This design comes from an exercise in tuning for small area and a short achievable clock period on the open sky130 flow, not from production work.
At most, simulation tests tie the RTL to the original design; equivalence was not proved.
The series may have gaps, and a smaller design here may also do less where the tests do not look.
The RTL of runs 2 and 5 was laid out without a check of its function.
With no activity given, the tool overestimates toggling in this design, so its power and IR-drop figures are unreliable.

**config.mk**
```make
export PLATFORM = sky130hd
export DESIGN_NAME = mac
export DESIGN_NICKNAME = mac
export VERILOG_FILES = /design/flow/design.v
export SDC_FILE = /design/flow/constraint.sdc
export NUM_CORES = 4
export LEC_CHECK = 0
export CAP_MARGIN = 20
export CORE_MARGIN = 2
export CORE_UTILIZATION = 45
export PLACE_DENSITY = 0.6
export SETUP_SLACK_MARGIN = 2.0
export SLEW_MARGIN = 20
```
**run.sh**
```bash
#!/bin/bash
# synth_recipe.tcl (not shown) runs the flow's synth.tcl, then flattens the netlist and writes it again
# the make line also repeats each setting of config.mk as NAME=value (left out here)
make -C /OpenROAD-flow-scripts/flow DESIGN_CONFIG=/design/flow/config.mk WORK_HOME=/design/flow/orfs CLKGATE_MAP_FILE= SYNTH_SCRIPT=/design/flow/synth_recipe.tcl finish
```
**design.v**
```verilog
module mac_fin (
    input  [18:0] si,
    input  [18:0] ci,
    input  [18:0] pi,
    input  [18:0] qi,
    output [18:0] sum
);
    wire s0 = si[0] ^ ci[0];
    wire c0 = si[0] & ci[0];
    wire s1 = si[1] ^ ci[1] ^ pi[1];
    wire c1 = (si[1] & ci[1]) | (si[1] & pi[1]) | (ci[1] & pi[1]);
    wire s2 = si[2] ^ ci[2] ^ pi[2];
    wire c2 = (si[2] & ci[2]) | (si[2] & pi[2]) | (ci[2] & pi[2]);
    wire s3 = si[3] ^ ci[3] ^ pi[3];
    wire c3 = (si[3] & ci[3]) | (si[3] & pi[3]) | (ci[3] & pi[3]);
    wire s4 = si[4] ^ ci[4] ^ pi[4];
    wire c4 = (si[4] & ci[4]) | (si[4] & pi[4]) | (ci[4] & pi[4]);
    wire s5 = si[5] ^ ci[5] ^ pi[5];
    wire c5 = (si[5] & ci[5]) | (si[5] & pi[5]) | (ci[5] & pi[5]);
    wire s6 = si[6] ^ ci[6] ^ pi[6];
    wire c6 = (si[6] & ci[6]) | (si[6] & pi[6]) | (ci[6] & pi[6]);
    wire s7 = si[7] ^ ci[7] ^ pi[7];
    wire c7 = (si[7] & ci[7]) | (si[7] & pi[7]) | (ci[7] & pi[7]);
    wire s8 = si[8] ^ ci[8] ^ pi[8];
    wire c8 = (si[8] & ci[8]) | (si[8] & pi[8]) | (ci[8] & pi[8]);
    wire s9 = si[9] ^ ci[9] ^ pi[9];
    wire c9 = (si[9] & ci[9]) | (si[9] & pi[9]) | (ci[9] & pi[9]);
    wire s10 = si[10] ^ ci[10] ^ pi[10];
    wire c10 = (si[10] & ci[10]) | (si[10] & pi[10]) | (ci[10] & pi[10]);
    wire s11 = si[11] ^ ci[11] ^ pi[11];
    wire c11 = (si[11] & ci[11]) | (si[11] & pi[11]) | (ci[11] & pi[11]);
    wire s12 = si[12] ^ ci[12] ^ pi[12];
    wire c12 = (si[12] & ci[12]) | (si[12] & pi[12]) | (ci[12] & pi[12]);
    wire s13 = si[13] ^ ci[13] ^ pi[13];
    wire c13 = (si[13] & ci[13]) | (si[13] & pi[13]) | (ci[13] & pi[13]);
    wire s14 = si[14] ^ ci[14] ^ pi[14];
    wire c14 = (si[14] & ci[14]) | (si[14] & pi[14]) | (ci[14] & pi[14]);
    wire s15 = si[15] ^ ci[15] ^ pi[15];
    wire c15 = (si[15] & ci[15]) | (si[15] & pi[15]) | (ci[15] & pi[15]);
    wire s16 = si[16] ^ ci[16] ^ pi[16];
    wire c16 = (si[16] & ci[16]) | (si[16] & pi[16]) | (ci[16] & pi[16]);
    wire s17 = si[17] ^ ci[17] ^ pi[17];
    wire c17 = (si[17] & ci[17]) | (si[17] & pi[17]) | (ci[17] & pi[17]);
    wire s18 = si[18] ^ ci[18] ^ pi[18];
    wire s19 = pi[0] ^ qi[0];
    wire c19 = pi[0] & qi[0];
    wire s20 = qi[1] ^ c0 ^ s1;
    wire c20 = (qi[1] & c0) | (qi[1] & s1) | (c0 & s1);
    wire s21 = qi[2] ^ c1 ^ s2;
    wire c21 = (qi[2] & c1) | (qi[2] & s2) | (c1 & s2);
    wire s22 = qi[3] ^ c2 ^ s3;
    wire c22 = (qi[3] & c2) | (qi[3] & s3) | (c2 & s3);
    wire s23 = qi[4] ^ c3 ^ s4;
    wire c23 = (qi[4] & c3) | (qi[4] & s4) | (c3 & s4);
    wire s24 = qi[5] ^ c4 ^ s5;
    wire c24 = (qi[5] & c4) | (qi[5] & s5) | (c4 & s5);
    wire s25 = qi[6] ^ c5 ^ s6;
    wire c25 = (qi[6] & c5) | (qi[6] & s6) | (c5 & s6);
    wire s26 = qi[7] ^ c6 ^ s7;
    wire c26 = (qi[7] & c6) | (qi[7] & s7) | (c6 & s7);
    wire s27 = qi[8] ^ c7 ^ s8;
    wire c27 = (qi[8] & c7) | (qi[8] & s8) | (c7 & s8);
    wire s28 = qi[9] ^ c8 ^ s9;
    wire c28 = (qi[9] & c8) | (qi[9] & s9) | (c8 & s9);
    wire s29 = qi[10] ^ c9 ^ s10;
    wire c29 = (qi[10] & c9) | (qi[10] & s10) | (c9 & s10);
    wire s30 = qi[11] ^ c10 ^ s11;
    wire c30 = (qi[11] & c10) | (qi[11] & s11) | (c10 & s11);
    wire s31 = qi[12] ^ c11 ^ s12;
    wire c31 = (qi[12] & c11) | (qi[12] & s12) | (c11 & s12);
    wire s32 = qi[13] ^ c12 ^ s13;
    wire c32 = (qi[13] & c12) | (qi[13] & s13) | (c12 & s13);
    wire s33 = qi[14] ^ c13 ^ s14;
    wire c33 = (qi[14] & c13) | (qi[14] & s14) | (c13 & s14);
    wire s34 = qi[15] ^ c14 ^ s15;
    wire c34 = (qi[15] & c14) | (qi[15] & s15) | (c14 & s15);
    wire s35 = qi[16] ^ c15 ^ s16;
    wire c35 = (qi[16] & c15) | (qi[16] & s16) | (c15 & s16);
    wire s36 = qi[17] ^ c16 ^ s17;
    wire c36 = (qi[17] & c16) | (qi[17] & s17) | (c16 & s17);
    wire s37 = qi[18] ^ c17 ^ s18;
    wire [18:0] ra = {c36, c35, c34, c33, c32, c31, c30, c29, c28, c27, c26, c25, c24, c23, c22, c21, c20, c19, s0};
    wire [18:0] rb = {s37, s36, s35, s34, s33, s32, s31, s30, s29, s28, s27, s26, s25, s24, s23, s22, s21, s20, s19};
    assign sum = ra + rb;
endmodule
module mac_cs (
    input  [3:0]  one,
    input  [3:0]  two,
    input  [3:0]  neg,
    input  [7:0]  w,
    input  [18:0] si,
    input  [18:0] ci,
    output [18:0] so,
    output [18:0] co
);
    wire pp0_0 = ((one[0] & w[0]) | (two[0] & 1'b0)) ^ neg[0];
    wire pp0_1 = ((one[0] & w[1]) | (two[0] & w[0])) ^ neg[0];
    wire pp0_2 = ((one[0] & w[2]) | (two[0] & w[1])) ^ neg[0];
    wire pp0_3 = ((one[0] & w[3]) | (two[0] & w[2])) ^ neg[0];
    wire pp0_4 = ((one[0] & w[4]) | (two[0] & w[3])) ^ neg[0];
    wire pp0_5 = ((one[0] & w[5]) | (two[0] & w[4])) ^ neg[0];
    wire pp0_6 = ((one[0] & w[6]) | (two[0] & w[5])) ^ neg[0];
    wire pp0_7 = ((one[0] & w[7]) | (two[0] & w[6])) ^ neg[0];
    wire pp0_8 = ~(((one[0] | two[0]) & w[7]) ^ neg[0]);
    wire pp1_0 = ((one[1] & w[0]) | (two[1] & 1'b0)) ^ neg[1];
    wire pp1_1 = ((one[1] & w[1]) | (two[1] & w[0])) ^ neg[1];
    wire pp1_2 = ((one[1] & w[2]) | (two[1] & w[1])) ^ neg[1];
    wire pp1_3 = ((one[1] & w[3]) | (two[1] & w[2])) ^ neg[1];
    wire pp1_4 = ((one[1] & w[4]) | (two[1] & w[3])) ^ neg[1];
    wire pp1_5 = ((one[1] & w[5]) | (two[1] & w[4])) ^ neg[1];
    wire pp1_6 = ((one[1] & w[6]) | (two[1] & w[5])) ^ neg[1];
    wire pp1_7 = ((one[1] & w[7]) | (two[1] & w[6])) ^ neg[1];
    wire pp1_8 = ~(((one[1] | two[1]) & w[7]) ^ neg[1]);
    wire pp2_0 = ((one[2] & w[0]) | (two[2] & 1'b0)) ^ neg[2];
    wire pp2_1 = ((one[2] & w[1]) | (two[2] & w[0])) ^ neg[2];
    wire pp2_2 = ((one[2] & w[2]) | (two[2] & w[1])) ^ neg[2];
    wire pp2_3 = ((one[2] & w[3]) | (two[2] & w[2])) ^ neg[2];
    wire pp2_4 = ((one[2] & w[4]) | (two[2] & w[3])) ^ neg[2];
    wire pp2_5 = ((one[2] & w[5]) | (two[2] & w[4])) ^ neg[2];
    wire pp2_6 = ((one[2] & w[6]) | (two[2] & w[5])) ^ neg[2];
    wire pp2_7 = ((one[2] & w[7]) | (two[2] & w[6])) ^ neg[2];
    wire pp2_8 = ~(((one[2] | two[2]) & w[7]) ^ neg[2]);
    wire pp3_0 = ((one[3] & w[0]) | (two[3] & 1'b0)) ^ neg[3];
    wire pp3_1 = ((one[3] & w[1]) | (two[3] & w[0])) ^ neg[3];
    wire pp3_2 = ((one[3] & w[2]) | (two[3] & w[1])) ^ neg[3];
    wire pp3_3 = ((one[3] & w[3]) | (two[3] & w[2])) ^ neg[3];
    wire pp3_4 = ((one[3] & w[4]) | (two[3] & w[3])) ^ neg[3];
    wire pp3_5 = ((one[3] & w[5]) | (two[3] & w[4])) ^ neg[3];
    wire pp3_6 = ((one[3] & w[6]) | (two[3] & w[5])) ^ neg[3];
    wire pp3_7 = ((one[3] & w[7]) | (two[3] & w[6])) ^ neg[3];
    wire pp3_8 = ~(((one[3] | two[3]) & w[7]) ^ neg[3]);
    wire s0 = si[6] ^ ci[6];
    wire c0 = si[6] & ci[6];
    wire s1 = si[7] ^ ci[7];
    wire c1 = si[7] & ci[7];
    wire s2 = si[8] ^ ci[8];
    wire c2 = si[8] & ci[8];
    wire s3 = si[2] ^ ci[2];
    wire c3 = si[2] & ci[2];
    wire s4 = si[3] ^ ci[3];
    wire c4 = si[3] & ci[3];
    wire s5 = si[4] ^ ci[4] ^ neg[2];
    wire c5 = (si[4] & ci[4]) | (si[4] & neg[2]) | (ci[4] & neg[2]);
    wire s6 = pp0_4 ^ pp1_2;
    wire c6 = pp0_4 & pp1_2;
    wire s7 = si[5] ^ ci[5] ^ pp0_5;
    wire c7 = (si[5] & ci[5]) | (si[5] & pp0_5) | (ci[5] & pp0_5);
    wire s8 = pp1_3 ^ pp2_1;
    wire c8 = pp1_3 & pp2_1;
    wire s9 = neg[3] ^ s0 ^ pp0_6;
    wire c9 = (neg[3] & s0) | (neg[3] & pp0_6) | (s0 & pp0_6);
    wire s10 = pp1_4 ^ pp2_2 ^ pp3_0;
    wire c10 = (pp1_4 & pp2_2) | (pp1_4 & pp3_0) | (pp2_2 & pp3_0);
    wire s11 = c0 ^ s1 ^ pp0_7;
    wire c11 = (c0 & s1) | (c0 & pp0_7) | (s1 & pp0_7);
    wire s12 = pp1_5 ^ pp2_3 ^ pp3_1;
    wire c12 = (pp1_5 & pp2_3) | (pp1_5 & pp3_1) | (pp2_3 & pp3_1);
    wire s13 = c1 ^ s2 ^ pp0_8;
    wire c13 = (c1 & s2) | (c1 & pp0_8) | (s2 & pp0_8);
    wire s14 = pp1_6 ^ pp2_4 ^ pp3_2;
    wire c14 = (pp1_6 & pp2_4) | (pp1_6 & pp3_2) | (pp2_4 & pp3_2);
    wire s15 = si[9] ^ ci[9] ^ c2;
    wire c15 = (si[9] & ci[9]) | (si[9] & c2) | (ci[9] & c2);
    wire s16 = pp1_7 ^ pp2_5 ^ pp3_3;
    wire c16 = (pp1_7 & pp2_5) | (pp1_7 & pp3_3) | (pp2_5 & pp3_3);
    wire s17 = si[10] ^ ci[10] ^ pp1_8;
    wire c17 = (si[10] & ci[10]) | (si[10] & pp1_8) | (ci[10] & pp1_8);
    wire s18 = pp2_6 ^ pp3_4;
    wire c18 = pp2_6 & pp3_4;
    wire s19 = si[11] ^ ci[11] ^ pp2_7;
    wire c19 = (si[11] & ci[11]) | (si[11] & pp2_7) | (ci[11] & pp2_7);
    wire s20 = si[12] ^ ci[12];
    wire c20 = si[12] & ci[12];
    wire s21 = si[0] ^ ci[0];
    wire c21 = si[0] & ci[0];
    wire s22 = si[1] ^ ci[1];
    wire c22 = si[1] & ci[1];
    wire s23 = neg[1] ^ s3 ^ pp0_2;
    wire c23 = (neg[1] & s3) | (neg[1] & pp0_2) | (s3 & pp0_2);
    wire s24 = c3 ^ s4 ^ pp0_3;
    wire c24 = (c3 & s4) | (c3 & pp0_3) | (s4 & pp0_3);
    wire s25 = c4 ^ pp2_0 ^ s5;
    wire c25 = (c4 & pp2_0) | (c4 & s5) | (pp2_0 & s5);
    wire s26 = c5 ^ c6 ^ s8;
    wire c26 = (c5 & c6) | (c5 & s8) | (c6 & s8);
    wire s27 = c8 ^ c7 ^ s9;
    wire c27 = (c8 & c7) | (c8 & s9) | (c7 & s9);
    wire s28 = c9 ^ c10 ^ s11;
    wire c28 = (c9 & c10) | (c9 & s11) | (c10 & s11);
    wire s29 = c11 ^ c12 ^ s13;
    wire c29 = (c11 & c12) | (c11 & s13) | (c12 & s13);
    wire s30 = s15 ^ c13 ^ c14;
    wire c30 = (s15 & c13) | (s15 & c14) | (c13 & c14);
    wire s31 = c15 ^ s18 ^ c16;
    wire c31 = (c15 & s18) | (c15 & c16) | (s18 & c16);
    wire s32 = pp3_5 ^ c18 ^ c17;
    wire c32 = (pp3_5 & c18) | (pp3_5 & c17) | (c18 & c17);
    wire s33 = s20 ^ pp2_8 ^ pp3_6;
    wire c33 = (s20 & pp2_8) | (s20 & pp3_6) | (pp2_8 & pp3_6);
    wire s34 = si[13] ^ ci[13] ^ c20;
    wire c34 = (si[13] & ci[13]) | (si[13] & c20) | (ci[13] & c20);
    wire s35 = si[14] ^ ci[14];
    wire c35 = si[14] & ci[14];
    wire s36 = neg[0] ^ s21;
    wire c36 = neg[0] & s21;
    wire s37 = c21 ^ s22 ^ pp0_1;
    wire c37 = (c21 & s22) | (c21 & pp0_1) | (s22 & pp0_1);
    wire s38 = c22 ^ pp1_0 ^ s23;
    wire c38 = (c22 & pp1_0) | (c22 & s23) | (pp1_0 & s23);
    wire s39 = pp1_1 ^ c23 ^ s24;
    wire c39 = (pp1_1 & c23) | (pp1_1 & s24) | (c23 & s24);
    wire s40 = s6 ^ c24 ^ s25;
    wire c40 = (s6 & c24) | (s6 & s25) | (c24 & s25);
    wire s41 = s7 ^ c25 ^ s26;
    wire c41 = (s7 & c25) | (s7 & s26) | (c25 & s26);
    wire s42 = s10 ^ c26 ^ s27;
    wire c42 = (s10 & c26) | (s10 & s27) | (c26 & s27);
    wire s43 = s12 ^ c27 ^ s28;
    wire c43 = (s12 & c27) | (s12 & s28) | (c27 & s28);
    wire s44 = s14 ^ c28 ^ s29;
    wire c44 = (s14 & c28) | (s14 & s29) | (c28 & s29);
    wire s45 = s16 ^ s30 ^ c29;
    wire c45 = (s16 & s30) | (s16 & c29) | (s30 & c29);
    wire s46 = s17 ^ c30 ^ s31;
    wire c46 = (s17 & c30) | (s17 & s31) | (c30 & s31);
    wire s47 = s19 ^ c31 ^ s32;
    wire c47 = (s19 & c31) | (s19 & s32) | (c31 & s32);
    wire s48 = c19 ^ s33 ^ c32;
    wire c48 = (c19 & s33) | (c19 & c32) | (s33 & c32);
    wire s49 = pp3_7 ^ s34 ^ c33;
    wire c49 = (pp3_7 & s34) | (pp3_7 & c33) | (s34 & c33);
    wire s50 = s35 ^ pp3_8 ^ c34;
    wire c50 = (s35 & pp3_8) | (s35 & c34) | (pp3_8 & c34);
    wire s51 = si[15] ^ ci[15] ^ c35;
    wire c51 = (si[15] & ci[15]) | (si[15] & c35) | (ci[15] & c35);
    wire s52 = si[16] ^ ci[16];
    wire c52 = si[16] & ci[16];
    wire s53 = si[17] ^ ci[17];
    wire c53 = si[17] & ci[17];
    wire s54 = si[18] ^ ci[18];
    assign so = {c53, c52, s52, s51, s50, s49, c47, c46, c45, c44, c43, c42, c41, c40, c39, c38, c37, c36, pp0_0};
    assign co = {s54, s53, c51, c50, c49, c48, s48, s47, s46, s45, s44, s43, s42, s41, s40, s39, s38, s37, s36};
endmodule
module mac_cs0 (
    input  [3:0]  one,
    input  [3:0]  two,
    input  [3:0]  neg,
    input  [7:0]  w,
    input  [18:0] ci,
    output [18:0] so,
    output [18:0] co
);
    wire pp0_0 = ((one[0] & w[0]) | (two[0] & 1'b0)) ^ neg[0];
    wire pp0_1 = ((one[0] & w[1]) | (two[0] & w[0])) ^ neg[0];
    wire pp0_2 = ((one[0] & w[2]) | (two[0] & w[1])) ^ neg[0];
    wire pp0_3 = ((one[0] & w[3]) | (two[0] & w[2])) ^ neg[0];
    wire pp0_4 = ((one[0] & w[4]) | (two[0] & w[3])) ^ neg[0];
    wire pp0_5 = ((one[0] & w[5]) | (two[0] & w[4])) ^ neg[0];
    wire pp0_6 = ((one[0] & w[6]) | (two[0] & w[5])) ^ neg[0];
    wire pp0_7 = ((one[0] & w[7]) | (two[0] & w[6])) ^ neg[0];
    wire pp0_8 = ~(((one[0] | two[0]) & w[7]) ^ neg[0]);
    wire pp1_0 = ((one[1] & w[0]) | (two[1] & 1'b0)) ^ neg[1];
    wire pp1_1 = ((one[1] & w[1]) | (two[1] & w[0])) ^ neg[1];
    wire pp1_2 = ((one[1] & w[2]) | (two[1] & w[1])) ^ neg[1];
    wire pp1_3 = ((one[1] & w[3]) | (two[1] & w[2])) ^ neg[1];
    wire pp1_4 = ((one[1] & w[4]) | (two[1] & w[3])) ^ neg[1];
    wire pp1_5 = ((one[1] & w[5]) | (two[1] & w[4])) ^ neg[1];
    wire pp1_6 = ((one[1] & w[6]) | (two[1] & w[5])) ^ neg[1];
    wire pp1_7 = ((one[1] & w[7]) | (two[1] & w[6])) ^ neg[1];
    wire pp1_8 = ~(((one[1] | two[1]) & w[7]) ^ neg[1]);
    wire pp2_0 = ((one[2] & w[0]) | (two[2] & 1'b0)) ^ neg[2];
    wire pp2_1 = ((one[2] & w[1]) | (two[2] & w[0])) ^ neg[2];
    wire pp2_2 = ((one[2] & w[2]) | (two[2] & w[1])) ^ neg[2];
    wire pp2_3 = ((one[2] & w[3]) | (two[2] & w[2])) ^ neg[2];
    wire pp2_4 = ((one[2] & w[4]) | (two[2] & w[3])) ^ neg[2];
    wire pp2_5 = ((one[2] & w[5]) | (two[2] & w[4])) ^ neg[2];
    wire pp2_6 = ((one[2] & w[6]) | (two[2] & w[5])) ^ neg[2];
    wire pp2_7 = ((one[2] & w[7]) | (two[2] & w[6])) ^ neg[2];
    wire pp2_8 = ~(((one[2] | two[2]) & w[7]) ^ neg[2]);
    wire pp3_0 = ((one[3] & w[0]) | (two[3] & 1'b0)) ^ neg[3];
    wire pp3_1 = ((one[3] & w[1]) | (two[3] & w[0])) ^ neg[3];
    wire pp3_2 = ((one[3] & w[2]) | (two[3] & w[1])) ^ neg[3];
    wire pp3_3 = ((one[3] & w[3]) | (two[3] & w[2])) ^ neg[3];
    wire pp3_4 = ((one[3] & w[4]) | (two[3] & w[3])) ^ neg[3];
    wire pp3_5 = ((one[3] & w[5]) | (two[3] & w[4])) ^ neg[3];
    wire pp3_6 = ((one[3] & w[6]) | (two[3] & w[5])) ^ neg[3];
    wire pp3_7 = ((one[3] & w[7]) | (two[3] & w[6])) ^ neg[3];
    wire pp3_8 = ~(((one[3] | two[3]) & w[7]) ^ neg[3]);
    wire s0 = ci[4] ^ neg[2];
    wire c0 = ci[4] & neg[2];
    wire s1 = ci[5] ^ pp0_5;
    wire c1 = ci[5] & pp0_5;
    wire s2 = ci[6] ^ neg[3] ^ pp0_6;
    wire c2 = (ci[6] & neg[3]) | (ci[6] & pp0_6) | (neg[3] & pp0_6);
    wire s3 = pp1_4 ^ pp2_2;
    wire c3 = pp1_4 & pp2_2;
    wire s4 = ci[7] ^ pp0_7 ^ pp1_5;
    wire c4 = (ci[7] & pp0_7) | (ci[7] & pp1_5) | (pp0_7 & pp1_5);
    wire s5 = pp2_3 ^ pp3_1;
    wire c5 = pp2_3 & pp3_1;
    wire s6 = 1'b1 ^ ci[8] ^ pp0_8;
    wire c6 = (1'b1 & ci[8]) | (1'b1 & pp0_8) | (ci[8] & pp0_8);
    wire s7 = pp1_6 ^ pp2_4 ^ pp3_2;
    wire c7 = (pp1_6 & pp2_4) | (pp1_6 & pp3_2) | (pp2_4 & pp3_2);
    wire s8 = ci[9] ^ pp1_7 ^ pp2_5;
    wire c8 = (ci[9] & pp1_7) | (ci[9] & pp2_5) | (pp1_7 & pp2_5);
    wire s9 = 1'b1 ^ ci[10] ^ pp1_8;
    wire c9 = (1'b1 & ci[10]) | (1'b1 & pp1_8) | (ci[10] & pp1_8);
    wire s10 = 1'b1 ^ ci[11];
    wire c10 = 1'b1 & ci[11];
    wire s11 = ci[2] ^ neg[1];
    wire c11 = ci[2] & neg[1];
    wire s12 = ci[3] ^ pp0_3;
    wire c12 = ci[3] & pp0_3;
    wire s13 = s0 ^ pp0_4 ^ pp1_2;
    wire c13 = (s0 & pp0_4) | (s0 & pp1_2) | (pp0_4 & pp1_2);
    wire s14 = c0 ^ pp1_3 ^ pp2_1;
    wire c14 = (c0 & pp1_3) | (c0 & pp2_1) | (pp1_3 & pp2_1);
    wire s15 = pp3_0 ^ c1 ^ s3;
    wire c15 = (pp3_0 & c1) | (pp3_0 & s3) | (c1 & s3);
    wire s16 = c3 ^ s5 ^ c2;
    wire c16 = (c3 & s5) | (c3 & c2) | (s5 & c2);
    wire s17 = c5 ^ c4 ^ s6;
    wire c17 = (c5 & c4) | (c5 & s6) | (c4 & s6);
    wire s18 = pp3_3 ^ c6 ^ c7;
    wire c18 = (pp3_3 & c6) | (pp3_3 & c7) | (c6 & c7);
    wire s19 = pp2_6 ^ pp3_4 ^ c8;
    wire c19 = (pp2_6 & pp3_4) | (pp2_6 & c8) | (pp3_4 & c8);
    wire s20 = s10 ^ pp2_7 ^ pp3_5;
    wire c20 = (s10 & pp2_7) | (s10 & pp3_5) | (pp2_7 & pp3_5);
    wire s21 = ci[12] ^ c10 ^ pp2_8;
    wire c21 = (ci[12] & c10) | (ci[12] & pp2_8) | (c10 & pp2_8);
    wire s22 = 1'b1 ^ ci[13];
    wire c22 = 1'b1 & ci[13];
    wire s23 = ci[0] ^ neg[0];
    wire c23 = ci[0] & neg[0];
    wire s24 = ci[1] ^ pp0_1;
    wire c24 = ci[1] & pp0_1;
    wire s25 = s11 ^ pp0_2 ^ pp1_0;
    wire c25 = (s11 & pp0_2) | (s11 & pp1_0) | (pp0_2 & pp1_0);
    wire s26 = c11 ^ pp1_1 ^ s12;
    wire c26 = (c11 & pp1_1) | (c11 & s12) | (pp1_1 & s12);
    wire s27 = pp2_0 ^ c12 ^ s13;
    wire c27 = (pp2_0 & c12) | (pp2_0 & s13) | (c12 & s13);
    wire s28 = s1 ^ c13 ^ s14;
    wire c28 = (s1 & c13) | (s1 & s14) | (c13 & s14);
    wire s29 = c14 ^ s2 ^ s15;
    wire c29 = (c14 & s2) | (c14 & s15) | (s2 & s15);
    wire s30 = s4 ^ c15 ^ s16;
    wire c30 = (s4 & c15) | (s4 & s16) | (c15 & s16);
    wire s31 = s7 ^ c16 ^ s17;
    wire c31 = (s7 & c16) | (s7 & s17) | (c16 & s17);
    wire s32 = s8 ^ s18 ^ c17;
    wire c32 = (s8 & s18) | (s8 & c17) | (s18 & c17);
    wire s33 = s9 ^ c18 ^ s19;
    wire c33 = (s9 & c18) | (s9 & s19) | (c18 & s19);
    wire s34 = c9 ^ s20 ^ c19;
    wire c34 = (c9 & s20) | (c9 & c19) | (s20 & c19);
    wire s35 = pp3_6 ^ c20 ^ s21;
    wire c35 = (pp3_6 & c20) | (pp3_6 & s21) | (c20 & s21);
    wire s36 = s22 ^ pp3_7 ^ c21;
    wire c36 = (s22 & pp3_7) | (s22 & c21) | (pp3_7 & c21);
    wire s37 = ci[14] ^ c22 ^ pp3_8;
    wire c37 = (ci[14] & c22) | (ci[14] & pp3_8) | (c22 & pp3_8);
    wire s38 = 1'b1 ^ ci[15];
    wire c38 = 1'b1 & ci[15];
    wire s39 = 1'b1 ^ ci[16];
    wire c39 = 1'b1 & ci[16];
    assign so = {1'b1, ci[17], c38, s38, s37, s36, s35, c33, c32, c31, c30, c29, c28, c27, c26, c25, c24, c23, s23};
    assign co = {ci[18], c39, s39, c37, c36, c35, c34, s34, s33, s32, s31, s30, s29, s28, s27, s26, s25, s24, pp0_0};
endmodule
module mac_p6 (
    input  [3:0]  one,
    input  [3:0]  two,
    input  [3:0]  neg,
    input  [7:0]  w,
    output [18:0] so,
    output [18:0] co
);
    wire pp0_0 = ((one[0] & w[0]) | (two[0] & 1'b0)) ^ neg[0];
    wire pp0_1 = ((one[0] & w[1]) | (two[0] & w[0])) ^ neg[0];
    wire pp0_2 = ((one[0] & w[2]) | (two[0] & w[1])) ^ neg[0];
    wire pp0_3 = ((one[0] & w[3]) | (two[0] & w[2])) ^ neg[0];
    wire pp0_4 = ((one[0] & w[4]) | (two[0] & w[3])) ^ neg[0];
    wire pp0_5 = ((one[0] & w[5]) | (two[0] & w[4])) ^ neg[0];
    wire pp0_6 = ((one[0] & w[6]) | (two[0] & w[5])) ^ neg[0];
    wire pp0_7 = ((one[0] & w[7]) | (two[0] & w[6])) ^ neg[0];
    wire pp0_8 = ~(((one[0] | two[0]) & w[7]) ^ neg[0]);
    wire pp1_0 = ((one[1] & w[0]) | (two[1] & 1'b0)) ^ neg[1];
    wire pp1_1 = ((one[1] & w[1]) | (two[1] & w[0])) ^ neg[1];
    wire pp1_2 = ((one[1] & w[2]) | (two[1] & w[1])) ^ neg[1];
    wire pp1_3 = ((one[1] & w[3]) | (two[1] & w[2])) ^ neg[1];
    wire pp1_4 = ((one[1] & w[4]) | (two[1] & w[3])) ^ neg[1];
    wire pp1_5 = ((one[1] & w[5]) | (two[1] & w[4])) ^ neg[1];
    wire pp1_6 = ((one[1] & w[6]) | (two[1] & w[5])) ^ neg[1];
    wire pp1_7 = ((one[1] & w[7]) | (two[1] & w[6])) ^ neg[1];
    wire pp1_8 = ~(((one[1] | two[1]) & w[7]) ^ neg[1]);
    wire pp2_0 = ((one[2] & w[0]) | (two[2] & 1'b0)) ^ neg[2];
    wire pp2_1 = ((one[2] & w[1]) | (two[2] & w[0])) ^ neg[2];
    wire pp2_2 = ((one[2] & w[2]) | (two[2] & w[1])) ^ neg[2];
    wire pp2_3 = ((one[2] & w[3]) | (two[2] & w[2])) ^ neg[2];
    wire pp2_4 = ((one[2] & w[4]) | (two[2] & w[3])) ^ neg[2];
    wire pp2_5 = ((one[2] & w[5]) | (two[2] & w[4])) ^ neg[2];
    wire pp2_6 = ((one[2] & w[6]) | (two[2] & w[5])) ^ neg[2];
    wire pp2_7 = ((one[2] & w[7]) | (two[2] & w[6])) ^ neg[2];
    wire pp2_8 = ~(((one[2] | two[2]) & w[7]) ^ neg[2]);
    wire pp3_0 = ((one[3] & w[0]) | (two[3] & 1'b0)) ^ neg[3];
    wire pp3_1 = ((one[3] & w[1]) | (two[3] & w[0])) ^ neg[3];
    wire pp3_2 = ((one[3] & w[2]) | (two[3] & w[1])) ^ neg[3];
    wire pp3_3 = ((one[3] & w[3]) | (two[3] & w[2])) ^ neg[3];
    wire pp3_4 = ((one[3] & w[4]) | (two[3] & w[3])) ^ neg[3];
    wire pp3_5 = ((one[3] & w[5]) | (two[3] & w[4])) ^ neg[3];
    wire pp3_6 = ((one[3] & w[6]) | (two[3] & w[5])) ^ neg[3];
    wire pp3_7 = ((one[3] & w[7]) | (two[3] & w[6])) ^ neg[3];
    wire pp3_8 = ~(((one[3] | two[3]) & w[7]) ^ neg[3]);
    wire s0 = neg[3] ^ pp0_6;
    wire c0 = neg[3] & pp0_6;
    wire s1 = pp0_7 ^ pp1_5;
    wire c1 = pp0_7 & pp1_5;
    wire s2 = pp0_8 ^ pp1_6;
    wire c2 = pp0_8 & pp1_6;
    wire s3 = neg[2] ^ pp0_4;
    wire c3 = neg[2] & pp0_4;
    wire s4 = pp0_5 ^ pp1_3;
    wire c4 = pp0_5 & pp1_3;
    wire s5 = pp1_4 ^ pp2_2 ^ pp3_0;
    wire c5 = (pp1_4 & pp2_2) | (pp1_4 & pp3_0) | (pp2_2 & pp3_0);
    wire s6 = pp2_3 ^ pp3_1 ^ c0;
    wire c6 = (pp2_3 & pp3_1) | (pp2_3 & c0) | (pp3_1 & c0);
    wire s7 = pp2_4 ^ pp3_2 ^ c1;
    wire c7 = (pp2_4 & pp3_2) | (pp2_4 & c1) | (pp3_2 & c1);
    wire s8 = pp1_7 ^ pp2_5 ^ pp3_3;
    wire c8 = (pp1_7 & pp2_5) | (pp1_7 & pp3_3) | (pp2_5 & pp3_3);
    wire s9 = pp1_8 ^ pp2_6;
    wire c9 = pp1_8 & pp2_6;
    wire s10 = neg[1] ^ pp0_2;
    wire c10 = neg[1] & pp0_2;
    wire s11 = pp0_3 ^ pp1_1;
    wire c11 = pp0_3 & pp1_1;
    wire s12 = pp1_2 ^ pp2_0 ^ s3;
    wire c12 = (pp1_2 & pp2_0) | (pp1_2 & s3) | (pp2_0 & s3);
    wire s13 = pp2_1 ^ c3 ^ s4;
    wire c13 = (pp2_1 & c3) | (pp2_1 & s4) | (c3 & s4);
    wire s14 = c4 ^ s0 ^ s5;
    wire c14 = (c4 & s0) | (c4 & s5) | (s0 & s5);
    wire s15 = s1 ^ c5 ^ s6;
    wire c15 = (s1 & c5) | (s1 & s6) | (c5 & s6);
    wire s16 = s2 ^ c6 ^ s7;
    wire c16 = (s2 & c6) | (s2 & s7) | (c6 & s7);
    wire s17 = c2 ^ s8 ^ c7;
    wire c17 = (c2 & s8) | (c2 & c7) | (s8 & c7);
    wire s18 = pp3_4 ^ s9 ^ c8;
    wire c18 = (pp3_4 & s9) | (pp3_4 & c8) | (s9 & c8);
    wire s19 = pp2_7 ^ pp3_5 ^ c9;
    wire c19 = (pp2_7 & pp3_5) | (pp2_7 & c9) | (pp3_5 & c9);
    wire s20 = pp2_8 ^ pp3_6;
    wire c20 = pp2_8 & pp3_6;
    assign so = {1'b0, 1'b0, 1'b0, 1'b0, pp3_8, pp3_7, s20, s19, s18, c16, c15, c14, c13, c12, c11, c10, pp1_0, pp0_1, neg[0]};
    assign co = {1'b0, 1'b0, 1'b0, 1'b0, 1'b0, c20, c19, c18, c17, s17, s16, s15, s14, s13, s12, s11, s10, 1'b0, pp0_0};
endmodule
module mac #(parameter DW=8,CW=19,ROW=7,COLUMN=7,OW=26
) (
    input [ROW*DW-1     : 0]        mac_m_data  ,
    input [COLUMN*DW-1  : 0]        w           ,
    input [ROW-1        : 0]        w_en        ,
    input [COLUMN*CW-1  : 0]        ci          ,
    output [COLUMN*OW-1 : 0]        mac_s_data  ,
    input clk,
    input rst_n
);
localparam [113:0] RV = {19'd502528, 19'd480768, 19'd459008, 19'd437248, 19'd415488, 19'd393728};
localparam [18:0]  RP = 19'd21760;
reg  [47:0]  xd1;        
reg  [55:0]  wd;         
reg  [5:0]   wed;        
reg  [6:0]   ld;         
reg  [27:0]  one, two, neg;   
reg  [391:0] wq;         
reg  [797:0] ss, sc;     
reg  [132:0] p6s, p6c;   
reg  [132:0] so;         
wire [797:0] ssn, scn;
wire [132:0] p6sn, p6cn, son;
always @(posedge clk) begin
    xd1 <= mac_m_data[47:0];
    wd  <= w;
end
always @(posedge clk or negedge rst_n) begin
    if (!rst_n) begin
        wed <= 6'd0;
        ld  <= 7'd0;
    end else begin
        wed <= w_en[5:0];
        ld  <= ld | {w_en[6], wed};
    end
end
genvar r, c, j;
generate
for (r = 0; r < 7; r = r + 1) begin : row
    wire       v  = (r < 6) ? (ld[r] | wed[r % 6]) : (ld[6] | w_en[6]);
    wire [8:0] xe = (r < 6) ? {xd1[8*(r % 6) +: 8], 1'b0} : {mac_m_data[55:48], 1'b0};
    for (j = 0; j < 4; j = j + 1) begin : dg
        wire b2 = xe[2*j+2], b1 = xe[2*j+1], b0 = xe[2*j];
        always @(posedge clk or negedge rst_n) begin
            if (!rst_n) begin
                one[4*r+j] <= 1'b0;
                two[4*r+j] <= 1'b0;
                neg[4*r+j] <= 1'b0;
            end else begin
                one[4*r+j] <= v & (b1 ^ b0);
                two[4*r+j] <= v & ((b2 & ~b1 & ~b0) | (~b2 & b1 & b0));
                neg[4*r+j] <= v & b2;
            end
        end
    end
    always @(posedge clk) begin
        if (r < 6) begin
            if (wed[r % 6]) wq[56*r +: 56] <= wd;
        end else begin
            if (w_en[6]) wq[56*r +: 56] <= w;
        end
    end
    for (c = 0; c < 7; c = c + 1) begin : col
        if (r == 0) begin : g0
            mac_cs0 u (.one(one[4*r +: 4]), .two(two[4*r +: 4]), .neg(neg[4*r +: 4]), .w(wq[56*r + 8*c +: 8]),
                       .ci(ci[19*c +: 19]), .so(ssn[133*r + 19*c +: 19]), .co(scn[133*r + 19*c +: 19]));
        end else if (r < 6) begin : gm
            mac_cs u (.one(one[4*r +: 4]), .two(two[4*r +: 4]), .neg(neg[4*r +: 4]), .w(wq[56*r + 8*c +: 8]),
                      .si(ss[133*(r-1) + 19*c +: 19]), .ci(sc[133*(r-1) + 19*c +: 19]),
                      .so(ssn[133*r + 19*c +: 19]), .co(scn[133*r + 19*c +: 19]));
        end else begin : gl
            mac_p6 u (.one(one[4*r +: 4]), .two(two[4*r +: 4]), .neg(neg[4*r +: 4]), .w(wq[56*r + 8*c +: 8]),
                      .so(p6sn[19*c +: 19]), .co(p6cn[19*c +: 19]));
            mac_fin f (.si(ss[133*5 + 19*c +: 19]), .ci(sc[133*5 + 19*c +: 19]),
                       .pi(p6s[19*c +: 19]), .qi(p6c[19*c +: 19]), .sum(son[19*c +: 19]));
        end
        if (r < 6) begin : acc
            always @(posedge clk or negedge rst_n) begin
                if (!rst_n) begin
                    ss[133*r + 19*c +: 19] <= RV[19*r +: 19];
                    sc[133*r + 19*c +: 19] <= 19'd0;
                end else begin
                    ss[133*r + 19*c +: 19] <= ssn[133*r + 19*c +: 19];
                    sc[133*r + 19*c +: 19] <= scn[133*r + 19*c +: 19];
                end
            end
        end else begin : res
            always @(posedge clk or negedge rst_n) begin
                if (!rst_n) begin
                    p6s[19*c +: 19] <= RP;
                    p6c[19*c +: 19] <= 19'd0;
                    so[19*c +: 19]  <= 19'd0;
                end else begin
                    p6s[19*c +: 19] <= p6sn[19*c +: 19];
                    p6c[19*c +: 19] <= p6cn[19*c +: 19];
                    so[19*c +: 19]  <= son[19*c +: 19];
                end
            end
        end
    end
end
for (c = 0; c < 7; c = c + 1) begin : outp
    assign mac_s_data[26*c +: 26] = {{7{so[19*c + 18]}}, so[19*c +: 19]};
end
endgenerate
endmodule
```
**constraint.sdc**
```tcl
create_clock -name core_clock -period 5.5 [get_ports {clk}]
set_input_delay 1.1000 -clock core_clock [delete_from_list [all_inputs] [get_ports {clk}]]
set_output_delay 1.1000 -clock core_clock [all_outputs]
set_load 0.01 [all_outputs]
```
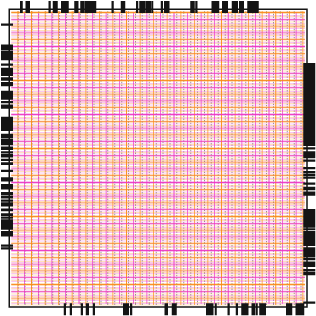
Fig. 1. Floorplan with the power grid (run 1).
(0.5 px per um) Pins as bars on the die edge. Tap cells in grey.
| net | colour |
|---|---|
| VSS | orange |
| VDD | magenta |
tap cells: 4578
met1 rails: 217
rows: 216
signal pins: 436

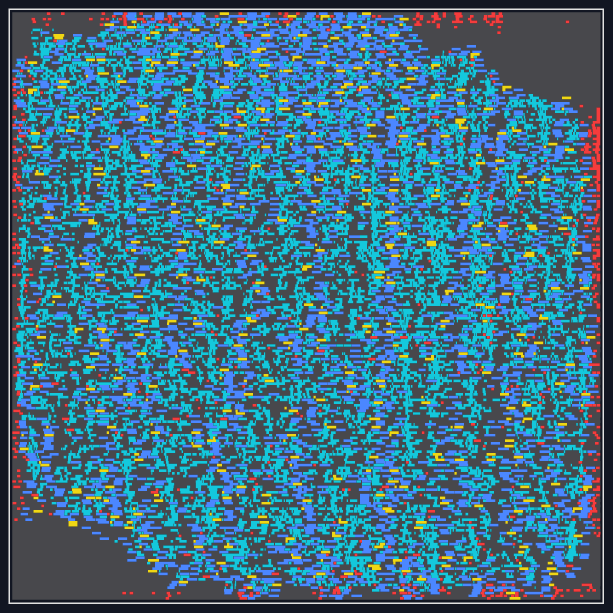
Fig. 2. Cell classes on the final placement (run 1).
(1 px per um) Fill, decap, tap and diode cells in grey.
| class | colour | cells | share of their area |
|---|---|---|---|
| sequential cells | blue | 2505 | 38% |
| remaining logic cells | cyan | 9062 | 52% |
| remaining buffers and delay cells | red | 699 | 4.0% |
| clock drivers and dummy loads | yellow | 555 | 6.1% |

==> results.toml, run 1 <==
[outcome]
status = "complete, no violations"

[sta]
setup_viol = 0
tightestPinTransition_ns = 1.129
finalCriticalPeriod_ns = 3.645
maxSlewViolCount = 0
slew_headroom_pct = 24.21
skew_ns = 0.08857
max_freq_ghz = 0.2743

[clock_network]
clk_pin_slew_worst_paths_ns = 0.06
cts_max_path_buffers = 4
root_buffer = "clkbuf_16"
htree_levels = 5

[worst_setup_path]
worstPathRequired_ns = 6.36
rr_startpoint = "p6s[80]$_DFF_PN0_"
cp_max_fo = 2
critPathArrivalTime_ns = 4.50

[cells_and_area]
utilization_pct = 50.89
final_area_um2 = 175800
fillers = 29850

[synthesis]
syn_nets = 15480
synth_edf_count = 392
yosys_warnings = 1
synth_top_cell_area_share_pct = 27.98
synth-main-ff-cell = "dfrtp_1"
yosys.area.top_type = "dfrtp_1"
ys_seq_elements = 2505

[drt]
drc_errors = 0
wl_per_cell_um = 31.63
drt_iter0_drc = 8109
routed_via_density = 5.503
drtAntennaViolNets = 0

[die]
dieArea_um2 = 351100
dieWidth_um = 592.5
core_area_um2 = 345400

[global_route]
grt_max_degree = 138
grt_pass1_vias = 104700
grt_pass1_wl_mm = 784.9
globalRouteTotalUtil_pct = 31.70
antenna_found_initial = 70

[job]
maxCapViolations = 0
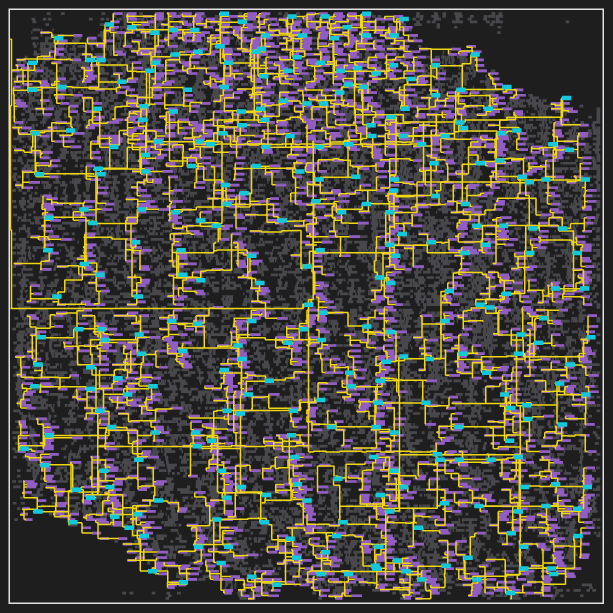
Fig. 3. Routed clock nets over the placement (run 1).
(1 px per um)
[clock-net drivers] cyan | count: 300
[clock wires] yellow | length: 36.3 mm
[flip-flops] purple | count: 2505
flops lie: all over the die

## run 1: area by class of cell
type / count / area [um^2] / area share (%)
well taps: 4578 / 5728 / 3.259
diodes: 40 / 100.1 / 0.05695
multi-input cells: 7112 / 80760 / 45.95
repair buffers: 699 / 6852 / 3.898
inverters: 1950 / 7320 / 4.164
clock inverters: 139 / 1682 / 0.9567
flip-flops and latches: 2505 / 64630 / 36.77
clock buffers: 416 / 8691 / 4.945
## run 1: critical path, stage by stage, from the launching register on
cell	delay, ns
dfrtp_1	0.34
inv_2	0.04
fa_1	0.54
inv_2	0.04
fa_1	0.49
ha_4	0.30
o211ai_1	0.11
o211a_1	0.27
o31ai_4	0.75
a21oi_2	0.14
o21ai_2	0.20
a311o_1	0.20
xor2_1	0.14
## run 1: cell families after synthesis
kind of cell / after synthesis / synth area share, %
adder cells (fa/ha/maj): 2674 / 30.23
multiplexers: 5 / 0.03211
AND/OR/NAND/NOR: 813 / 2.244
buffers and inverters: 2938 / 7.342
AO/OA/AOI/OAI: 1683 / 7.915
flip-flops: 2505 / 41.35
XOR/XNOR: 1937 / 10.88
## run 1: registers in the layout (all words and copies together) (netlist names), 48 cells and up
| register | cells |
|---|---|
| xd1 | 48 |
| ss | 791 |
| sc | 798 |
| so | 133 |
| wq | 392 |
| p6c | 91 |
| wd | 56 |
| p6s | 99 |
## run 1: final timing paths
path / to / slack [ns] / cells after the start
max in group asynchronous: one[0]$_DFF_PN0_ / 3.85 / 2
max: so[93]$_DFF_PN0_ / 1.85 / 12
min reg2reg: sc[208]$_DFF_PN0_ / 0.38 / 1
min: sc[686]$_DFF_PN0_ / 0.16 / 1
min in group core_clock: sc[208]$_DFF_PN0_ / 0.38 / 1
max reg2reg: so[93]$_DFF_PN0_ / 1.85 / 12
## run 1: layer usage
layer  GRT usage, %  up-vias  wire length [um]
met5              0        -               408
met4          18.66       18             39330
met3          4.149     1129             31380
met2          52.51     4132            265000
met1          40.00    50950            215400
li1               -    39730                 -
## run 1: cell usage in the layout, fill, tap and decap left out, drive strengths merged, types with 313 or more instances in the layout
cell type      netlist  final
inv               1950   1965
fa                1820   1820
dfrtp             1743   1743
xnor2             1624   1624
a22oi             1372   1372
ha                 854    854
nand2              457    457
clkdlybuf4s50        0    433
clkbuf             674    416
edfxtp             392    392
xor2               313    313
## run 1: cell usage after synthesis, types with 6 or more instances
cell	count
buf_1	260
nor2b_1	58
a31oi_1	15
ha_1	854
inv_1	1949
nor3_1	20
o21ai_1	21
a22oi_1	1372
nand4_1	8
o21bai_1	11
o21ai_0	22
dfrtp_1	1743
clkbuf_2	173
buf_4	50
xor2_1	313
and2_1	7
xnor2_1	1624
nand3_1	24
a211o_1	6
a21oi_1	111
a21o_1	36
fa_1	1820
o31a_1	6
or2_2	34
edfxtp_1	392
nand2b_1	16
o21a_1	21
nand2_1	457
dfstp_2	266
clkbuf_1	501
dfxtp_1	104
a211oi_1	8
nor2_1	165
o31ai_1	12
and3_1	6
## run 1: what timing repair did
action,4_1_cts,5_1_grt
pin swaps,48,66
hold buffers,0,0
buffers inserted,21,23
setup endpoints to repair,46,35
resized for setup,80,49
Fig. 4: run 1, the clock network
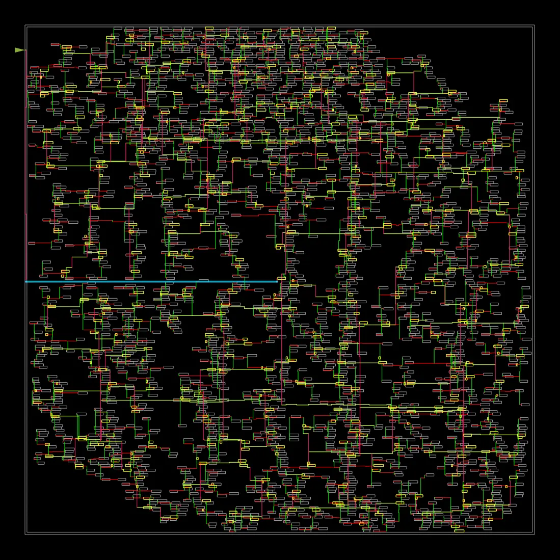

==> inputs of run 2 (changes only) <==
--- a/design.v
+++ b/design.v
@@ -1,8 +1,7 @@
 module mac_fin (
     input  [18:0] si,
     input  [18:0] ci,
-    input  [18:0] pi,
-    input  [18:0] qi,
+    input  [15:0] pi,
     output [18:0] sum
 );
     wire s0 = si[0] ^ ci[0];
@@ -37,50 +36,13 @@
     wire c14 = (si[14] & ci[14]) | (si[14] & pi[14]) | (ci[14] & pi[14]);
     wire s15 = si[15] ^ ci[15] ^ pi[15];
     wire c15 = (si[15] & ci[15]) | (si[15] & pi[15]) | (ci[15] & pi[15]);
-    wire s16 = si[16] ^ ci[16] ^ pi[16];
-    wire c16 = (si[16] & ci[16]) | (si[16] & pi[16]) | (ci[16] & pi[16]);
-    wire s17 = si[17] ^ ci[17] ^ pi[17];
-    wire c17 = (si[17] & ci[17]) | (si[17] & pi[17]) | (ci[17] & pi[17]);
-    wire s18 = si[18] ^ ci[18] ^ pi[18];
-    wire s19 = pi[0] ^ qi[0];
-    wire c19 = pi[0] & qi[0];
-    wire s20 = qi[1] ^ c0 ^ s1;
-    wire c20 = (qi[1] & c0) | (qi[1] & s1) | (c0 & s1);
-    wire s21 = qi[2] ^ c1 ^ s2;
-    wire c21 = (qi[2] & c1) | (qi[2] & s2) | (c1 & s2);
-    wire s22 = qi[3] ^ c2 ^ s3;
-    wire c22 = (qi[3] & c2) | (qi[3] & s3) | (c2 & s3);
-    wire s23 = qi[4] ^ c3 ^ s4;
-    wire c23 = (qi[4] & c3) | (qi[4] & s4) | (c3 & s4);
-    wire s24 = qi[5] ^ c4 ^ s5;
-    wire c24 = (qi[5] & c4) | (qi[5] & s5) | (c4 & s5);
-    wire s25 = qi[6] ^ c5 ^ s6;
-    wire c25 = (qi[6] & c5) | (qi[6] & s6) | (c5 & s6);
-    wire s26 = qi[7] ^ c6 ^ s7;
-    wire c26 = (qi[7] & c6) | (qi[7] & s7) | (c6 & s7);
-    wire s27 = qi[8] ^ c7 ^ s8;
-    wire c27 = (qi[8] & c7) | (qi[8] & s8) | (c7 & s8);
-    wire s28 = qi[9] ^ c8 ^ s9;
-    wire c28 = (qi[9] & c8) | (qi[9] & s9) | (c8 & s9);
-    wire s29 = qi[10] ^ c9 ^ s10;
-    wire c29 = (qi[10] & c9) | (qi[10] & s10) | (c9 & s10);
-    wire s30 = qi[11] ^ c10 ^ s11;
-    wire c30 = (qi[11] & c10) | (qi[11] & s11) | (c10 & s11);
-    wire s31 = qi[12] ^ c11 ^ s12;
-    wire c31 = (qi[12] & c11) | (qi[12] & s12) | (c11 & s12);
-    wire s32 = qi[13] ^ c12 ^ s13;
-    wire c32 = (qi[13] & c12) | (qi[13] & s13) | (c12 & s13);
-    wire s33 = qi[14] ^ c13 ^ s14;
-    wire c33 = (qi[14] & c13) | (qi[14] & s14) | (c13 & s14);
-    wire s34 = qi[15] ^ c14 ^ s15;
-    wire c34 = (qi[15] & c14) | (qi[15] & s15) | (c14 & s15);
-    wire s35 = qi[16] ^ c15 ^ s16;
-    wire c35 = (qi[16] & c15) | (qi[16] & s16) | (c15 & s16);
-    wire s36 = qi[17] ^ c16 ^ s17;
-    wire c36 = (qi[17] & c16) | (qi[17] & s17) | (c16 & s17);
-    wire s37 = qi[18] ^ c17 ^ s18;
-    wire [18:0] ra = {c36, c35, c34, c33, c32, c31, c30, c29, c28, c27, c26, c25, c24, c23, c22, c21, c20, c19, s0};
-    wire [18:0] rb = {s37, s36, s35, s34, s33, s32, s31, s30, s29, s28, s27, s26, s25, s24, s23, s22, s21, s20, s19};
+    wire s16 = si[16] ^ ci[16];
+    wire c16 = si[16] & ci[16];
+    wire s17 = si[17] ^ ci[17];
+    wire c17 = si[17] & ci[17];
+    wire s18 = si[18] ^ ci[18];
+    wire [18:0] ra = {c17, c16, s16, c14, c13, c12, c11, c10, c9, c8, c7, c6, c5, c4, c3, c2, c1, c0, pi[0]};
+    wire [18:0] rb = {s18, s17, c15, s15, s14, s13, s12, s11, s10, s9, s8, s7, s6, s5, s4, s3, s2, s1, s0};
     assign sum = ra + rb;
 endmodule
 module mac_cs (
@@ -370,13 +332,25 @@
     assign co = {ci[18], c39, s39, c37, c36, c35, c34, s34, s33, s32, s31, s30, s29, s28, s27, s26, s25, s24, pp0_0};
 endmodule
 module mac_p6 (
-    input  [3:0]  one,
-    input  [3:0]  two,
-    input  [3:0]  neg,
+    input  [7:0]  x,
     input  [7:0]  w,
     output [18:0] so,
     output [18:0] co
 );
+    wire [8:0] xe = {x, 1'b0};
+    wire [3:0] one, two, neg;
+    assign one[0] = xe[1] ^ xe[0];
+    assign two[0] = (xe[2] & ~xe[1] & ~xe[0]) | (~xe[2] & xe[1] & xe[0]);
+    assign neg[0] = xe[2];
+    assign one[1] = xe[3] ^ xe[2];
+    assign two[1] = (xe[4] & ~xe[3] & ~xe[2]) | (~xe[4] & xe[3] & xe[2]);
+    assign neg[1] = xe[4];
+    assign one[2] = xe[5] ^ xe[4];
+    assign two[2] = (xe[6] & ~xe[5] & ~xe[4]) | (~xe[6] & xe[5] & xe[4]);
+    assign neg[2] = xe[6];
+    assign one[3] = xe[7] ^ xe[6];
+    assign two[3] = (xe[8] & ~xe[7] & ~xe[6]) | (~xe[8] & xe[7] & xe[6]);
+    assign neg[3] = xe[8];
     wire pp0_0 = ((one[0] & w[0]) | (two[0] & 1'b0)) ^ neg[0];
     wire pp0_1 = ((one[0] & w[1]) | (two[0] & w[0])) ^ neg[0];
     wire pp0_2 = ((one[0] & w[2]) | (two[0] & w[1])) ^ neg[0];
@@ -474,13 +448,15 @@
 reg  [55:0]  wd;         
 reg  [5:0]   wed;        
 reg  [6:0]   ld;         
-reg  [27:0]  one, two, neg;   
+reg  [71:0]  one, two, neg;   
 reg  [391:0] wq;         
 reg  [797:0] ss, sc;     
 reg  [132:0] p6s, p6c;   
+reg  [111:0] p6r;        
 reg  [132:0] so;         
 wire [797:0] ssn, scn;
 wire [132:0] p6sn, p6cn, son;
+wire [132:0] p6rn;
 always @(posedge clk) begin
     xd1 <= mac_m_data[47:0];
     wd  <= w;
@@ -494,72 +470,75 @@
         ld  <= ld | {w_en[6], wed};
     end
 end
-genvar r, c, j;
+wire [55:0] w6 = w_en[6] ? w : (wq[391:336] & {56{ld[6]}});
+genvar r, c, j, g;
 generate
-for (r = 0; r < 7; r = r + 1) begin : row
-    wire       v  = (r < 6) ? (ld[r] | wed[r % 6]) : (ld[6] | w_en[6]);
-    wire [8:0] xe = (r < 6) ? {xd1[8*(r % 6) +: 8], 1'b0} : {mac_m_data[55:48], 1'b0};
-    for (j = 0; j < 4; j = j + 1) begin : dg
-        wire b2 = xe[2*j+2], b1 = xe[2*j+1], b0 = xe[2*j];
-        always @(posedge clk or negedge rst_n) begin
-            if (!rst_n) begin
-                one[4*r+j] <= 1'b0;
-                two[4*r+j] <= 1'b0;
-                neg[4*r+j] <= 1'b0;
-            end else begin
-                one[4*r+j] <= v & (b1 ^ b0);
-                two[4*r+j] <= v & ((b2 & ~b1 & ~b0) | (~b2 & b1 & b0));
-                neg[4*r+j] <= v & b2;
+for (r = 0; r < 6; r = r + 1) begin : row
+    wire       v  = ld[r] | wed[r];
+    wire [8:0] xe = {xd1[8*r +: 8], 1'b0};
+    for (g = 0; g < 3; g = g + 1) begin : grp
+        for (j = 0; j < 4; j = j + 1) begin : dg
+            wire b2 = xe[2*j+2], b1 = xe[2*j+1], b0 = xe[2*j];
+            always @(posedge clk or negedge rst_n) begin
+                if (!rst_n) begin
+                    one[12*r+4*g+j] <= 1'b0;
+                    two[12*r+4*g+j] <= 1'b0;
+                    neg[12*r+4*g+j] <= 1'b0;
+                end else begin
+                    one[12*r+4*g+j] <= v & (b1 ^ b0);
+                    two[12*r+4*g+j] <= v & ((b2 & ~b1 & ~b0) | (~b2 & b1 & b0));
+                    neg[12*r+4*g+j] <= v & b2;
+                end
             end
         end
     end
     always @(posedge clk) begin
-        if (r < 6) begin
-            if (wed[r % 6]) wq[56*r +: 56] <= wd;
-        end else begin
-            if (w_en[6]) wq[56*r +: 56] <= w;
-        end
+        if (wed[r]) wq[56*r +: 56] <= wd;
     end
     for (c = 0; c < 7; c = c + 1) begin : col
+        localparam integer G = (c < 3) ? 0 : (c < 5) ? 1 : 2;
         if (r == 0) begin : g0
-            mac_cs0 u (.one(one[4*r +: 4]), .two(two[4*r +: 4]), .neg(neg[4*r +: 4]), .w(wq[56*r + 8*c +: 8]),
+            mac_cs0 u (.one(one[12*r+4*G +: 4]), .two(two[12*r+4*G +: 4]), .neg(neg[12*r+4*G +: 4]),
+                       .w(wq[56*r + 8*c +: 8]),
                        .ci(ci[19*c +: 19]), .so(ssn[133*r + 19*c +: 19]), .co(scn[133*r + 19*c +: 19]));
-        end else if (r < 6) begin : gm
-            mac_cs u (.one(one[4*r +: 4]), .two(two[4*r +: 4]), .neg(neg[4*r +: 4]), .w(wq[56*r + 8*c +: 8]),
+        end else begin : gm
+            mac_cs u (.one(one[12*r+4*G +: 4]), .two(two[12*r+4*G +: 4]), .neg(neg[12*r+4*G +: 4]),
+                      .w(wq[56*r + 8*c +: 8]),
                       .si(ss[133*(r-1) + 19*c +: 19]), .ci(sc[133*(r-1) + 19*c +: 19]),
                       .so(ssn[133*r + 19*c +: 19]), .co(scn[133*r + 19*c +: 19]));
-        end else begin : gl
-            mac_p6 u (.one(one[4*r +: 4]), .two(two[4*r +: 4]), .neg(neg[4*r +: 4]), .w(wq[56*r + 8*c +: 8]),
-                      .so(p6sn[19*c +: 19]), .co(p6cn[19*c +: 19]));
-            mac_fin f (.si(ss[133*5 + 19*c +: 19]), .ci(sc[133*5 + 19*c +: 19]),
-                       .pi(p6s[19*c +: 19]), .qi(p6c[19*c +: 19]), .sum(son[19*c +: 19]));
         end
-        if (r < 6) begin : acc
-            always @(posedge clk or negedge rst_n) begin
-                if (!rst_n) begin
-                    ss[133*r + 19*c +: 19] <= RV[19*r +: 19];
-                    sc[133*r + 19*c +: 19] <= 19'd0;
-                end else begin
-                    ss[133*r + 19*c +: 19] <= ssn[133*r + 19*c +: 19];
-                    sc[133*r + 19*c +: 19] <= scn[133*r + 19*c +: 19];
-                end
-            end
-        end else begin : res
-            always @(posedge clk or negedge rst_n) begin
-                if (!rst_n) begin
-                    p6s[19*c +: 19] <= RP;
-                    p6c[19*c +: 19] <= 19'd0;
-                    so[19*c +: 19]  <= 19'd0;
-                end else begin
-                    p6s[19*c +: 19] <= p6sn[19*c +: 19];
-                    p6c[19*c +: 19] <= p6cn[19*c +: 19];
-                    so[19*c +: 19]  <= son[19*c +: 19];
-                end
+        always @(posedge clk or negedge rst_n) begin
+            if (!rst_n) begin
+                ss[133*r + 19*c +: 19] <= RV[19*r +: 19];
+                sc[133*r + 19*c +: 19] <= 19'd0;
+            end else begin
+                ss[133*r + 19*c +: 19] <= ssn[133*r + 19*c +: 19];
+                sc[133*r + 19*c +: 19] <= scn[133*r + 19*c +: 19];
             end
         end
     end
 end
-for (c = 0; c < 7; c = c + 1) begin : outp
+always @(posedge clk) begin
+    if (w_en[6]) wq[391:336] <= w;
+end
+for (c = 0; c < 7; c = c + 1) begin : last
+    mac_p6 u (.x(mac_m_data[55:48]), .w(w6[8*c +: 8]), .so(p6sn[19*c +: 19]), .co(p6cn[19*c +: 19]));
+    assign p6rn[19*c +: 19] = p6s[19*c +: 19] + p6c[19*c +: 19];
+    mac_fin f (.si(ss[133*5 + 19*c +: 19]), .ci(sc[133*5 + 19*c +: 19]), .pi(p6r[16*c +: 16]),
+               .sum(son[19*c +: 19]));
+    always @(posedge clk or negedge rst_n) begin
+        if (!rst_n) begin
+            p6s[19*c +: 19] <= RP;
+            p6c[19*c +: 19] <= 19'd0;
+            p6r[16*c +: 16] <= RP[15:0];
+            so[19*c +: 19]  <= 19'd0;
+        end else begin
+            p6s[19*c +: 19] <= p6sn[19*c +: 19];
+            p6c[19*c +: 19] <= p6cn[19*c +: 19];
+            p6r[16*c +: 16] <= p6rn[19*c +: 16];
+            so[19*c +: 19]  <= son[19*c +: 19];
+        end
+    end
     assign mac_s_data[26*c +: 26] = {{7{so[19*c + 18]}}, so[19*c +: 19]};
 end
 endgenerate
--- a/config.mk
+++ b/config.mk
@@ -9,5 +9,5 @@
 export CORE_MARGIN = 2
 export CORE_UTILIZATION = 45
 export PLACE_DENSITY = 0.6
-export SETUP_SLACK_MARGIN = 2.0
+export SETUP_SLACK_MARGIN = 2.3
 export SLEW_MARGIN = 20
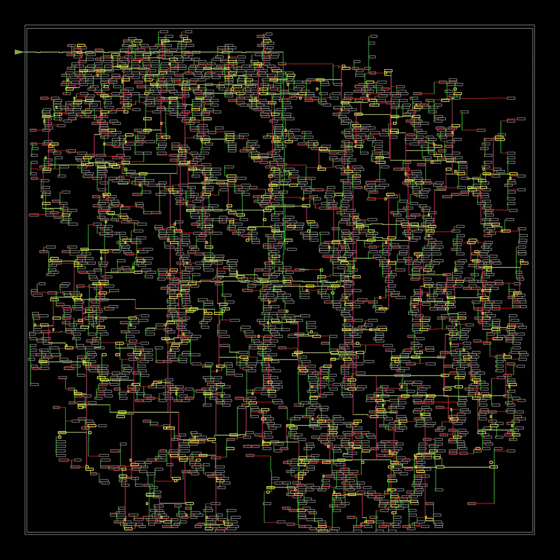
Fig. 5. The clock network (run 2).
number of sequential cells: 2605
skew final: 0.04347 ns
Clock Sinks: 2605
clock buffer count: 431
Skew-Pair Late Insertion Delay: 0.96 ns

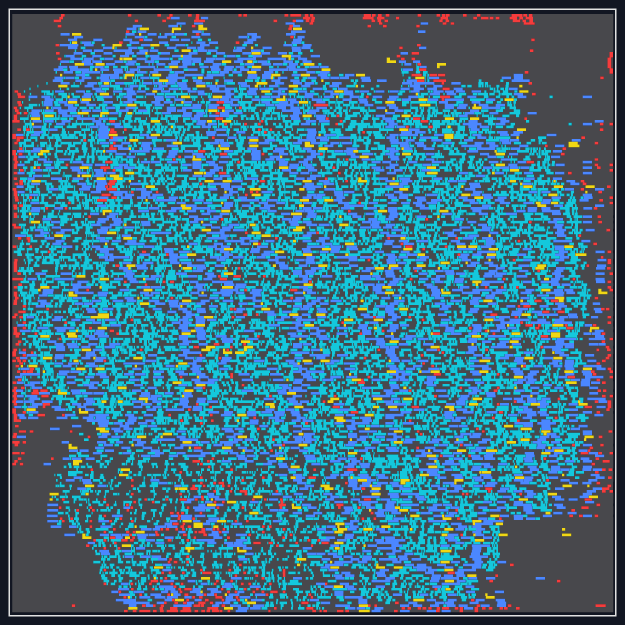
Fig. 6. Cell classes on the final placement (run 2).
(1 px per um) Fill, decap, tap and diode cells in grey.
| class | colour | cells | share of their area |
|---|---|---|---|
| sequential cells | blue | 2605 | 38% |
| remaining buffers and delay cells | red | 923 | 5.1% |
| clock drivers and dummy loads | yellow | 564 | 5.7% |
| remaining logic cells | cyan | 9841 | 52% |

==> results.toml, run 2 <==
[synthesis]
yosysMostFrequentCell = "dfrtp_1"
yosys_warnings = 1
synth_top_cell_area_share_pct = 27.93
yosys.area.top_type = "dfrtp_1"
ys_seq_elements = 2605
synth-main-ff-cell = "dfrtp_1"
synth_commonest_cells = "dfrtp_1, fa_1, inv_1"
syn_nets = 16440

[cells_and_area]
top_register = "sc"
mostFrequentLayoutCell = "fa_1"
reg_top3 = "sc x798, ss x791, wq x392"
largest_reg_flops = 798
fillers = 31440

[clock_network]
clk_pin_slew_worst_paths_ns = 0.06
hold_buffers = 0
cts_max_path_buffers = 4

[worst_setup_path]
r2r_slack_ns = 2.31
path_cells = "buf_12, a22oi_1, xor2_1, fa_1, fa_1, inv_1, fa_1"
rr_startpoint = "one[61]$_DFF_PN0_"
cp_slowest_stage_delay_ns = 0.66
crit_slowest_cell = "dfrtp_4"
worstPathRequired_ns = 6.29
cp_max_fo = 35

[sta]
tightestPinTransition_ns = 1.373
maxSlewViolCount = 0
setup_viol = 0
max_freq_ghz = 0.3135
slew_headroom_pct = 8.187
finalCriticalPeriod_ns = 3.190

[drt]
drc_errors = 0
wl_per_cell_um = 30.02
drtAntennaViolNets = 0
drt_iter0_drc = 13160
routed_via_density = 5.670

[die]
dieArea_um2 = 366100
dieWidth_um = 605.1

[global_route]
antenna_found_initial = 117
globalRouteTotalUtil_pct = 30.69
grt_pass1_wl_mm = 800.9
grt_max_degree = 181

[job]
maxCapViolations = 0

[outcome]
status = "complete, no violations"
run 2: cell types whose count changed after synthesis, sizes merged, moves of 77 or more:
| cell | change |
|---|---|
| a21oi | +197 |
| o22ai | +83 |
| o21ai | +286 |
| o221ai | +78 |
| clkbuf | +111 |
| inv | -226 |
| xnor2 | -620 |
| nand2 | +208 |
| fa | -77 |
| xor2 | +472 |
run 2: per-layer routing:
| metal | global-route usage, % | wire (um) | vias up |
|---|---|---|---|
| li1 | - | - | 44600 |
| met1 | 44.57 | 236000 | 55130 |
| met2 | 44.06 | 241700 | 6027 |
| met3 | 6.672 | 58390 | 997 |
| met4 | 13.83 | 29140 | 30 |
| met5 | 0 | 193 | - |
run 2: path summary, 6_finish.rpt:
check                                    end  cells after the start
max in group asynchronous  ss[355]$_DFF_PN1_                      3
hold reg to reg            sc[227]$_DFF_PN0_                      1
setup reg to reg           sc[711]$_DFF_PN0_                      7
setup / recovery           sc[711]$_DFF_PN0_                      7
min in group core_clock    sc[227]$_DFF_PN0_                      1
hold / removal              so[19]$_DFF_PN0_                      1
run 2: cells by family (layout without fill, tap and decap cells):
group                      Yosys count  in the layout  share of synthesized area (%)
other                                0            127                              0
AOI/OAI and AO/OA                 2502           2503                          10.77
DFF                               2605           2605                          41.21
buffers and inverters             2822           3212                          6.795
adders and majority gates         2655           2655                          28.47
and+or+nand+nor                   1155           1155                          3.033
xor gates and xnor gates          1789           1789                          9.637
muxes                               14             14                        0.09312
run 2: final cells by class:
class	instances	area, um^2	area share, %
well taps	4773	5972	3.228
inverters	1725	6477	3.502
clock inverters	133	1227	0.6635
flip-flops and latches	2605	67240	36.35
clock buffers	431	8934	4.829
repair buffers	923	9159	4.951
multi-input cells	8116	85660	46.31
diodes	127	317.8	0.1718
run 2: what timing repair did:
| item | 4_1_cts | 5_1_grt |
|---|---|---|
| gates cloned | 0 | 4 |
| setup endpoints to repair | 400 | 162 |
| pin swaps | 26 | 39 |
| gates resized for setup | 109 | 70 |
| setup buffers | 50 | 99 |
run 2: per-stage QoR:
stage	setup WS, ns	util, %	hold WS (ns)	instance area [um^2]
5_1_grt	2.220	51.39	0.1444	184700
2_1_floorplan	2.024	-	0.3702	163100
4_1_cts	2.177	50.98	0.1184	183300
3_5_place_dp	0.8210	47.83	0.3735	171900
3_3_place_gp	0.7604	47.78	0.3729	171800
6_report	2.310	51.46	0.1346	185000
run 2: worst max-delay path, delay by kind of cell (launching register included):
family	cells	cell delay [ns]
xor gates and xnor gates	1	0.19
buffers and inverters	2	0.41
AOI/OAI and AO/OA	1	0.13
DFF	1	0.66
adders and majority gates	3	1.62
Fig. 7: run 2, floorplan with the power grid
(0.5 px per um) Pins as bars on the die edge. Tap cells in grey.
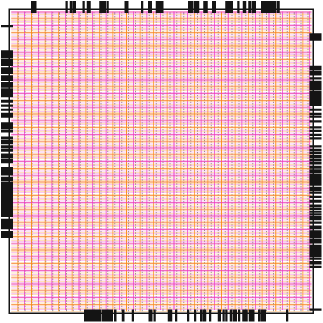

==> inputs of run 3 (changes only) <==
--- a/design.v
+++ b/design.v
@@ -448,7 +448,7 @@
 reg  [55:0]  wd;         
 reg  [5:0]   wed;        
 reg  [6:0]   ld;         
-reg  [71:0]  one, two, neg;   
+reg  [47:0]  one, two, neg;   
 reg  [391:0] wq;         
 reg  [797:0] ss, sc;     
 reg  [132:0] p6s, p6c;   
@@ -476,18 +476,21 @@
 for (r = 0; r < 6; r = r + 1) begin : row
     wire       v  = ld[r] | wed[r];
     wire [8:0] xe = {xd1[8*r +: 8], 1'b0};
-    for (g = 0; g < 3; g = g + 1) begin : grp
+    for (g = 0; g < 2; g = g + 1) begin : grp
         for (j = 0; j < 4; j = j + 1) begin : dg
             wire b2 = xe[2*j+2], b1 = xe[2*j+1], b0 = xe[2*j];
+            wire d1 = v & (b1 ^ b0);
+            wire d2 = v & ((b2 & ~b1 & ~b0) | (~b2 & b1 & b0));
+            wire d3 = v & b2;
             always @(posedge clk or negedge rst_n) begin
                 if (!rst_n) begin
-                    one[12*r+4*g+j] <= 1'b0;
-                    two[12*r+4*g+j] <= 1'b0;
-                    neg[12*r+4*g+j] <= 1'b0;
+                    one[8*r+4*g+j] <= g[0];
+                    two[8*r+4*g+j] <= g[0];
+                    neg[8*r+4*g+j] <= g[0];
                 end else begin
-                    one[12*r+4*g+j] <= v & (b1 ^ b0);
-                    two[12*r+4*g+j] <= v & ((b2 & ~b1 & ~b0) | (~b2 & b1 & b0));
-                    neg[12*r+4*g+j] <= v & b2;
+                    one[8*r+4*g+j] <= d1 ^ g[0];
+                    two[8*r+4*g+j] <= d2 ^ g[0];
+                    neg[8*r+4*g+j] <= d3 ^ g[0];
                 end
             end
         end
@@ -496,13 +499,16 @@
         if (wed[r]) wq[56*r +: 56] <= wd;
     end
     for (c = 0; c < 7; c = c + 1) begin : col
-        localparam integer G = (c < 3) ? 0 : (c < 5) ? 1 : 2;
+        localparam integer G = (c < 4) ? 0 : 1;
+        wire [3:0] d_one = one[8*r+4*G +: 4] ^ {4{G[0]}};
+        wire [3:0] d_two = two[8*r+4*G +: 4] ^ {4{G[0]}};
+        wire [3:0] d_neg = neg[8*r+4*G +: 4] ^ {4{G[0]}};
         if (r == 0) begin : g0
-            mac_cs0 u (.one(one[12*r+4*G +: 4]), .two(two[12*r+4*G +: 4]), .neg(neg[12*r+4*G +: 4]),
+            mac_cs0 u (.one(d_one), .two(d_two), .neg(d_neg),
                        .w(wq[56*r + 8*c +: 8]),
                        .ci(ci[19*c +: 19]), .so(ssn[133*r + 19*c +: 19]), .co(scn[133*r + 19*c +: 19]));
         end else begin : gm
-            mac_cs u (.one(one[12*r+4*G +: 4]), .two(two[12*r+4*G +: 4]), .neg(neg[12*r+4*G +: 4]),
+            mac_cs u (.one(d_one), .two(d_two), .neg(d_neg),
                       .w(wq[56*r + 8*c +: 8]),
                       .si(ss[133*(r-1) + 19*c +: 19]), .ci(sc[133*(r-1) + 19*c +: 19]),
                       .so(ssn[133*r + 19*c +: 19]), .co(scn[133*r + 19*c +: 19]));
--- a/config.mk
+++ b/config.mk
@@ -9,5 +9,5 @@
 export CORE_MARGIN = 2
 export CORE_UTILIZATION = 45
 export PLACE_DENSITY = 0.6
-export SETUP_SLACK_MARGIN = 2.3
+export SETUP_SLACK_MARGIN = 2.5
 export SLEW_MARGIN = 20
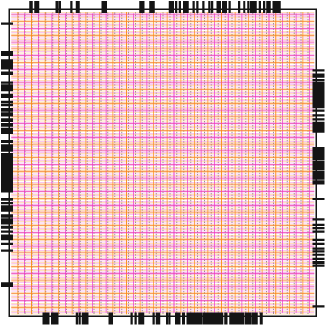
Fig. 8. Floorplan with the power grid (run 3).
(0.5 px per um) Pins as bars on the die edge. Tap cells in grey.
| net | colour |
|---|---|
| VSS | orange |
| VDD | magenta |
signal pins: 436
rows: 222
met5 straps: 44
met4 straps: 44
tap cells: 4816

==> results.toml, run 3 <==
[outcome]
status = "complete, no violations"

[die]
core_area_um2 = 366100
dieArea_um2 = 373200

[sta]
tightestPinTransition_ns = 1.234
setup_viol = 0
skew_ns = 0.04284
slew_headroom_pct = 17.72
max_freq_ghz = 0.3221
maxSlewViolCount = 0
setup_ws_ns = 2.396
finalCriticalPeriod_ns = 3.104

[global_route]
met3_usage_pct = 3.686
gr-usage-met2_pct = 37.91
met1_usage_pct = 38.28
grt_pass1_wl_mm = 711.1
grt_max_degree = 177
grt_pass1_vias = 105900
antenna_found_initial = 60
globalRouteTotalUtil_pct = 25.44
grt_most_used_layer = "met1"

[synthesis]
yosys.area.top_type = "dfrtp_1"
ys_seq_elements = 2677
synth-main-ff-cell = "dfrtp_1"
synth_edf_count = 392
synth_top_cell_area_share_pct = 27.41
synth.area.top_cells = "dfrtp_1, fa_1, edfxtp_1"
synth_commonest_cells = "inv_1, dfrtp_1, fa_1"
yosysMostFrequentCell = "inv_1"

[min_path]
hold_path_class = "in2async"

[worst_setup_path]
r2r_slack_ns = 2.40
critPathArrivalTime_ns = 3.97
worstPathRequired_ns = 6.36
cp-end-kind = "flip-flop"
rr_startpoint = "ld[6]$_DFF_PN0_"
regToRegEndpoint = "p6c[65]$_DFF_PN0_"
reg2reg_depth = 14
cp_max_fo = 9

[clock_network]
clk_pin_slew_worst_paths_ns = 0.06
clk_latency_ns = 0.94
clock_sinks = 2677
cts_max_path_buffers = 4
root_buffer = "clkbuf_16"
hold_buffers = 0
cts_inserted_buffers = 311
htree_levels = 5

[cells_and_area]
final_cell_mix = "inv_1, dfrtp_1, fa_1"
top_register = "sc"
reg_top3 = "sc x798, ss x791, wq x392"
largest_reg_flops = 798
fillers = 31710
mostFrequentLayoutCell = "inv_1"
multi_input_area_um2 = 87030
finalNonFillerCells = 19480
final-seq-area_um2 = 69360

[drt]
drt_iter0_drc = 10600
drtAntennaViolNets = 0
drc_errors = 0
wl_per_cell_um = 24.54

[job]
maxCapViolations = 0

[place]
post-place-ws_ns = 1.171
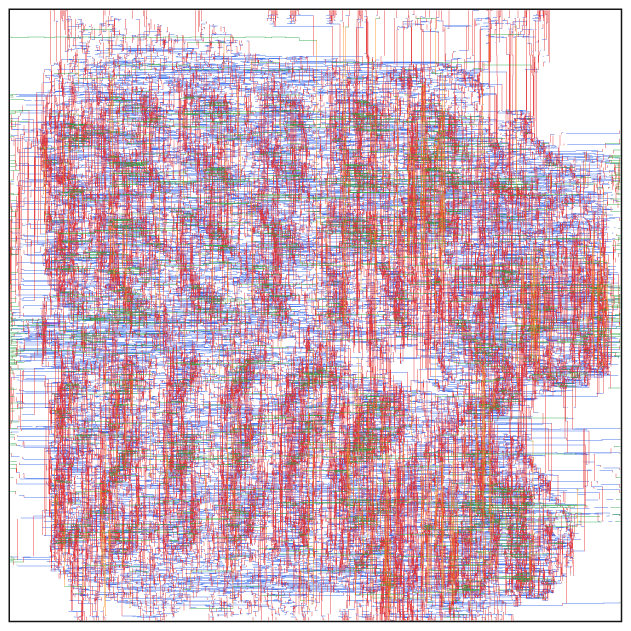
Fig. 9. Wiring by layer (run 3).
(1 px per um)
| layer | colour | wire length |
|---|---|---|
| M1 | blue | 219 mm |
| M2 | red | 211 mm |
| M4 | orange | 16100 um |
| M5 | purple | 23.9 um |
| M3 | green | 32.4 mm |

run 3: worst max-delay path by stage:
stage	depth (start not counted)	endpoint	slack, ns
2_1_floorplan	13	p6c[122]$_DFF_PN0_	1.99
3_3_place_gp	10	p6c[82]$_DFF_PN0_	1.20
3_5_place_dp	9	p6c[9]$_DFF_PN0_	1.17
4_1_cts	10	so[56]$_DFF_PN0_	2.32
5_1_grt	14	p6c[65]$_DFF_PN0_	2.32
6_report	14	p6c[65]$_DFF_PN0_	2.40
run 3: final cells by class:
cell class	count	area share, %
diodes	67	0.08832
clock buffers	431	4.751
clock inverters	150	0.9280
inverters	2036	4.040
multi-input cells	8400	45.84
flip-flops and latches	2677	36.54
well taps	4816	3.174
repair buffers	901	4.633
run 3: metrics by stage:
step	area (um^2)	utilization (%)	hold slack (ns)
floorplan	166500	-	0.3636
global placement	174800	47.73	0.3712
detailed placement	174800	47.74	0.3738
CTS	187400	51.18	0.1171
global route	189800	51.84	0.1532
finish	189800	51.85	0.1450
run 3: critical path, stage by stage, from the launching register on:
cell and delay [ns]:
dfrtp_1 0.38, nor2b_4 0.14, buf_12 0.16, buf_4 0.15, buf_8 0.12, a22oi_2 0.26
nor2_1 0.10, a21oi_1 0.14, o22ai_1 0.08, a21oi_1 0.17, ha_2 0.20, inv_2 0.04
fa_1 0.52, inv_2 0.05, fa_2 0.52
run 3: cell families after synthesis:
logic type | count (synthesis) | synth area share, %
buf+inv | 2952 | 6.911
simple gates | 1257 | 3.117
mux | 7 | 0.04228
flops | 2677 | 41.57
compound gates | 2540 | 10.08
fa+ha+maj | 2793 | 28.76
xor+xnor | 1803 | 9.528
run 3: per-layer routing:
metal | routed length, um | up-vias
li1 | - | 46250
met1 | 218800 | 53560
met2 | 210700 | 4045
met3 | 32380 | 633
met4 | 16120 | 4
met5 | 23 | -
run 3: timing repair:
item	4_1_cts	5_1_grt
setup endpoints to repair	644	261
buffers inserted	103	144
gates resized for setup	311	223
pin swaps	82	110
cloned	1	2
Fig. 10: run 3, IR drop map
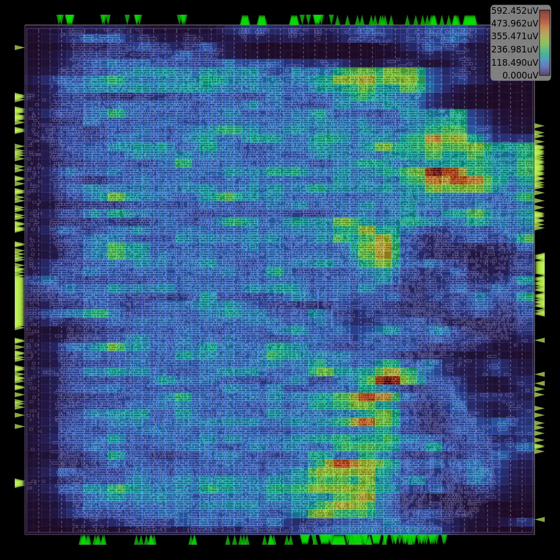

==> inputs of run 4 (changes only) <==
--- a/config.mk
+++ b/config.mk
@@ -7,7 +7,7 @@
 export LEC_CHECK = 0
 export CAP_MARGIN = 20
 export CORE_MARGIN = 2
-export CORE_UTILIZATION = 45
-export PLACE_DENSITY = 0.6
+export CORE_UTILIZATION = 60
+export PLACE_DENSITY = 0.72
 export SETUP_SLACK_MARGIN = 2.5
 export SLEW_MARGIN = 20
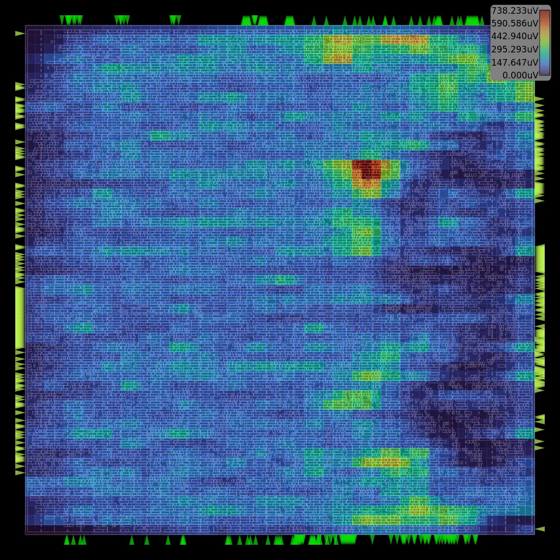
Fig. 11. IR drop map (run 4).

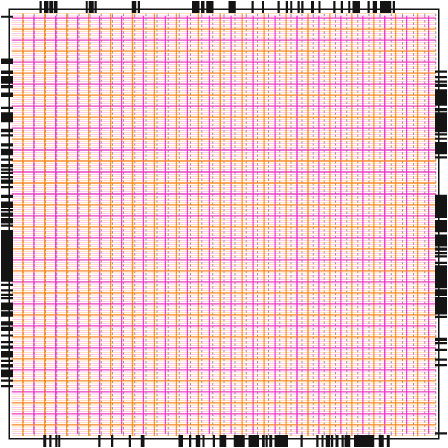
Fig. 12. Floorplan with the power grid (run 4).
Pins as bars on the die edge. Tap cells in grey.
| net | colour |
|---|---|
| VSS | orange |
| VDD | magenta |
signal pins: 436
tap cells: 3686
met1 rails: 193
met4 straps: 38
rows: 192

==> results.toml, run 4 <==
[die]
dieWidth_um = 529.6

[worst_setup_path]
regToRegEndpoint = "p6c[27]$_DFF_PN0_"
rr_startpoint = "ld[6]$_DFF_PN0_"
r2r_slack_ns = 2.38
reg2reg_depth = 14

[cells_and_area]
utilization_pct = 68.69
reg_top3 = "sc x798, ss x791, wq x392"
final_area_um2 = 188300
fillers = 19460

[min_path]
hold_path_class = "in2async"

[sta]
maxSlewViolCount = 0
finalCriticalPeriod_ns = 3.121
hold_slack_ns = 0.1567
tightestPinTransition_ns = 1.167
skew_ns = 0.03920

[job]
maxCapViolations = 0

[drt]
wl_met2_mm = 212.9
routed_via_density = 5.892

[clock_network]
cts_inserted_buffers = 299
cts_max_path_buffers = 4
clk_pin_slew_worst_paths_ns = 0.06
clk_latency_ns = 0.93
htree_levels = 5

[global_route]
grt_pass1_vias = 111400
grt_pass1_wl_mm = 708.8
globalRouteTotalUtil_pct = 33.76
antenna_found_initial = 61

[synthesis]
ys_seq_elements = 2677
syn_nets = 16930
yosys.area.top_type = "dfrtp_1"
synth_top_cell_area_share_pct = 27.41
synth_edf_count = 392
synth.area.top_cells = "dfrtp_1, fa_1, edfxtp_1"
yosysMostFrequentCell = "inv_1"

[outcome]
status = "complete, no violations"
## run 4: worst max path at each step
stage               cells past startpoint                 end  slack, ns         startpoint
floorplan                              13  p6c[122]$_DFF_PN0_       1.99            w_en[6]
global placement                       11  p6c[102]$_DFF_PN0_       0.97            w_en[6]
detailed placement                     10  p6c[102]$_DFF_PN0_       0.98            w_en[6]
CTS                                     9    so[55]$_DFF_PN0_       2.37  p6r[33]$_DFF_PN0_
global route                            9    so[55]$_DFF_PN0_       2.30  p6r[33]$_DFF_PN0_
finish                                 14   p6c[27]$_DFF_PN0_       2.38    ld[6]$_DFF_PN0_
## run 4: critical path: stages, from the launching register on
cell and delay [ns]:
dfrtp_1 0.36, nor2b_4 0.33, buf_12 0.19, buf_4 0.13, clkbuf_16 0.18, a22oi_2 0.07
buf_6 0.16, buf_4 0.14, nand2_1 0.05, o21ai_0 0.07, nand2_1 0.09, o221ai_1 0.13
fa_1 0.56, inv_1 0.05, fa_1 0.43
## run 4: kinds of logic (layout without fill, tap and decap cells)
family                     count (synthesis)  count (layout)  synth area share, %
muxes                                      7               7              0.04228
and+or+nand+nor                         1257            1257                3.117
other                                      0              32                    0
adders and majority gates               2793            2793                28.76
AOI/OAI and AO/OA                       2540            2542                10.08
buffers and inverters                   2952            3497                6.911
xor gates and xnor gates                1803            1803                9.528
DFF                                     2677            2677                41.57
## run 4: repair_timing
| item | 4_1_cts | 5_1_grt |
|---|---|---|
| endpoints found under the setup margin | 713 | 220 |
| gates resized for setup | 354 | 200 |
| gates cloned | 10 | 9 |
| endpoints found under the hold margin | 0 | 0 |
| hold buffers | 0 | 0 |
| setup buffers | 132 | 125 |
| pin swaps | 61 | 105 |
## run 4: routing by layer
| layer | GRT usage [%] | vias to the layer above |
|---|---|---|
| li1 | - | 46190 |
| met3 | 6.239 | 1010 |
| met2 | 50.76 | 5601 |
| met4 | 11.93 | 24 |
| met5 | 0 | - |
| met1 | 49.60 | 54960 |
## run 4: cell type report
class / instances / area [um^2] / share of cell area [%]
sequential: 2677 / 69360 / 36.84
clock buffer: 431 / 8830 / 4.690
clock inverter: 125 / 1684 / 0.8945
tap: 3686 / 4612 / 2.450
inverter: 2036 / 7671 / 4.074
antenna: 32 / 80.08 / 0.04253
multi-input combinational: 8402 / 86960 / 46.19
timing repair buffer: 905 / 9075 / 4.820
## run 4: metrics by stage
step                setup slack (ns)  cells
floorplan                      1.988  14030
global placement              0.9686  17430
detailed placement            0.9754  17430
CTS                            2.367  18130
global route                   2.303  18270
finish                         2.379  18290
Fig. 13: run 4, wiring by layer
(1.5 px per um)
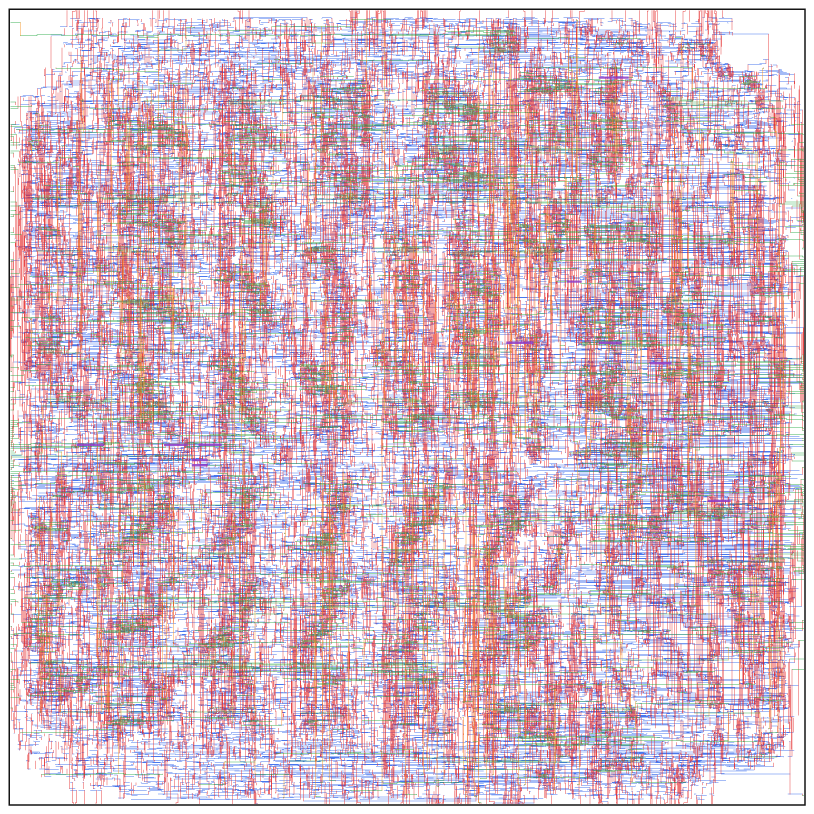

==> inputs of run 5 (changes only) <==
--- a/design.v
+++ b/design.v
@@ -525,7 +525,7 @@
     end
 end
 always @(posedge clk) begin
-    if (w_en[6]) wq[391:336] <= w;
+    wq[391:336] <= w6;
 end
 for (c = 0; c < 7; c = c + 1) begin : last
     mac_p6 u (.x(mac_m_data[55:48]), .w(w6[8*c +: 8]), .so(p6sn[19*c +: 19]), .co(p6cn[19*c +: 19]));
==> flow/run.sh (new file) <==
#!/bin/bash
# Own layout flow: the standard synthesis, then the full adders of the
# netlist are re-polarised to drop inverters (flow/polopt.py), then the standard flow's
# standard layout of that netlist, with plain buffers on the ports.
set -euo pipefail
cd "$(dirname "$0")/.."
RES=orfs/results/${FLOW_PLATFORM:-sky130hd}/mac/base
bash standard.sh synth > synth.log 2>&1
cp "$RES/1_2_yosys.v" "$RES/1_2_yosys_std.v"
python3 flow/polopt.py "$RES/1_2_yosys_std.v" "$RES/1_2_yosys.v" > polopt.log 2>&1
touch "$RES/1_2_yosys.v"
rm -f "$RES/1_synth.odb" "$RES/1_synth.sdc"
bash standard.sh synth > synth_odb.log 2>&1
bash standard.sh "BUFFER_PORTS_ARGS=-buffer_cell sky130_fd_sc_hd__buf_2" finish > layout.log 2>&1
test -s out/final.def
==> flow/polopt.py (new file) <==
#!/usr/bin/env python3
"""Re-polarise the full adders of a mapped sky130 netlist to remove inverters.

A full adder with all three inputs inverted gives both outputs inverted, so
each fa_* cell may be fed complemented inputs, and its outputs then carry the
complement of the original signals.  This picks, per full adder, whether to do
so (greedy local search) to minimise the number of inverters, then rewires:
every inverter chain is replaced by at most one inv_1 per driving net.
Usage: polopt.py IN.v OUT.v
"""
import re, sys, collections

src = open(sys.argv[1]).read()
INST = re.compile(r'^(\s*)(sky130_fd_sc_hd__\w+)\s+(\S+)\s*\((.*?)\);\n', re.M | re.S)
PIN = re.compile(r'\.(\w+)\(([^()]*)\)')
OUTP = {'X', 'Y', 'Q', 'Q_N', 'SUM', 'COUT', 'HI', 'LO'}

m0 = re.search(r'^module\s+(\w+)\s*\((.*?)\);', src, re.M | re.S)
ports = set()
for d in re.finditer(r'^\s*(input|output)\s*(\[[^\]]*\])?\s*([^;]+);', src, re.M):
    for nm in d.group(3).split(','):
        nm = nm.strip()
        if d.group(2):
            hi, lo = [int(x) for x in d.group(2)[1:-1].split(':')]
            for i in range(min(hi, lo), max(hi, lo) + 1):
                ports.add(f"{nm}[{i}]")
        else:
            ports.add(nm)

insts = []
for m in INST.finditer(src):
    pins = [(p, n.strip()) for p, n in PIN.findall(m.group(4))]
    insts.append([m.group(2), m.group(3), pins])
first = INST.search(src).start()
last = list(INST.finditer(src))[-1].end()
head, tail = src[:first], src[last:]

def isinv(t): return re.match(r'sky130_fd_sc_hd__(inv|clkinv)_\d+$', t) is not None
def isfa(t): return re.match(r'sky130_fd_sc_hd__fa_\d+$', t) is not None

drv = {}
for i, (t, nm, pins) in enumerate(insts):
    for p, n in pins:
        if p in OUTP and n:
            drv[n] = (i, p)

def root(n):
    par = 0
    seen = 0
    while n in drv and isinv(insts[drv[n][0]][0]):
        n = dict(insts[drv[n][0]][2])['A']
        par ^= 1
        seen += 1
        assert seen < 100
    return n, par

fas = [i for i, x in enumerate(insts) if isfa(x[0])]
flip = {i: 0 for i in fas}
conns = []   # (root, sink inst, pin, parity)
locked = set()
for i, (t, nm, pins) in enumerate(insts):
    if isinv(t):
        y = dict(pins)['Y']
        if y in ports:       # keep inverters that drive ports: lock the chain's source
            r, _ = root(y)
            if r in drv: locked.add(drv[r][0])
        continue
    for p, n in pins:
        if p in OUTP or not n:
            continue
        r, par = root(n)
        conns.append((r, i, p, par))

def srcfa(r):
    if r in drv and drv[r][0] in flip:
        return drv[r][0]
    return None

rootsinks = collections.defaultdict(list)
byfa = collections.defaultdict(set)
for k, (r, i, p, par) in enumerate(conns):
    rootsinks[r].append(k)
    s = srcfa(r)
    if s is not None: byfa[s].add(r)
    if i in flip: byfa[i].add(r)

def eff(k):
    r, i, p, par = conns[k]
    s = srcfa(r)
    return par ^ (flip[s] if s is not None else 0) ^ (flip[i] if i in flip else 0)

def rootcost(r):
    return 1 if any(eff(k) for k in rootsinks[r]) else 0

def total():
    return sum(rootcost(r) for r in rootsinks)

before = sum(1 for x in insts if isinv(x[0]))
for it in range(30):
    changed = 0
    for f in fas:
        if f in locked: continue
        rs = byfa[f]
        b = sum(rootcost(r) for r in rs)
        flip[f] ^= 1
        a = sum(rootcost(r) for r in rs)
        if a < b: changed += 1
        else: flip[f] ^= 1
    if not changed: break

# rebuild
out_insts = []
invnet = {}
newwires = []
k_of = {}
for k, (r, i, p, par) in enumerate(conns):
    k_of[(i, p)] = k
nid = 0
for i, (t, nm, pins) in enumerate(insts):
    if isinv(t) and dict(pins)['Y'] not in ports:
        continue
    newpins = []
    for p, n in pins:
        if (i, p) in k_of:
            k = k_of[(i, p)]
            r = conns[k][0]
            if eff(k):
                if r not in invnet:
                    w = f"_polinv_{nid}_"; nid += 1
                    invnet[r] = w
                    newwires.append(w)
                    out_insts.append(("sky130_fd_sc_hd__inv_1", f"_polinvc_{nid}_", [("A", r), ("Y", w)]))
                n = invnet[r]
            else:
                n = r
        newpins.append((p, n))
    out_insts.append((t, nm, newpins))

def fmt(t, nm, pins):
    esc = lambda n: n + " " if n.startswith("\\") else n
    return f"  {t} {esc(nm)} (\n" + ",\n".join(f"    .{p}({esc(n)})" for p, n in pins) + "\n  );\n"

head = head.rstrip('\n') + "\n" + "".join(f"  wire {w};\n" for w in newwires)
open(sys.argv[2], 'w').write(head + "".join(fmt(*x) for x in out_insts) + tail)
after = len(invnet) + sum(1 for x in insts if isinv(x[0]) and dict(x[2])['Y'] in ports)
print(f"polopt: {before} inverters -> {after}; {sum(flip.values())} of {len(fas)} full adders flipped", file=sys.stderr)
==> standard.sh (new file) <==
#!/bin/bash
# synth_recipe.tcl (not shown) runs the flow's synth.tcl, then flattens the netlist and writes it again
# the make line also repeats each setting of config.mk as NAME=value (left out here)
make -C /OpenROAD-flow-scripts/flow DESIGN_CONFIG=/design/flow/config.mk WORK_HOME=/design/flow/orfs CLKGATE_MAP_FILE= SYNTH_SCRIPT=/design/flow/synth_recipe.tcl "${@:-finish}"
removed: run.sh
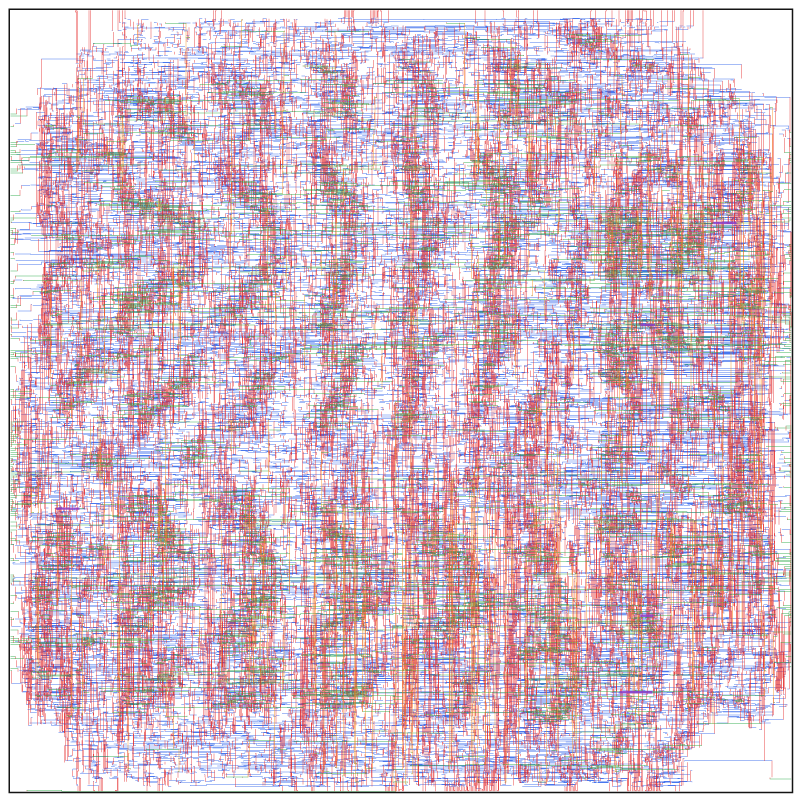
Fig. 14. Wiring by layer (run 5).
(1.5 px per um)
| layer | colour | wire length |
|---|---|---|
| M1 | blue | 190 mm |
| M4 | orange | 17400 um |
| M2 | red | 190 mm |
| M3 | green | 41.1 mm |
| M5 | purple | 63.5 um |

==> results.toml, run 5 <==
[clock_network]
cts_max_path_buffers = 4
cts_inserted_buffers = 298
cts_tree = "done"
hold_buffers = 0
root_buffer = "clkbuf_16"
htree_levels = 5
clk_pin_slew_worst_paths_ns = 0.06

[synthesis]
yosys_warnings = 1
syn_nets = 15490
avgSynthCellArea_um2 = 12.75
syn-cell-area_um2 = 160500
synthCells = 12590

[sta]
tightestPinTransition_ns = 1.058
setup_tns_ns = 0
period_share_pct = 57.61
setup_ws_ns = 2.332
slew_headroom_pct = 29.46
max_freq_ghz = 0.3156
finalCriticalPeriod_ns = 3.168
maxSlewViolCount = 0
setup_viol = 0
rsz0062_at_grt = "true"
final-hold-violation-count = 0

[outcome]
so.violations = "antenna violations"
status = "complete, but fails checks"

[place]
port_buffers = 435
post-place-ws_ns = 0.9616
dp_hpwl_mm = 312.3
gp_congestion = 0.9196

[cells_and_area]
layout-drive-gt1-share_pct = 17.77
syn_to_final_growth_pct = 12.95
reg_top3 = "sc x798, ss x791, wq x392"
largest_reg_flops = 798
top_register = "sc"
mostFrequentLayoutCell = "dfrtp_1"
final_cell_mix = "dfrtp_1, fa_1, xnor2_1"
nets = 15870
utilization_pct = 68.25

[drt]
wl_per_cell_um = 26.12
detail_route.wirelength_mm = 438.2
drtAntennaViolNets = 1
drc_errors = 0
drt_iter0_drc = 11550
drtPass1Iterations = 7
routed_via_density = 6.039
vias = 101300

[worst_setup_path]
cp-end-kind = "flip-flop"
regToRegEndpoint = "p6c[46]$_DFF_PN0_"
r2r_slack_ns = 2.33
rr_startpoint = "ld[6]$_DFF_PN0_"
cp_max_fo = 8
worstSetupPathType = "reg2reg"
start_kind = "flip-flop"
reg2reg_depth = 14
worstPathRequired_ns = 6.33
worstSetupEndpoint = "p6c[46]$_DFF_PN0_"
critPathArrivalTime_ns = 4.00
cp-startpoint = "ld[6]$_DFF_PN0_"

[die]
rows = 189
io_pins = 436
initial_core_util_pct = 60.42
dieWidth_um = 521.1
fp.dieH_um = 521.1
dieArea_um2 = 271600
core_area_um2 = 265600

[global_route]
grt_max_degree = 138
grt_remaining_overflow = 0
antenna_found_initial = 46
grt_pass1_wl_mm = 663.0
globalRouteTotalUtil_pct = 32.30
grt_pass1_vias = 104700

[min_path]
hold_path_class = "in2reg"

[job]
maxCapViolations = 0
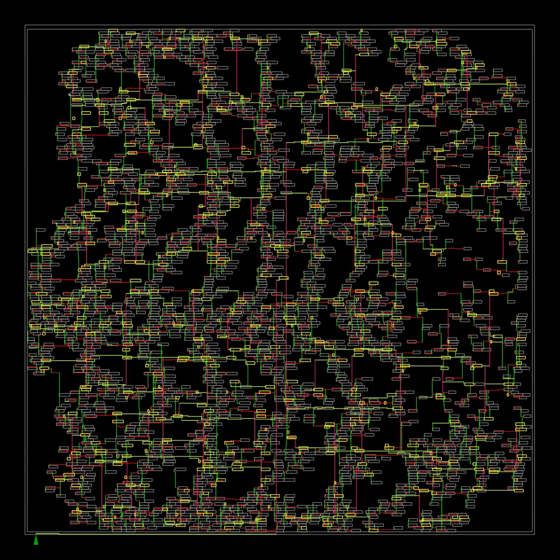
Fig. 15. The clock network (run 5).
clock buffer count: 413
skew final: 0.06209 ns
Clock Sinks: 2677
Skew-Pair Late Insertion Delay: 0.95 ns

## run 5: worst min path at each step
stage	cells after the start	from	endpoint
after global routing	1	mac_m_data[0]	xd1[0]$_DFF_P_
after global placement	1	sc[18]$_DFF_PN0_	sc[151]$_DFF_PN0_
after detailed placement	1	sc[18]$_DFF_PN0_	sc[151]$_DFF_PN0_
after floorplan	1	xd1[8]$_DFF_P_	one[12]$_DFF_PN1_
final	1	mac_m_data[0]	xd1[0]$_DFF_P_
after CTS	1	mac_m_data[0]	xd1[0]$_DFF_P_
## run 5: final cells by class
class | instances | area [um^2]
clock inverters | 139 | 1908
inverters | 1002 | 3884
repair inverters | 4 | 30.03
flip-flops and latches | 2677 | 68680
repair buffers | 973 | 7482
multi-input cells | 8013 | 86200
well taps | 3533 | 4420
diodes | 19 | 47.55
fillers | 18760 | 84320
clock buffers | 413 | 8584
## run 5: layer usage
layer	track usage (%)	vias up	part of all wire [%]
li1	-	42950	-
met1	49.52	52230	43
met2	46.76	5245	43
met3	5.802	864	9.4
met4	11.10	10	4.0
met5	0	-	0.014
## run 5: worst max-delay path, stage by stage, from the launching register on
cell and delay, ns:
dfrtp_1 0.41, nor2b_4 0.15, buf_12 0.13, buf_12 0.12
buf_16 0.14, buf_12 0.15, a22oi_4 0.24, buf_6 0.16
nor3_2 0.04, a311o_1 0.32, o21ai_2 0.08, o21ai_2 0.07
inv_1 0.09, fa_2 0.45, fa_2 0.53
## run 5: metrics by stage
stage          instance area, um^2  instances  hold slack (ns)
6_report                    181200      16770           0.2452
2_1_floorplan               160700      12590           0.3636
3_5_place_dp                165200      15850           0.3735
3_3_place_gp                165200      15850           0.3726
4_1_cts                     179000      16630           0.1874
5_1_grt                     181200      16760           0.2093
## run 5: repair_timing
action	CTS	global route
setup endpoints to repair	738	249
buffers inserted	228	120
resized for setup	347	258
gates cloned	2	4
pin swaps	128	139
Fig. 16: run 5, routed clock nets over the placement
(1 px per um)
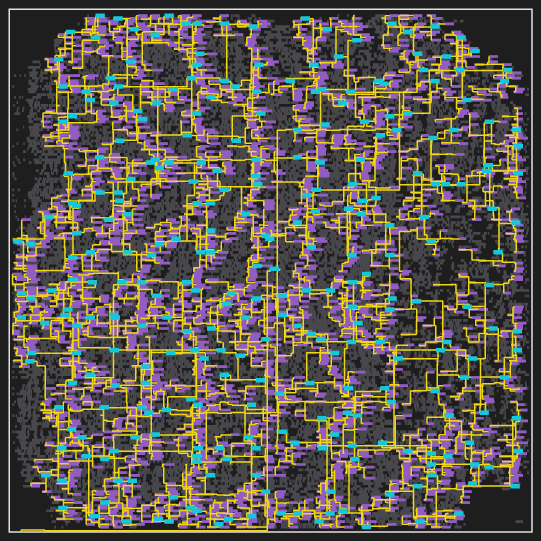

==> inputs of run 6 (changes only) <==
--- a/design.v
+++ b/design.v
@@ -447,7 +447,7 @@
 reg  [47:0]  xd1;        
 reg  [55:0]  wd;         
 reg  [5:0]   wed;        
-reg  [6:0]   ld;         
+reg  [5:0]   ld;         
 reg  [47:0]  one, two, neg;   
 reg  [391:0] wq;         
 reg  [797:0] ss, sc;     
@@ -464,13 +464,13 @@
 always @(posedge clk or negedge rst_n) begin
     if (!rst_n) begin
         wed <= 6'd0;
-        ld  <= 7'd0;
+        ld  <= 6'd0;
     end else begin
         wed <= w_en[5:0];
-        ld  <= ld | {w_en[6], wed};
+        ld  <= ld | wed;
     end
 end
-wire [55:0] w6 = w_en[6] ? w : (wq[391:336] & {56{ld[6]}});
+wire [55:0] w6 = w_en[6] ? w : wq[391:336];
 genvar r, c, j, g;
 generate
 for (r = 0; r < 6; r = r + 1) begin : row
@@ -524,8 +524,11 @@
         end
     end
 end
-always @(posedge clk) begin
-    wq[391:336] <= w6;
+always @(posedge clk or negedge rst_n) begin
+    if (!rst_n)
+        wq[391:336] <= 56'd0;
+    else
+        wq[391:336] <= w6;
 end
 for (c = 0; c < 7; c = c + 1) begin : last
     mac_p6 u (.x(mac_m_data[55:48]), .w(w6[8*c +: 8]), .so(p6sn[19*c +: 19]), .co(p6cn[19*c +: 19]));
--- a/config.mk
+++ b/config.mk
@@ -7,7 +7,7 @@
 export LEC_CHECK = 0
 export CAP_MARGIN = 20
 export CORE_MARGIN = 2
-export CORE_UTILIZATION = 60
-export PLACE_DENSITY = 0.72
-export SETUP_SLACK_MARGIN = 2.5
+export CORE_UTILIZATION = 50
+export PLACE_DENSITY = 0.65
+export SETUP_SLACK_MARGIN = 2.7
 export SLEW_MARGIN = 20
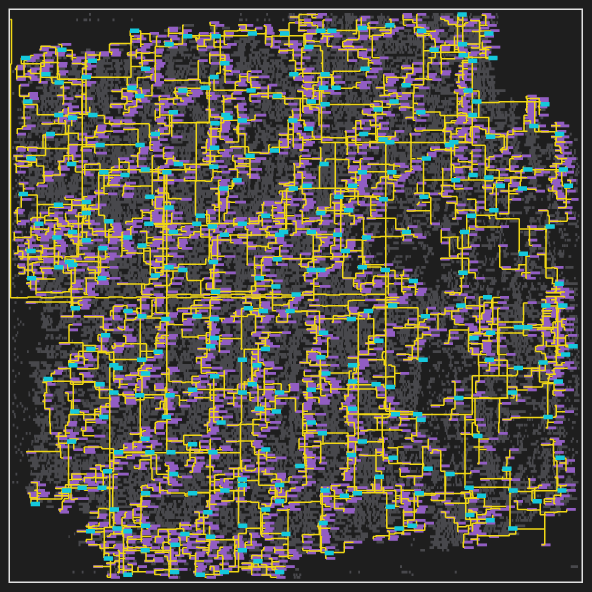
Fig. 17. Routed clock nets over the placement (run 6).
(1 px per um)
[clock wires] yellow | length: 35.3 mm
[flip-flops] purple | count: 2676
[clock-net drivers] cyan | count: 305
routed clock nets: 306

==> results.toml, run 6 <==
[outcome]
status = "complete, no violations"

[synthesis]
yosys_warnings = 1
syn-cell-area_um2 = 161000
avgSynthCellArea_um2 = 12.48
synthCells = 12910

[worst_setup_path]
worstSetupPathType = "reg2reg"
reg2reg_depth = 9
path_cells = "fa_1, ha_4, a211o_1, a2111oi_4, o32ai_2, o21ai_2, o22ai_2, o41ai_4, xnor2_2"
path_depth = 9
r2r_slack_ns = 2.32
cp-end-kind = "flip-flop"
regToRegEndpoint = "so[34]$_DFF_PN0_"
rr_startpoint = "p6r[17]$_DFF_PN0_"
crit_slowest_cell = "fa_1"

[die]
dieWidth_um = 571.5
io_pins = 436
rows = 208
core_area_um2 = 320900
fp.dieH_um = 571.5
dieArea_um2 = 326700
initial_core_util_pct = 50.19

[drt]
wl_per_cell_um = 27.82
drt_iter0_drc = 11540
drtPass1Iterations = 7
drtAntennaViolNets = 0
routed_via_density = 5.817
drc_errors = 0
vias = 105000

[clock_network]
clock_sinks = 2676
root_buffer = "clkbuf_16"
htree_levels = 5
cts_inserted_buffers = 305
cts_max_path_buffers = 4
cts_tree = "done"

[cells_and_area]
final_area_um2 = 186600
nets = 16340
final_cell_mix = "dfrtp_1, fa_1, xnor2_1"
finalNonFillerCells = 18050
syn_to_final_growth_pct = 15.89

[sta]
skew_ns = 0.05170
max_freq_ghz = 0.3144
setup_viol = 0
finalCriticalPeriod_ns = 3.180
maxSlewViolCount = 0
setup_tns_ns = 0
slew_headroom_pct = 17.01
tightestPinTransition_ns = 1.236

[job]
maxCapViolations = 0

[place]
dp_hpwl_mm = 359.2

[global_route]
antenna_found_initial = 78
globalRouteTotalUtil_pct = 30.21
grt_remaining_overflow = 0
grt_max_degree = 173

[min_path]
hold_path_class = "in2async"
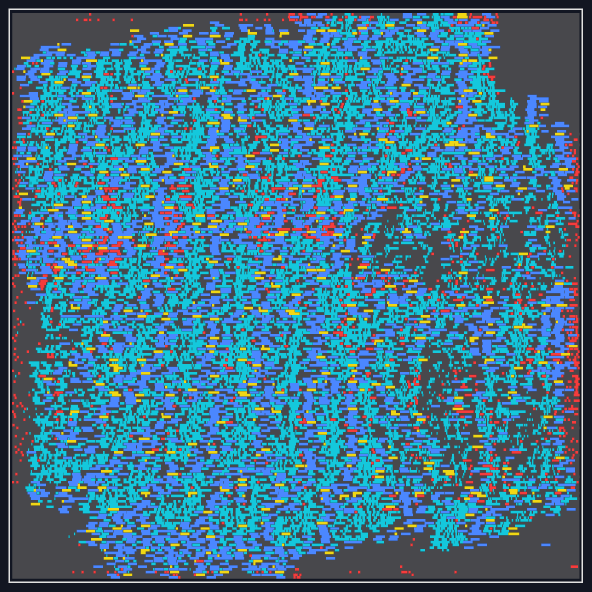
Fig. 18. Cell classes on the final placement (run 6).
(1 px per um) Fill, decap, tap and diode cells in grey.
| class | colour | cells | share of their area |
|---|---|---|---|
| clock drivers and dummy loads | yellow | 562 | 5.7% |
| sequential cells | blue | 2676 | 38% |
| remaining logic cells | cyan | 9332 | 51% |
| remaining buffers and delay cells | red | 1121 | 5.3% |

[run 6: cell type report]
type | count | area [um^2] | area share (%)
antenna | 49 | 122.6 | 0.06570
clock buffer | 423 | 8755 | 4.691
clock inverter | 139 | 1585 | 0.8494
inverter | 996 | 3877 | 2.078
multi-input combinational | 8335 | 88360 | 47.34
sequential | 2676 | 69020 | 36.98
tap | 4305 | 5386 | 2.886
timing repair buffer | 1121 | 9528 | 5.105
timing repair inverter | 1 | 7.507 | 0.004022
[run 6: worst reg2reg max path, delay by kind of cell (launching register included)]
kind                       cells  cell delay (ns)
xor gates and xnor gates       1             0.27
adders and majority gates      2             0.79
AOI/OAI and AO/OA              6             1.50
DFF                            1             0.41
[run 6: routing by layer]
layer  track usage, %  share of wire [%]
met5                0             0.0080
met1            44.30                 42
met4            11.79                5.0
met2            44.63                 44
met3            5.619                9.1
[run 6: per-stage QoR]
stage                     hold slack, ns  util [%]  setup slack, ns
after CTS                         0.1757     56.86            2.222
after global placement            0.3744     52.29            1.157
after global routing              0.1999     58.15            2.232
after floorplan                   0.3636         -            1.989
after detailed placement          0.3772     52.30            1.158
final                             0.1324     58.16            2.320
[run 6: worst max path at each step]
stage / start / to / slack (ns)
after global placement: w_en[6] / p6c[25]$_DFF_PN0_ / 1.16
after floorplan: w_en[6] / p6c[65]$_DFF_PN0_ / 1.99
after detailed placement: w_en[6] / p6c[28]$_DFF_PN0_ / 1.16
after CTS: p6r[17]$_DFF_PN0_ / so[34]$_DFF_PN0_ / 2.22
final: p6r[17]$_DFF_PN0_ / so[34]$_DFF_PN0_ / 2.32
after global routing: p6r[17]$_DFF_PN0_ / so[36]$_DFF_PN0_ / 2.23
[run 6: what timing repair did]
item / CTS / global route
gates resized for setup: 451 / 399
cloned: 3 / 5
setup endpoints to repair: 877 / 408
hold buffers: 0 / 0
buffers inserted: 245 / 211
pin swaps: 178 / 356
Fig. 19: run 6, the clock network
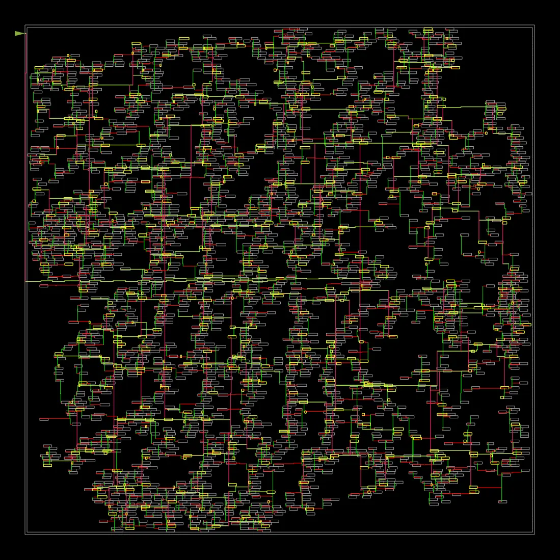

==> inputs of run 7 (changes only) <==
--- a/config.mk
+++ b/config.mk
@@ -7,7 +7,7 @@
 export LEC_CHECK = 0
 export CAP_MARGIN = 20
 export CORE_MARGIN = 2
-export CORE_UTILIZATION = 50
-export PLACE_DENSITY = 0.65
-export SETUP_SLACK_MARGIN = 2.7
+export CORE_UTILIZATION = 55
+export PLACE_DENSITY = 0.68
+export SETUP_SLACK_MARGIN = 2.6
 export SLEW_MARGIN = 20
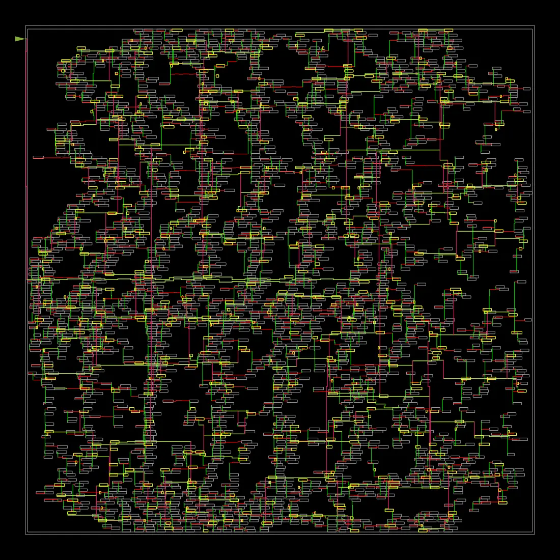
Fig. 20. The clock network (run 7).
Skew-Pair Late Insertion Delay: 0.92 ns
CTS Buf Count: 300
skew final: 0.04790 ns
Clock Sinks: 2676

==> results.toml, run 7 <==
[worst_setup_path]
start_kind = "flip-flop"
worstSetupPathType = "reg2reg"
cp_slowest_stage_delay_ns = 0.59
worstPathRequired_ns = 6.26
cp.buffers_inverters = 0
reg2reg_depth = 9
cp-end-kind = "flip-flop"
crit_slowest_cell = "fa_1"
path_cells = "fa_1, ha_4, o21a_4, a2111oi_4, o32ai_2, o21ai_2, o22ai_2, o41ai_4, xnor2_4"
cp_max_fo = 5
r2r_slack_ns = 2.40
rr_startpoint = "p6r[18]$_DFF_PN0_"
path_delay_family = "compound AO/OA/AOI/OAI gates"
regToRegEndpoint = "so[34]$_DFF_PN0_"

[sta]
final-hold-violation-count = 0
setup_tns_ns = 0
rsz0062_at_grt = "true"
setup_viol = 0
setup_ws_ns = 2.404
maxSlewViolCount = 0
hold_slack_ns = 0.09345
slew_headroom_pct = 19.09
period_share_pct = 56.30

[place]
post-place-ws_ns = 1.105
placed_cells = 16530
gp_congestion = 0.9323
dp_hpwl_mm = 329.8
port_buffers = 435

[die]
io_pins = 436
dieArea_um2 = 297200
rows = 198
initial_core_util_pct = 55.33
core_area_um2 = 291100
fp.dieH_um = 545.1

[global_route]
grt_pass1_vias = 106100
grt_max_degree = 174
grt_remaining_overflow = 0
gr-usage-met2_pct = 45.37
met3_usage_pct = 5.034
grt_most_used_layer = "met1"
met1_usage_pct = 46.41
grt_pass1_wl_mm = 688.2

[cells_and_area]
largest_reg_flops = 798
finalNonFillerCells = 17420
layout-drive-gt1-share_pct = 16.76
final_cell_mix = "dfrtp_1, fa_1, xnor2_1"
fillers = 22220
top_register = "sc"
mostFrequentLayoutCell = "dfrtp_1"
reg_top3 = "sc x798, ss x791, wq x392"
nets = 16160

[synthesis]
syn-cell-area_um2 = 161000
avgSynthCellArea_um2 = 12.48
synthCells = 12910
syn_nets = 15810

[clock_network]
clk_pin_slew_worst_paths_ns = 0.06
cts_tree = "done"
cts_max_path_buffers = 4
htree_levels = 5
root_buffer = "clkbuf_16"

[min_path]
hold_path_class = "in2async"

[drt]
drt_iter0_drc = 10740
drtAntennaViolNets = 0
drtPass1Iterations = 9
drc_errors = 0
routed_via_density = 5.890

[job]
maxCapViolations = 0

[outcome]
status = "complete, no violations"
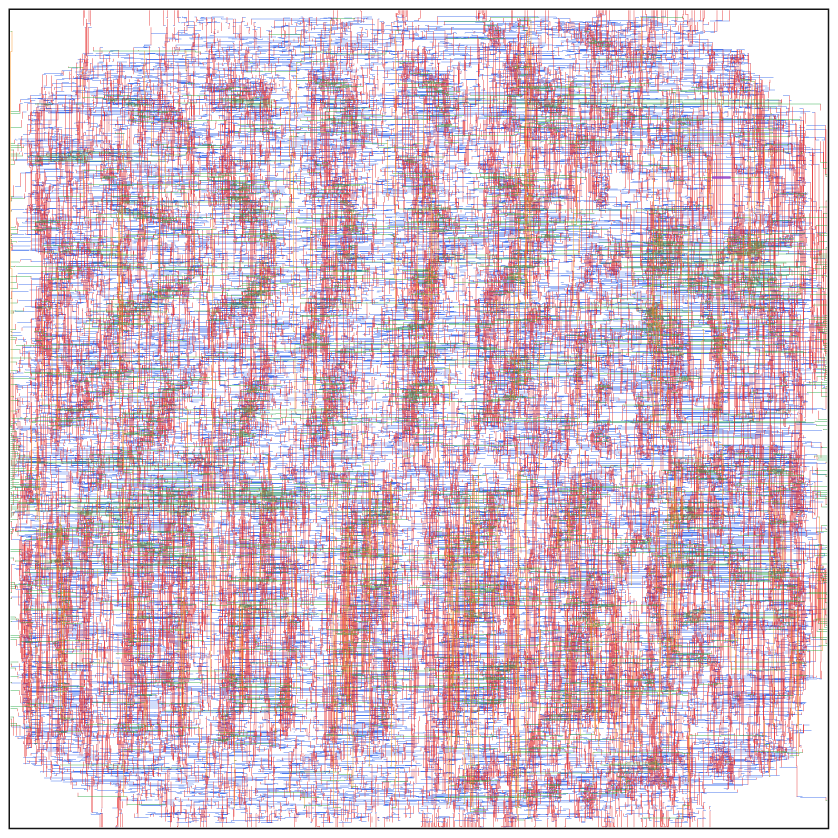
Fig. 21. Wiring by layer (run 7).
(1.5 px per um)
| layer | colour | wire length |
|---|---|---|
| M2 | red | 203 mm |
| M5 | purple | 11.0 um |
| M4 | orange | 16700 um |
| M1 | blue | 200 mm |
| M3 | green | 38.6 mm |
GR Util All Layers: 30.64%
DR WL/cell: 26.33 um
final WL: 458.5 mm

-- run 7: cell count changes in the layout (fill, tap and decap cells not counted), sizes merged --
cell / delta
buf: -169
clkinvlp: -6
diode: -41
clkbuf: -19
bufinv: +4
inv: +9
clkinv: -2
-- run 7: worst max path at each step --
stage | startpoint | slack, ns | end | depth (start not counted)
2_1_floorplan | w_en[6] | 1.99 | p6c[65]$_DFF_PN0_ | 12
3_3_place_gp | w_en[6] | 1.12 | p6c[65]$_DFF_PN0_ | 11
3_5_place_dp | w_en[6] | 1.11 | p6c[27]$_DFF_PN0_ | 9
4_1_cts | ss[685]$_DFF_PN0_ | 2.27 | so[34]$_DFF_PN0_ | 9
5_1_grt | ss[685]$_DFF_PN0_ | 2.25 | so[34]$_DFF_PN0_ | 9
6_report | p6r[18]$_DFF_PN0_ | 2.40 | so[34]$_DFF_PN0_ | 9
-- run 7: worst register-to-register path: cells and delay by family (launching register included) --
| kind | cells | cell delay [ns] |
|---|---|---|
| AOI/OAI and AO/OA | 6 | 1.48 |
| adders and majority gates | 2 | 0.83 |
| DFF | 1 | 0.43 |
| xor gates and xnor gates | 1 | 0.23 |
-- run 7: what timing repair did --
action	CTS	global route
setup buffers	151	169
gates resized for setup	288	229
endpoints found under the setup margin	881	335
hold buffers	0	0
cloned	2	4
pin swaps	43	98
-- run 7: area by class of cell --
cell class                      instances  area (um^2)  area share (%)
Antenna cell                            8        20.02         0.01098
Clock inverter                        144         1813          0.9939
Timing Repair inverter                  1        7.507        0.004116
Sequential cell                      2676        69050           37.85
Clock buffer                          411         8526           4.674
Multi-Input combinational cell       8335        86940           47.66
Timing Repair Buffer                  945         7312           4.009
Tap cell                             3900         4880           2.675
Inverter                              996         3862           2.118
-- run 7: per-stage QoR --
stage	instance area [um^2]	util (%)
after floorplan	162300	-
after global placement	166900	57.35
after detailed placement	167000	57.35
after CTS	180000	61.83
after global routing	182400	62.66
final	182400	62.66
-- run 7: layer usage --
metal	routed length [um]	vias up	share of wire [%]
met1	200400	53100	44
met4	16720	2	3.6
met2	202800	4840	44
met3	38590	795	8.4
met5	11	-	0.0024
li1	-	43850	-

==> gallery <==
Wiring by layer.
Plate I
(1 px per um)
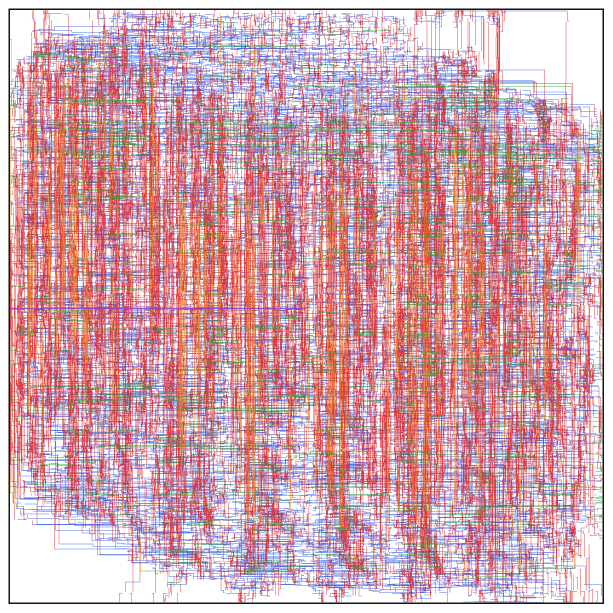
Plate II
(1.5 px per um)
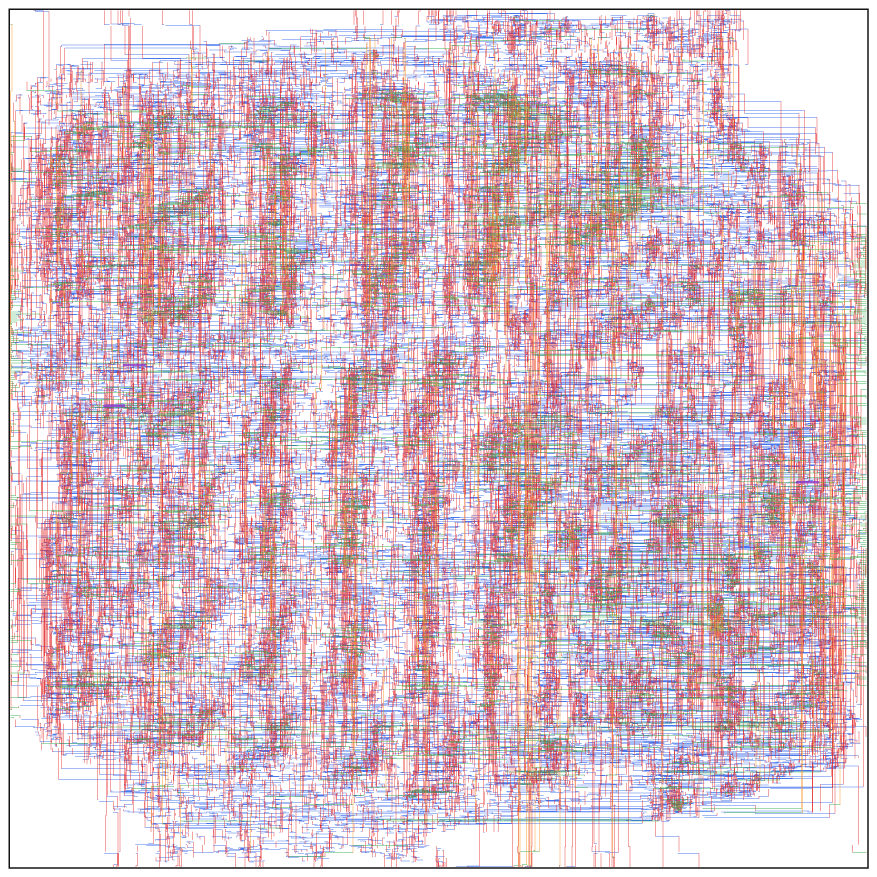
Plate III
(1 px per um)
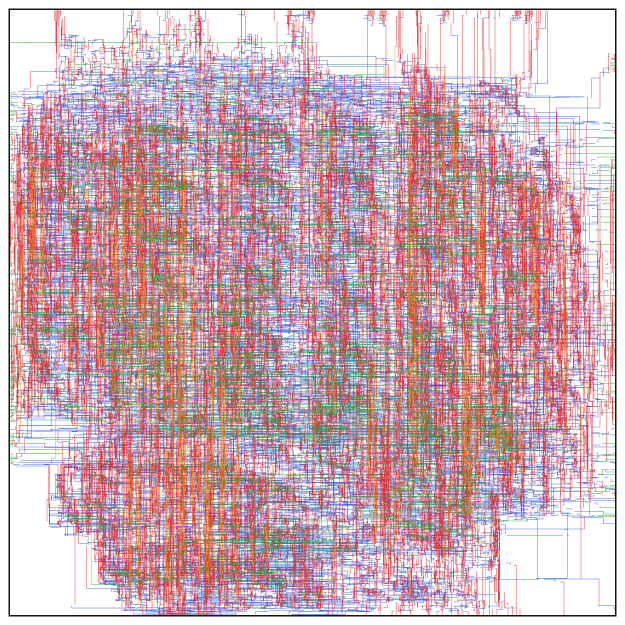
- Plate I = run 1
- Plate II = run 6
- Plate III = run 2


## Gallery

Routed clock nets over the placement.
(1 px per um)
picture 1
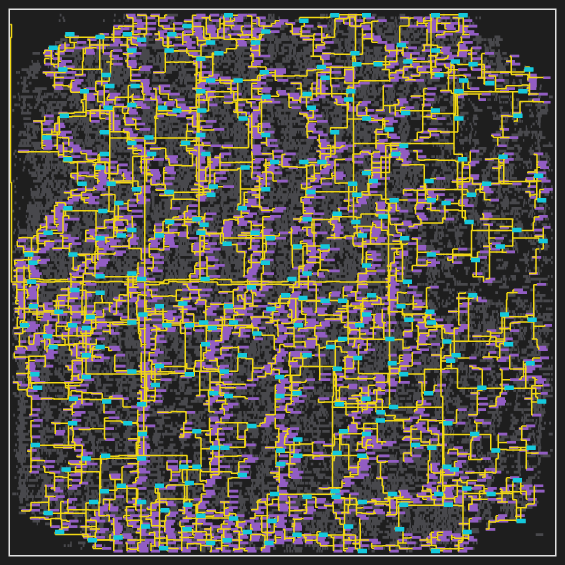
picture 2
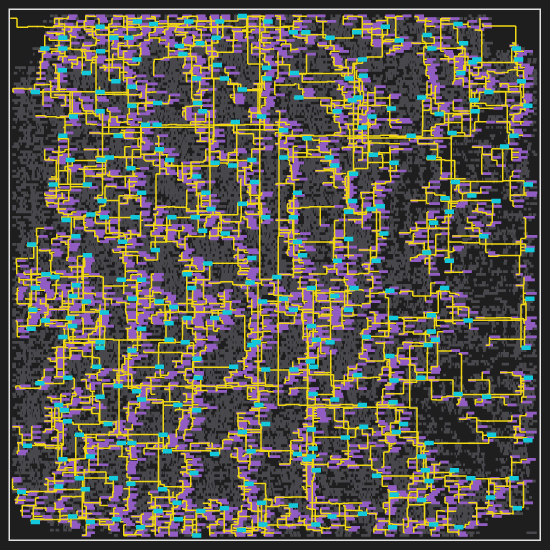
picture 3
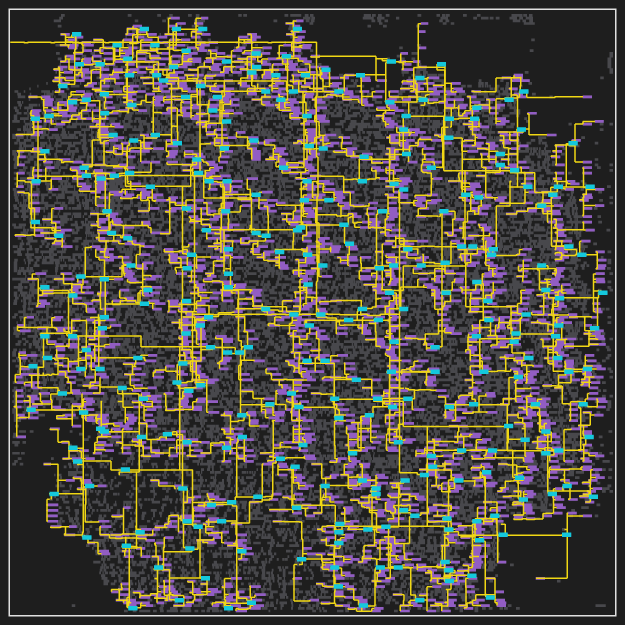
picture 4
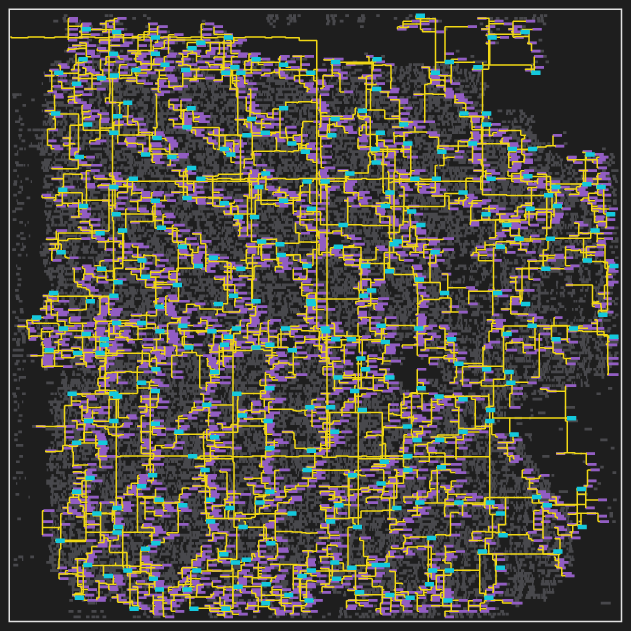
| picture | from |
|---|---|
| picture 3 | run 2 |
| picture 2 | run 4 |
| picture 4 | run 3 |
| picture 1 | run 7 |

Key to picture 4:
[flip-flops] purple | count: 2677
[clock wires] yellow | length: 36.5 mm
[clock-net drivers] cyan | count: 311
flops lie: all over the die

[static timing again, ports no longer ideal]
Ports are ideal in the flow. The routed layouts listed here were re-timed in OpenROAD.
Step 1, drivers: a clkbuf_16 drives clk and a buf_2 each remaining input, both assumed.
Step 2 also shifts input and output timing later by t, the mid clock arrival at the registers, as if the neighbouring blocks saw the same clock.
Slacks: ideal ports / drivers / drivers and shift; pairs: ideal ports / drivers.
| run | shift t [ns] | setup WS [ns] | clock arrival spread, ns | cell pins on the clock port's net |
|---|---|---|---|---|
| run 1 | 1.032 | 1.855 / 1.855 / 1.855 | 0.088 / 0.089 | 1 |
| run 2 | 1.034 | 2.310 / 2.307 / 1.335 | 0.044 / 0.045 | 1 |
| run 3 | 1.026 | 2.396 / 2.396 / 1.457 | 0.054 / 0.054 | 1 |
| run 4 | 1.020 | 2.379 / 2.379 / 1.364 | 0.047 / 0.047 | 1 |
| run 5 | 1.007 | 2.332 / 2.332 / 1.476 | 0.071 / 0.071 | 1 |
| run 6 | 1.036 | 2.320 / 2.320 / 1.384 | 0.060 / 0.060 | 1 |
| run 7 | 0.997 | 2.404 / 2.404 / 1.533 | 0.048 / 0.048 | 1 |
For run 4, which loses most, drivers alone change the setup slack by 0.000 ns; drivers and shift together by -1.015 ns.
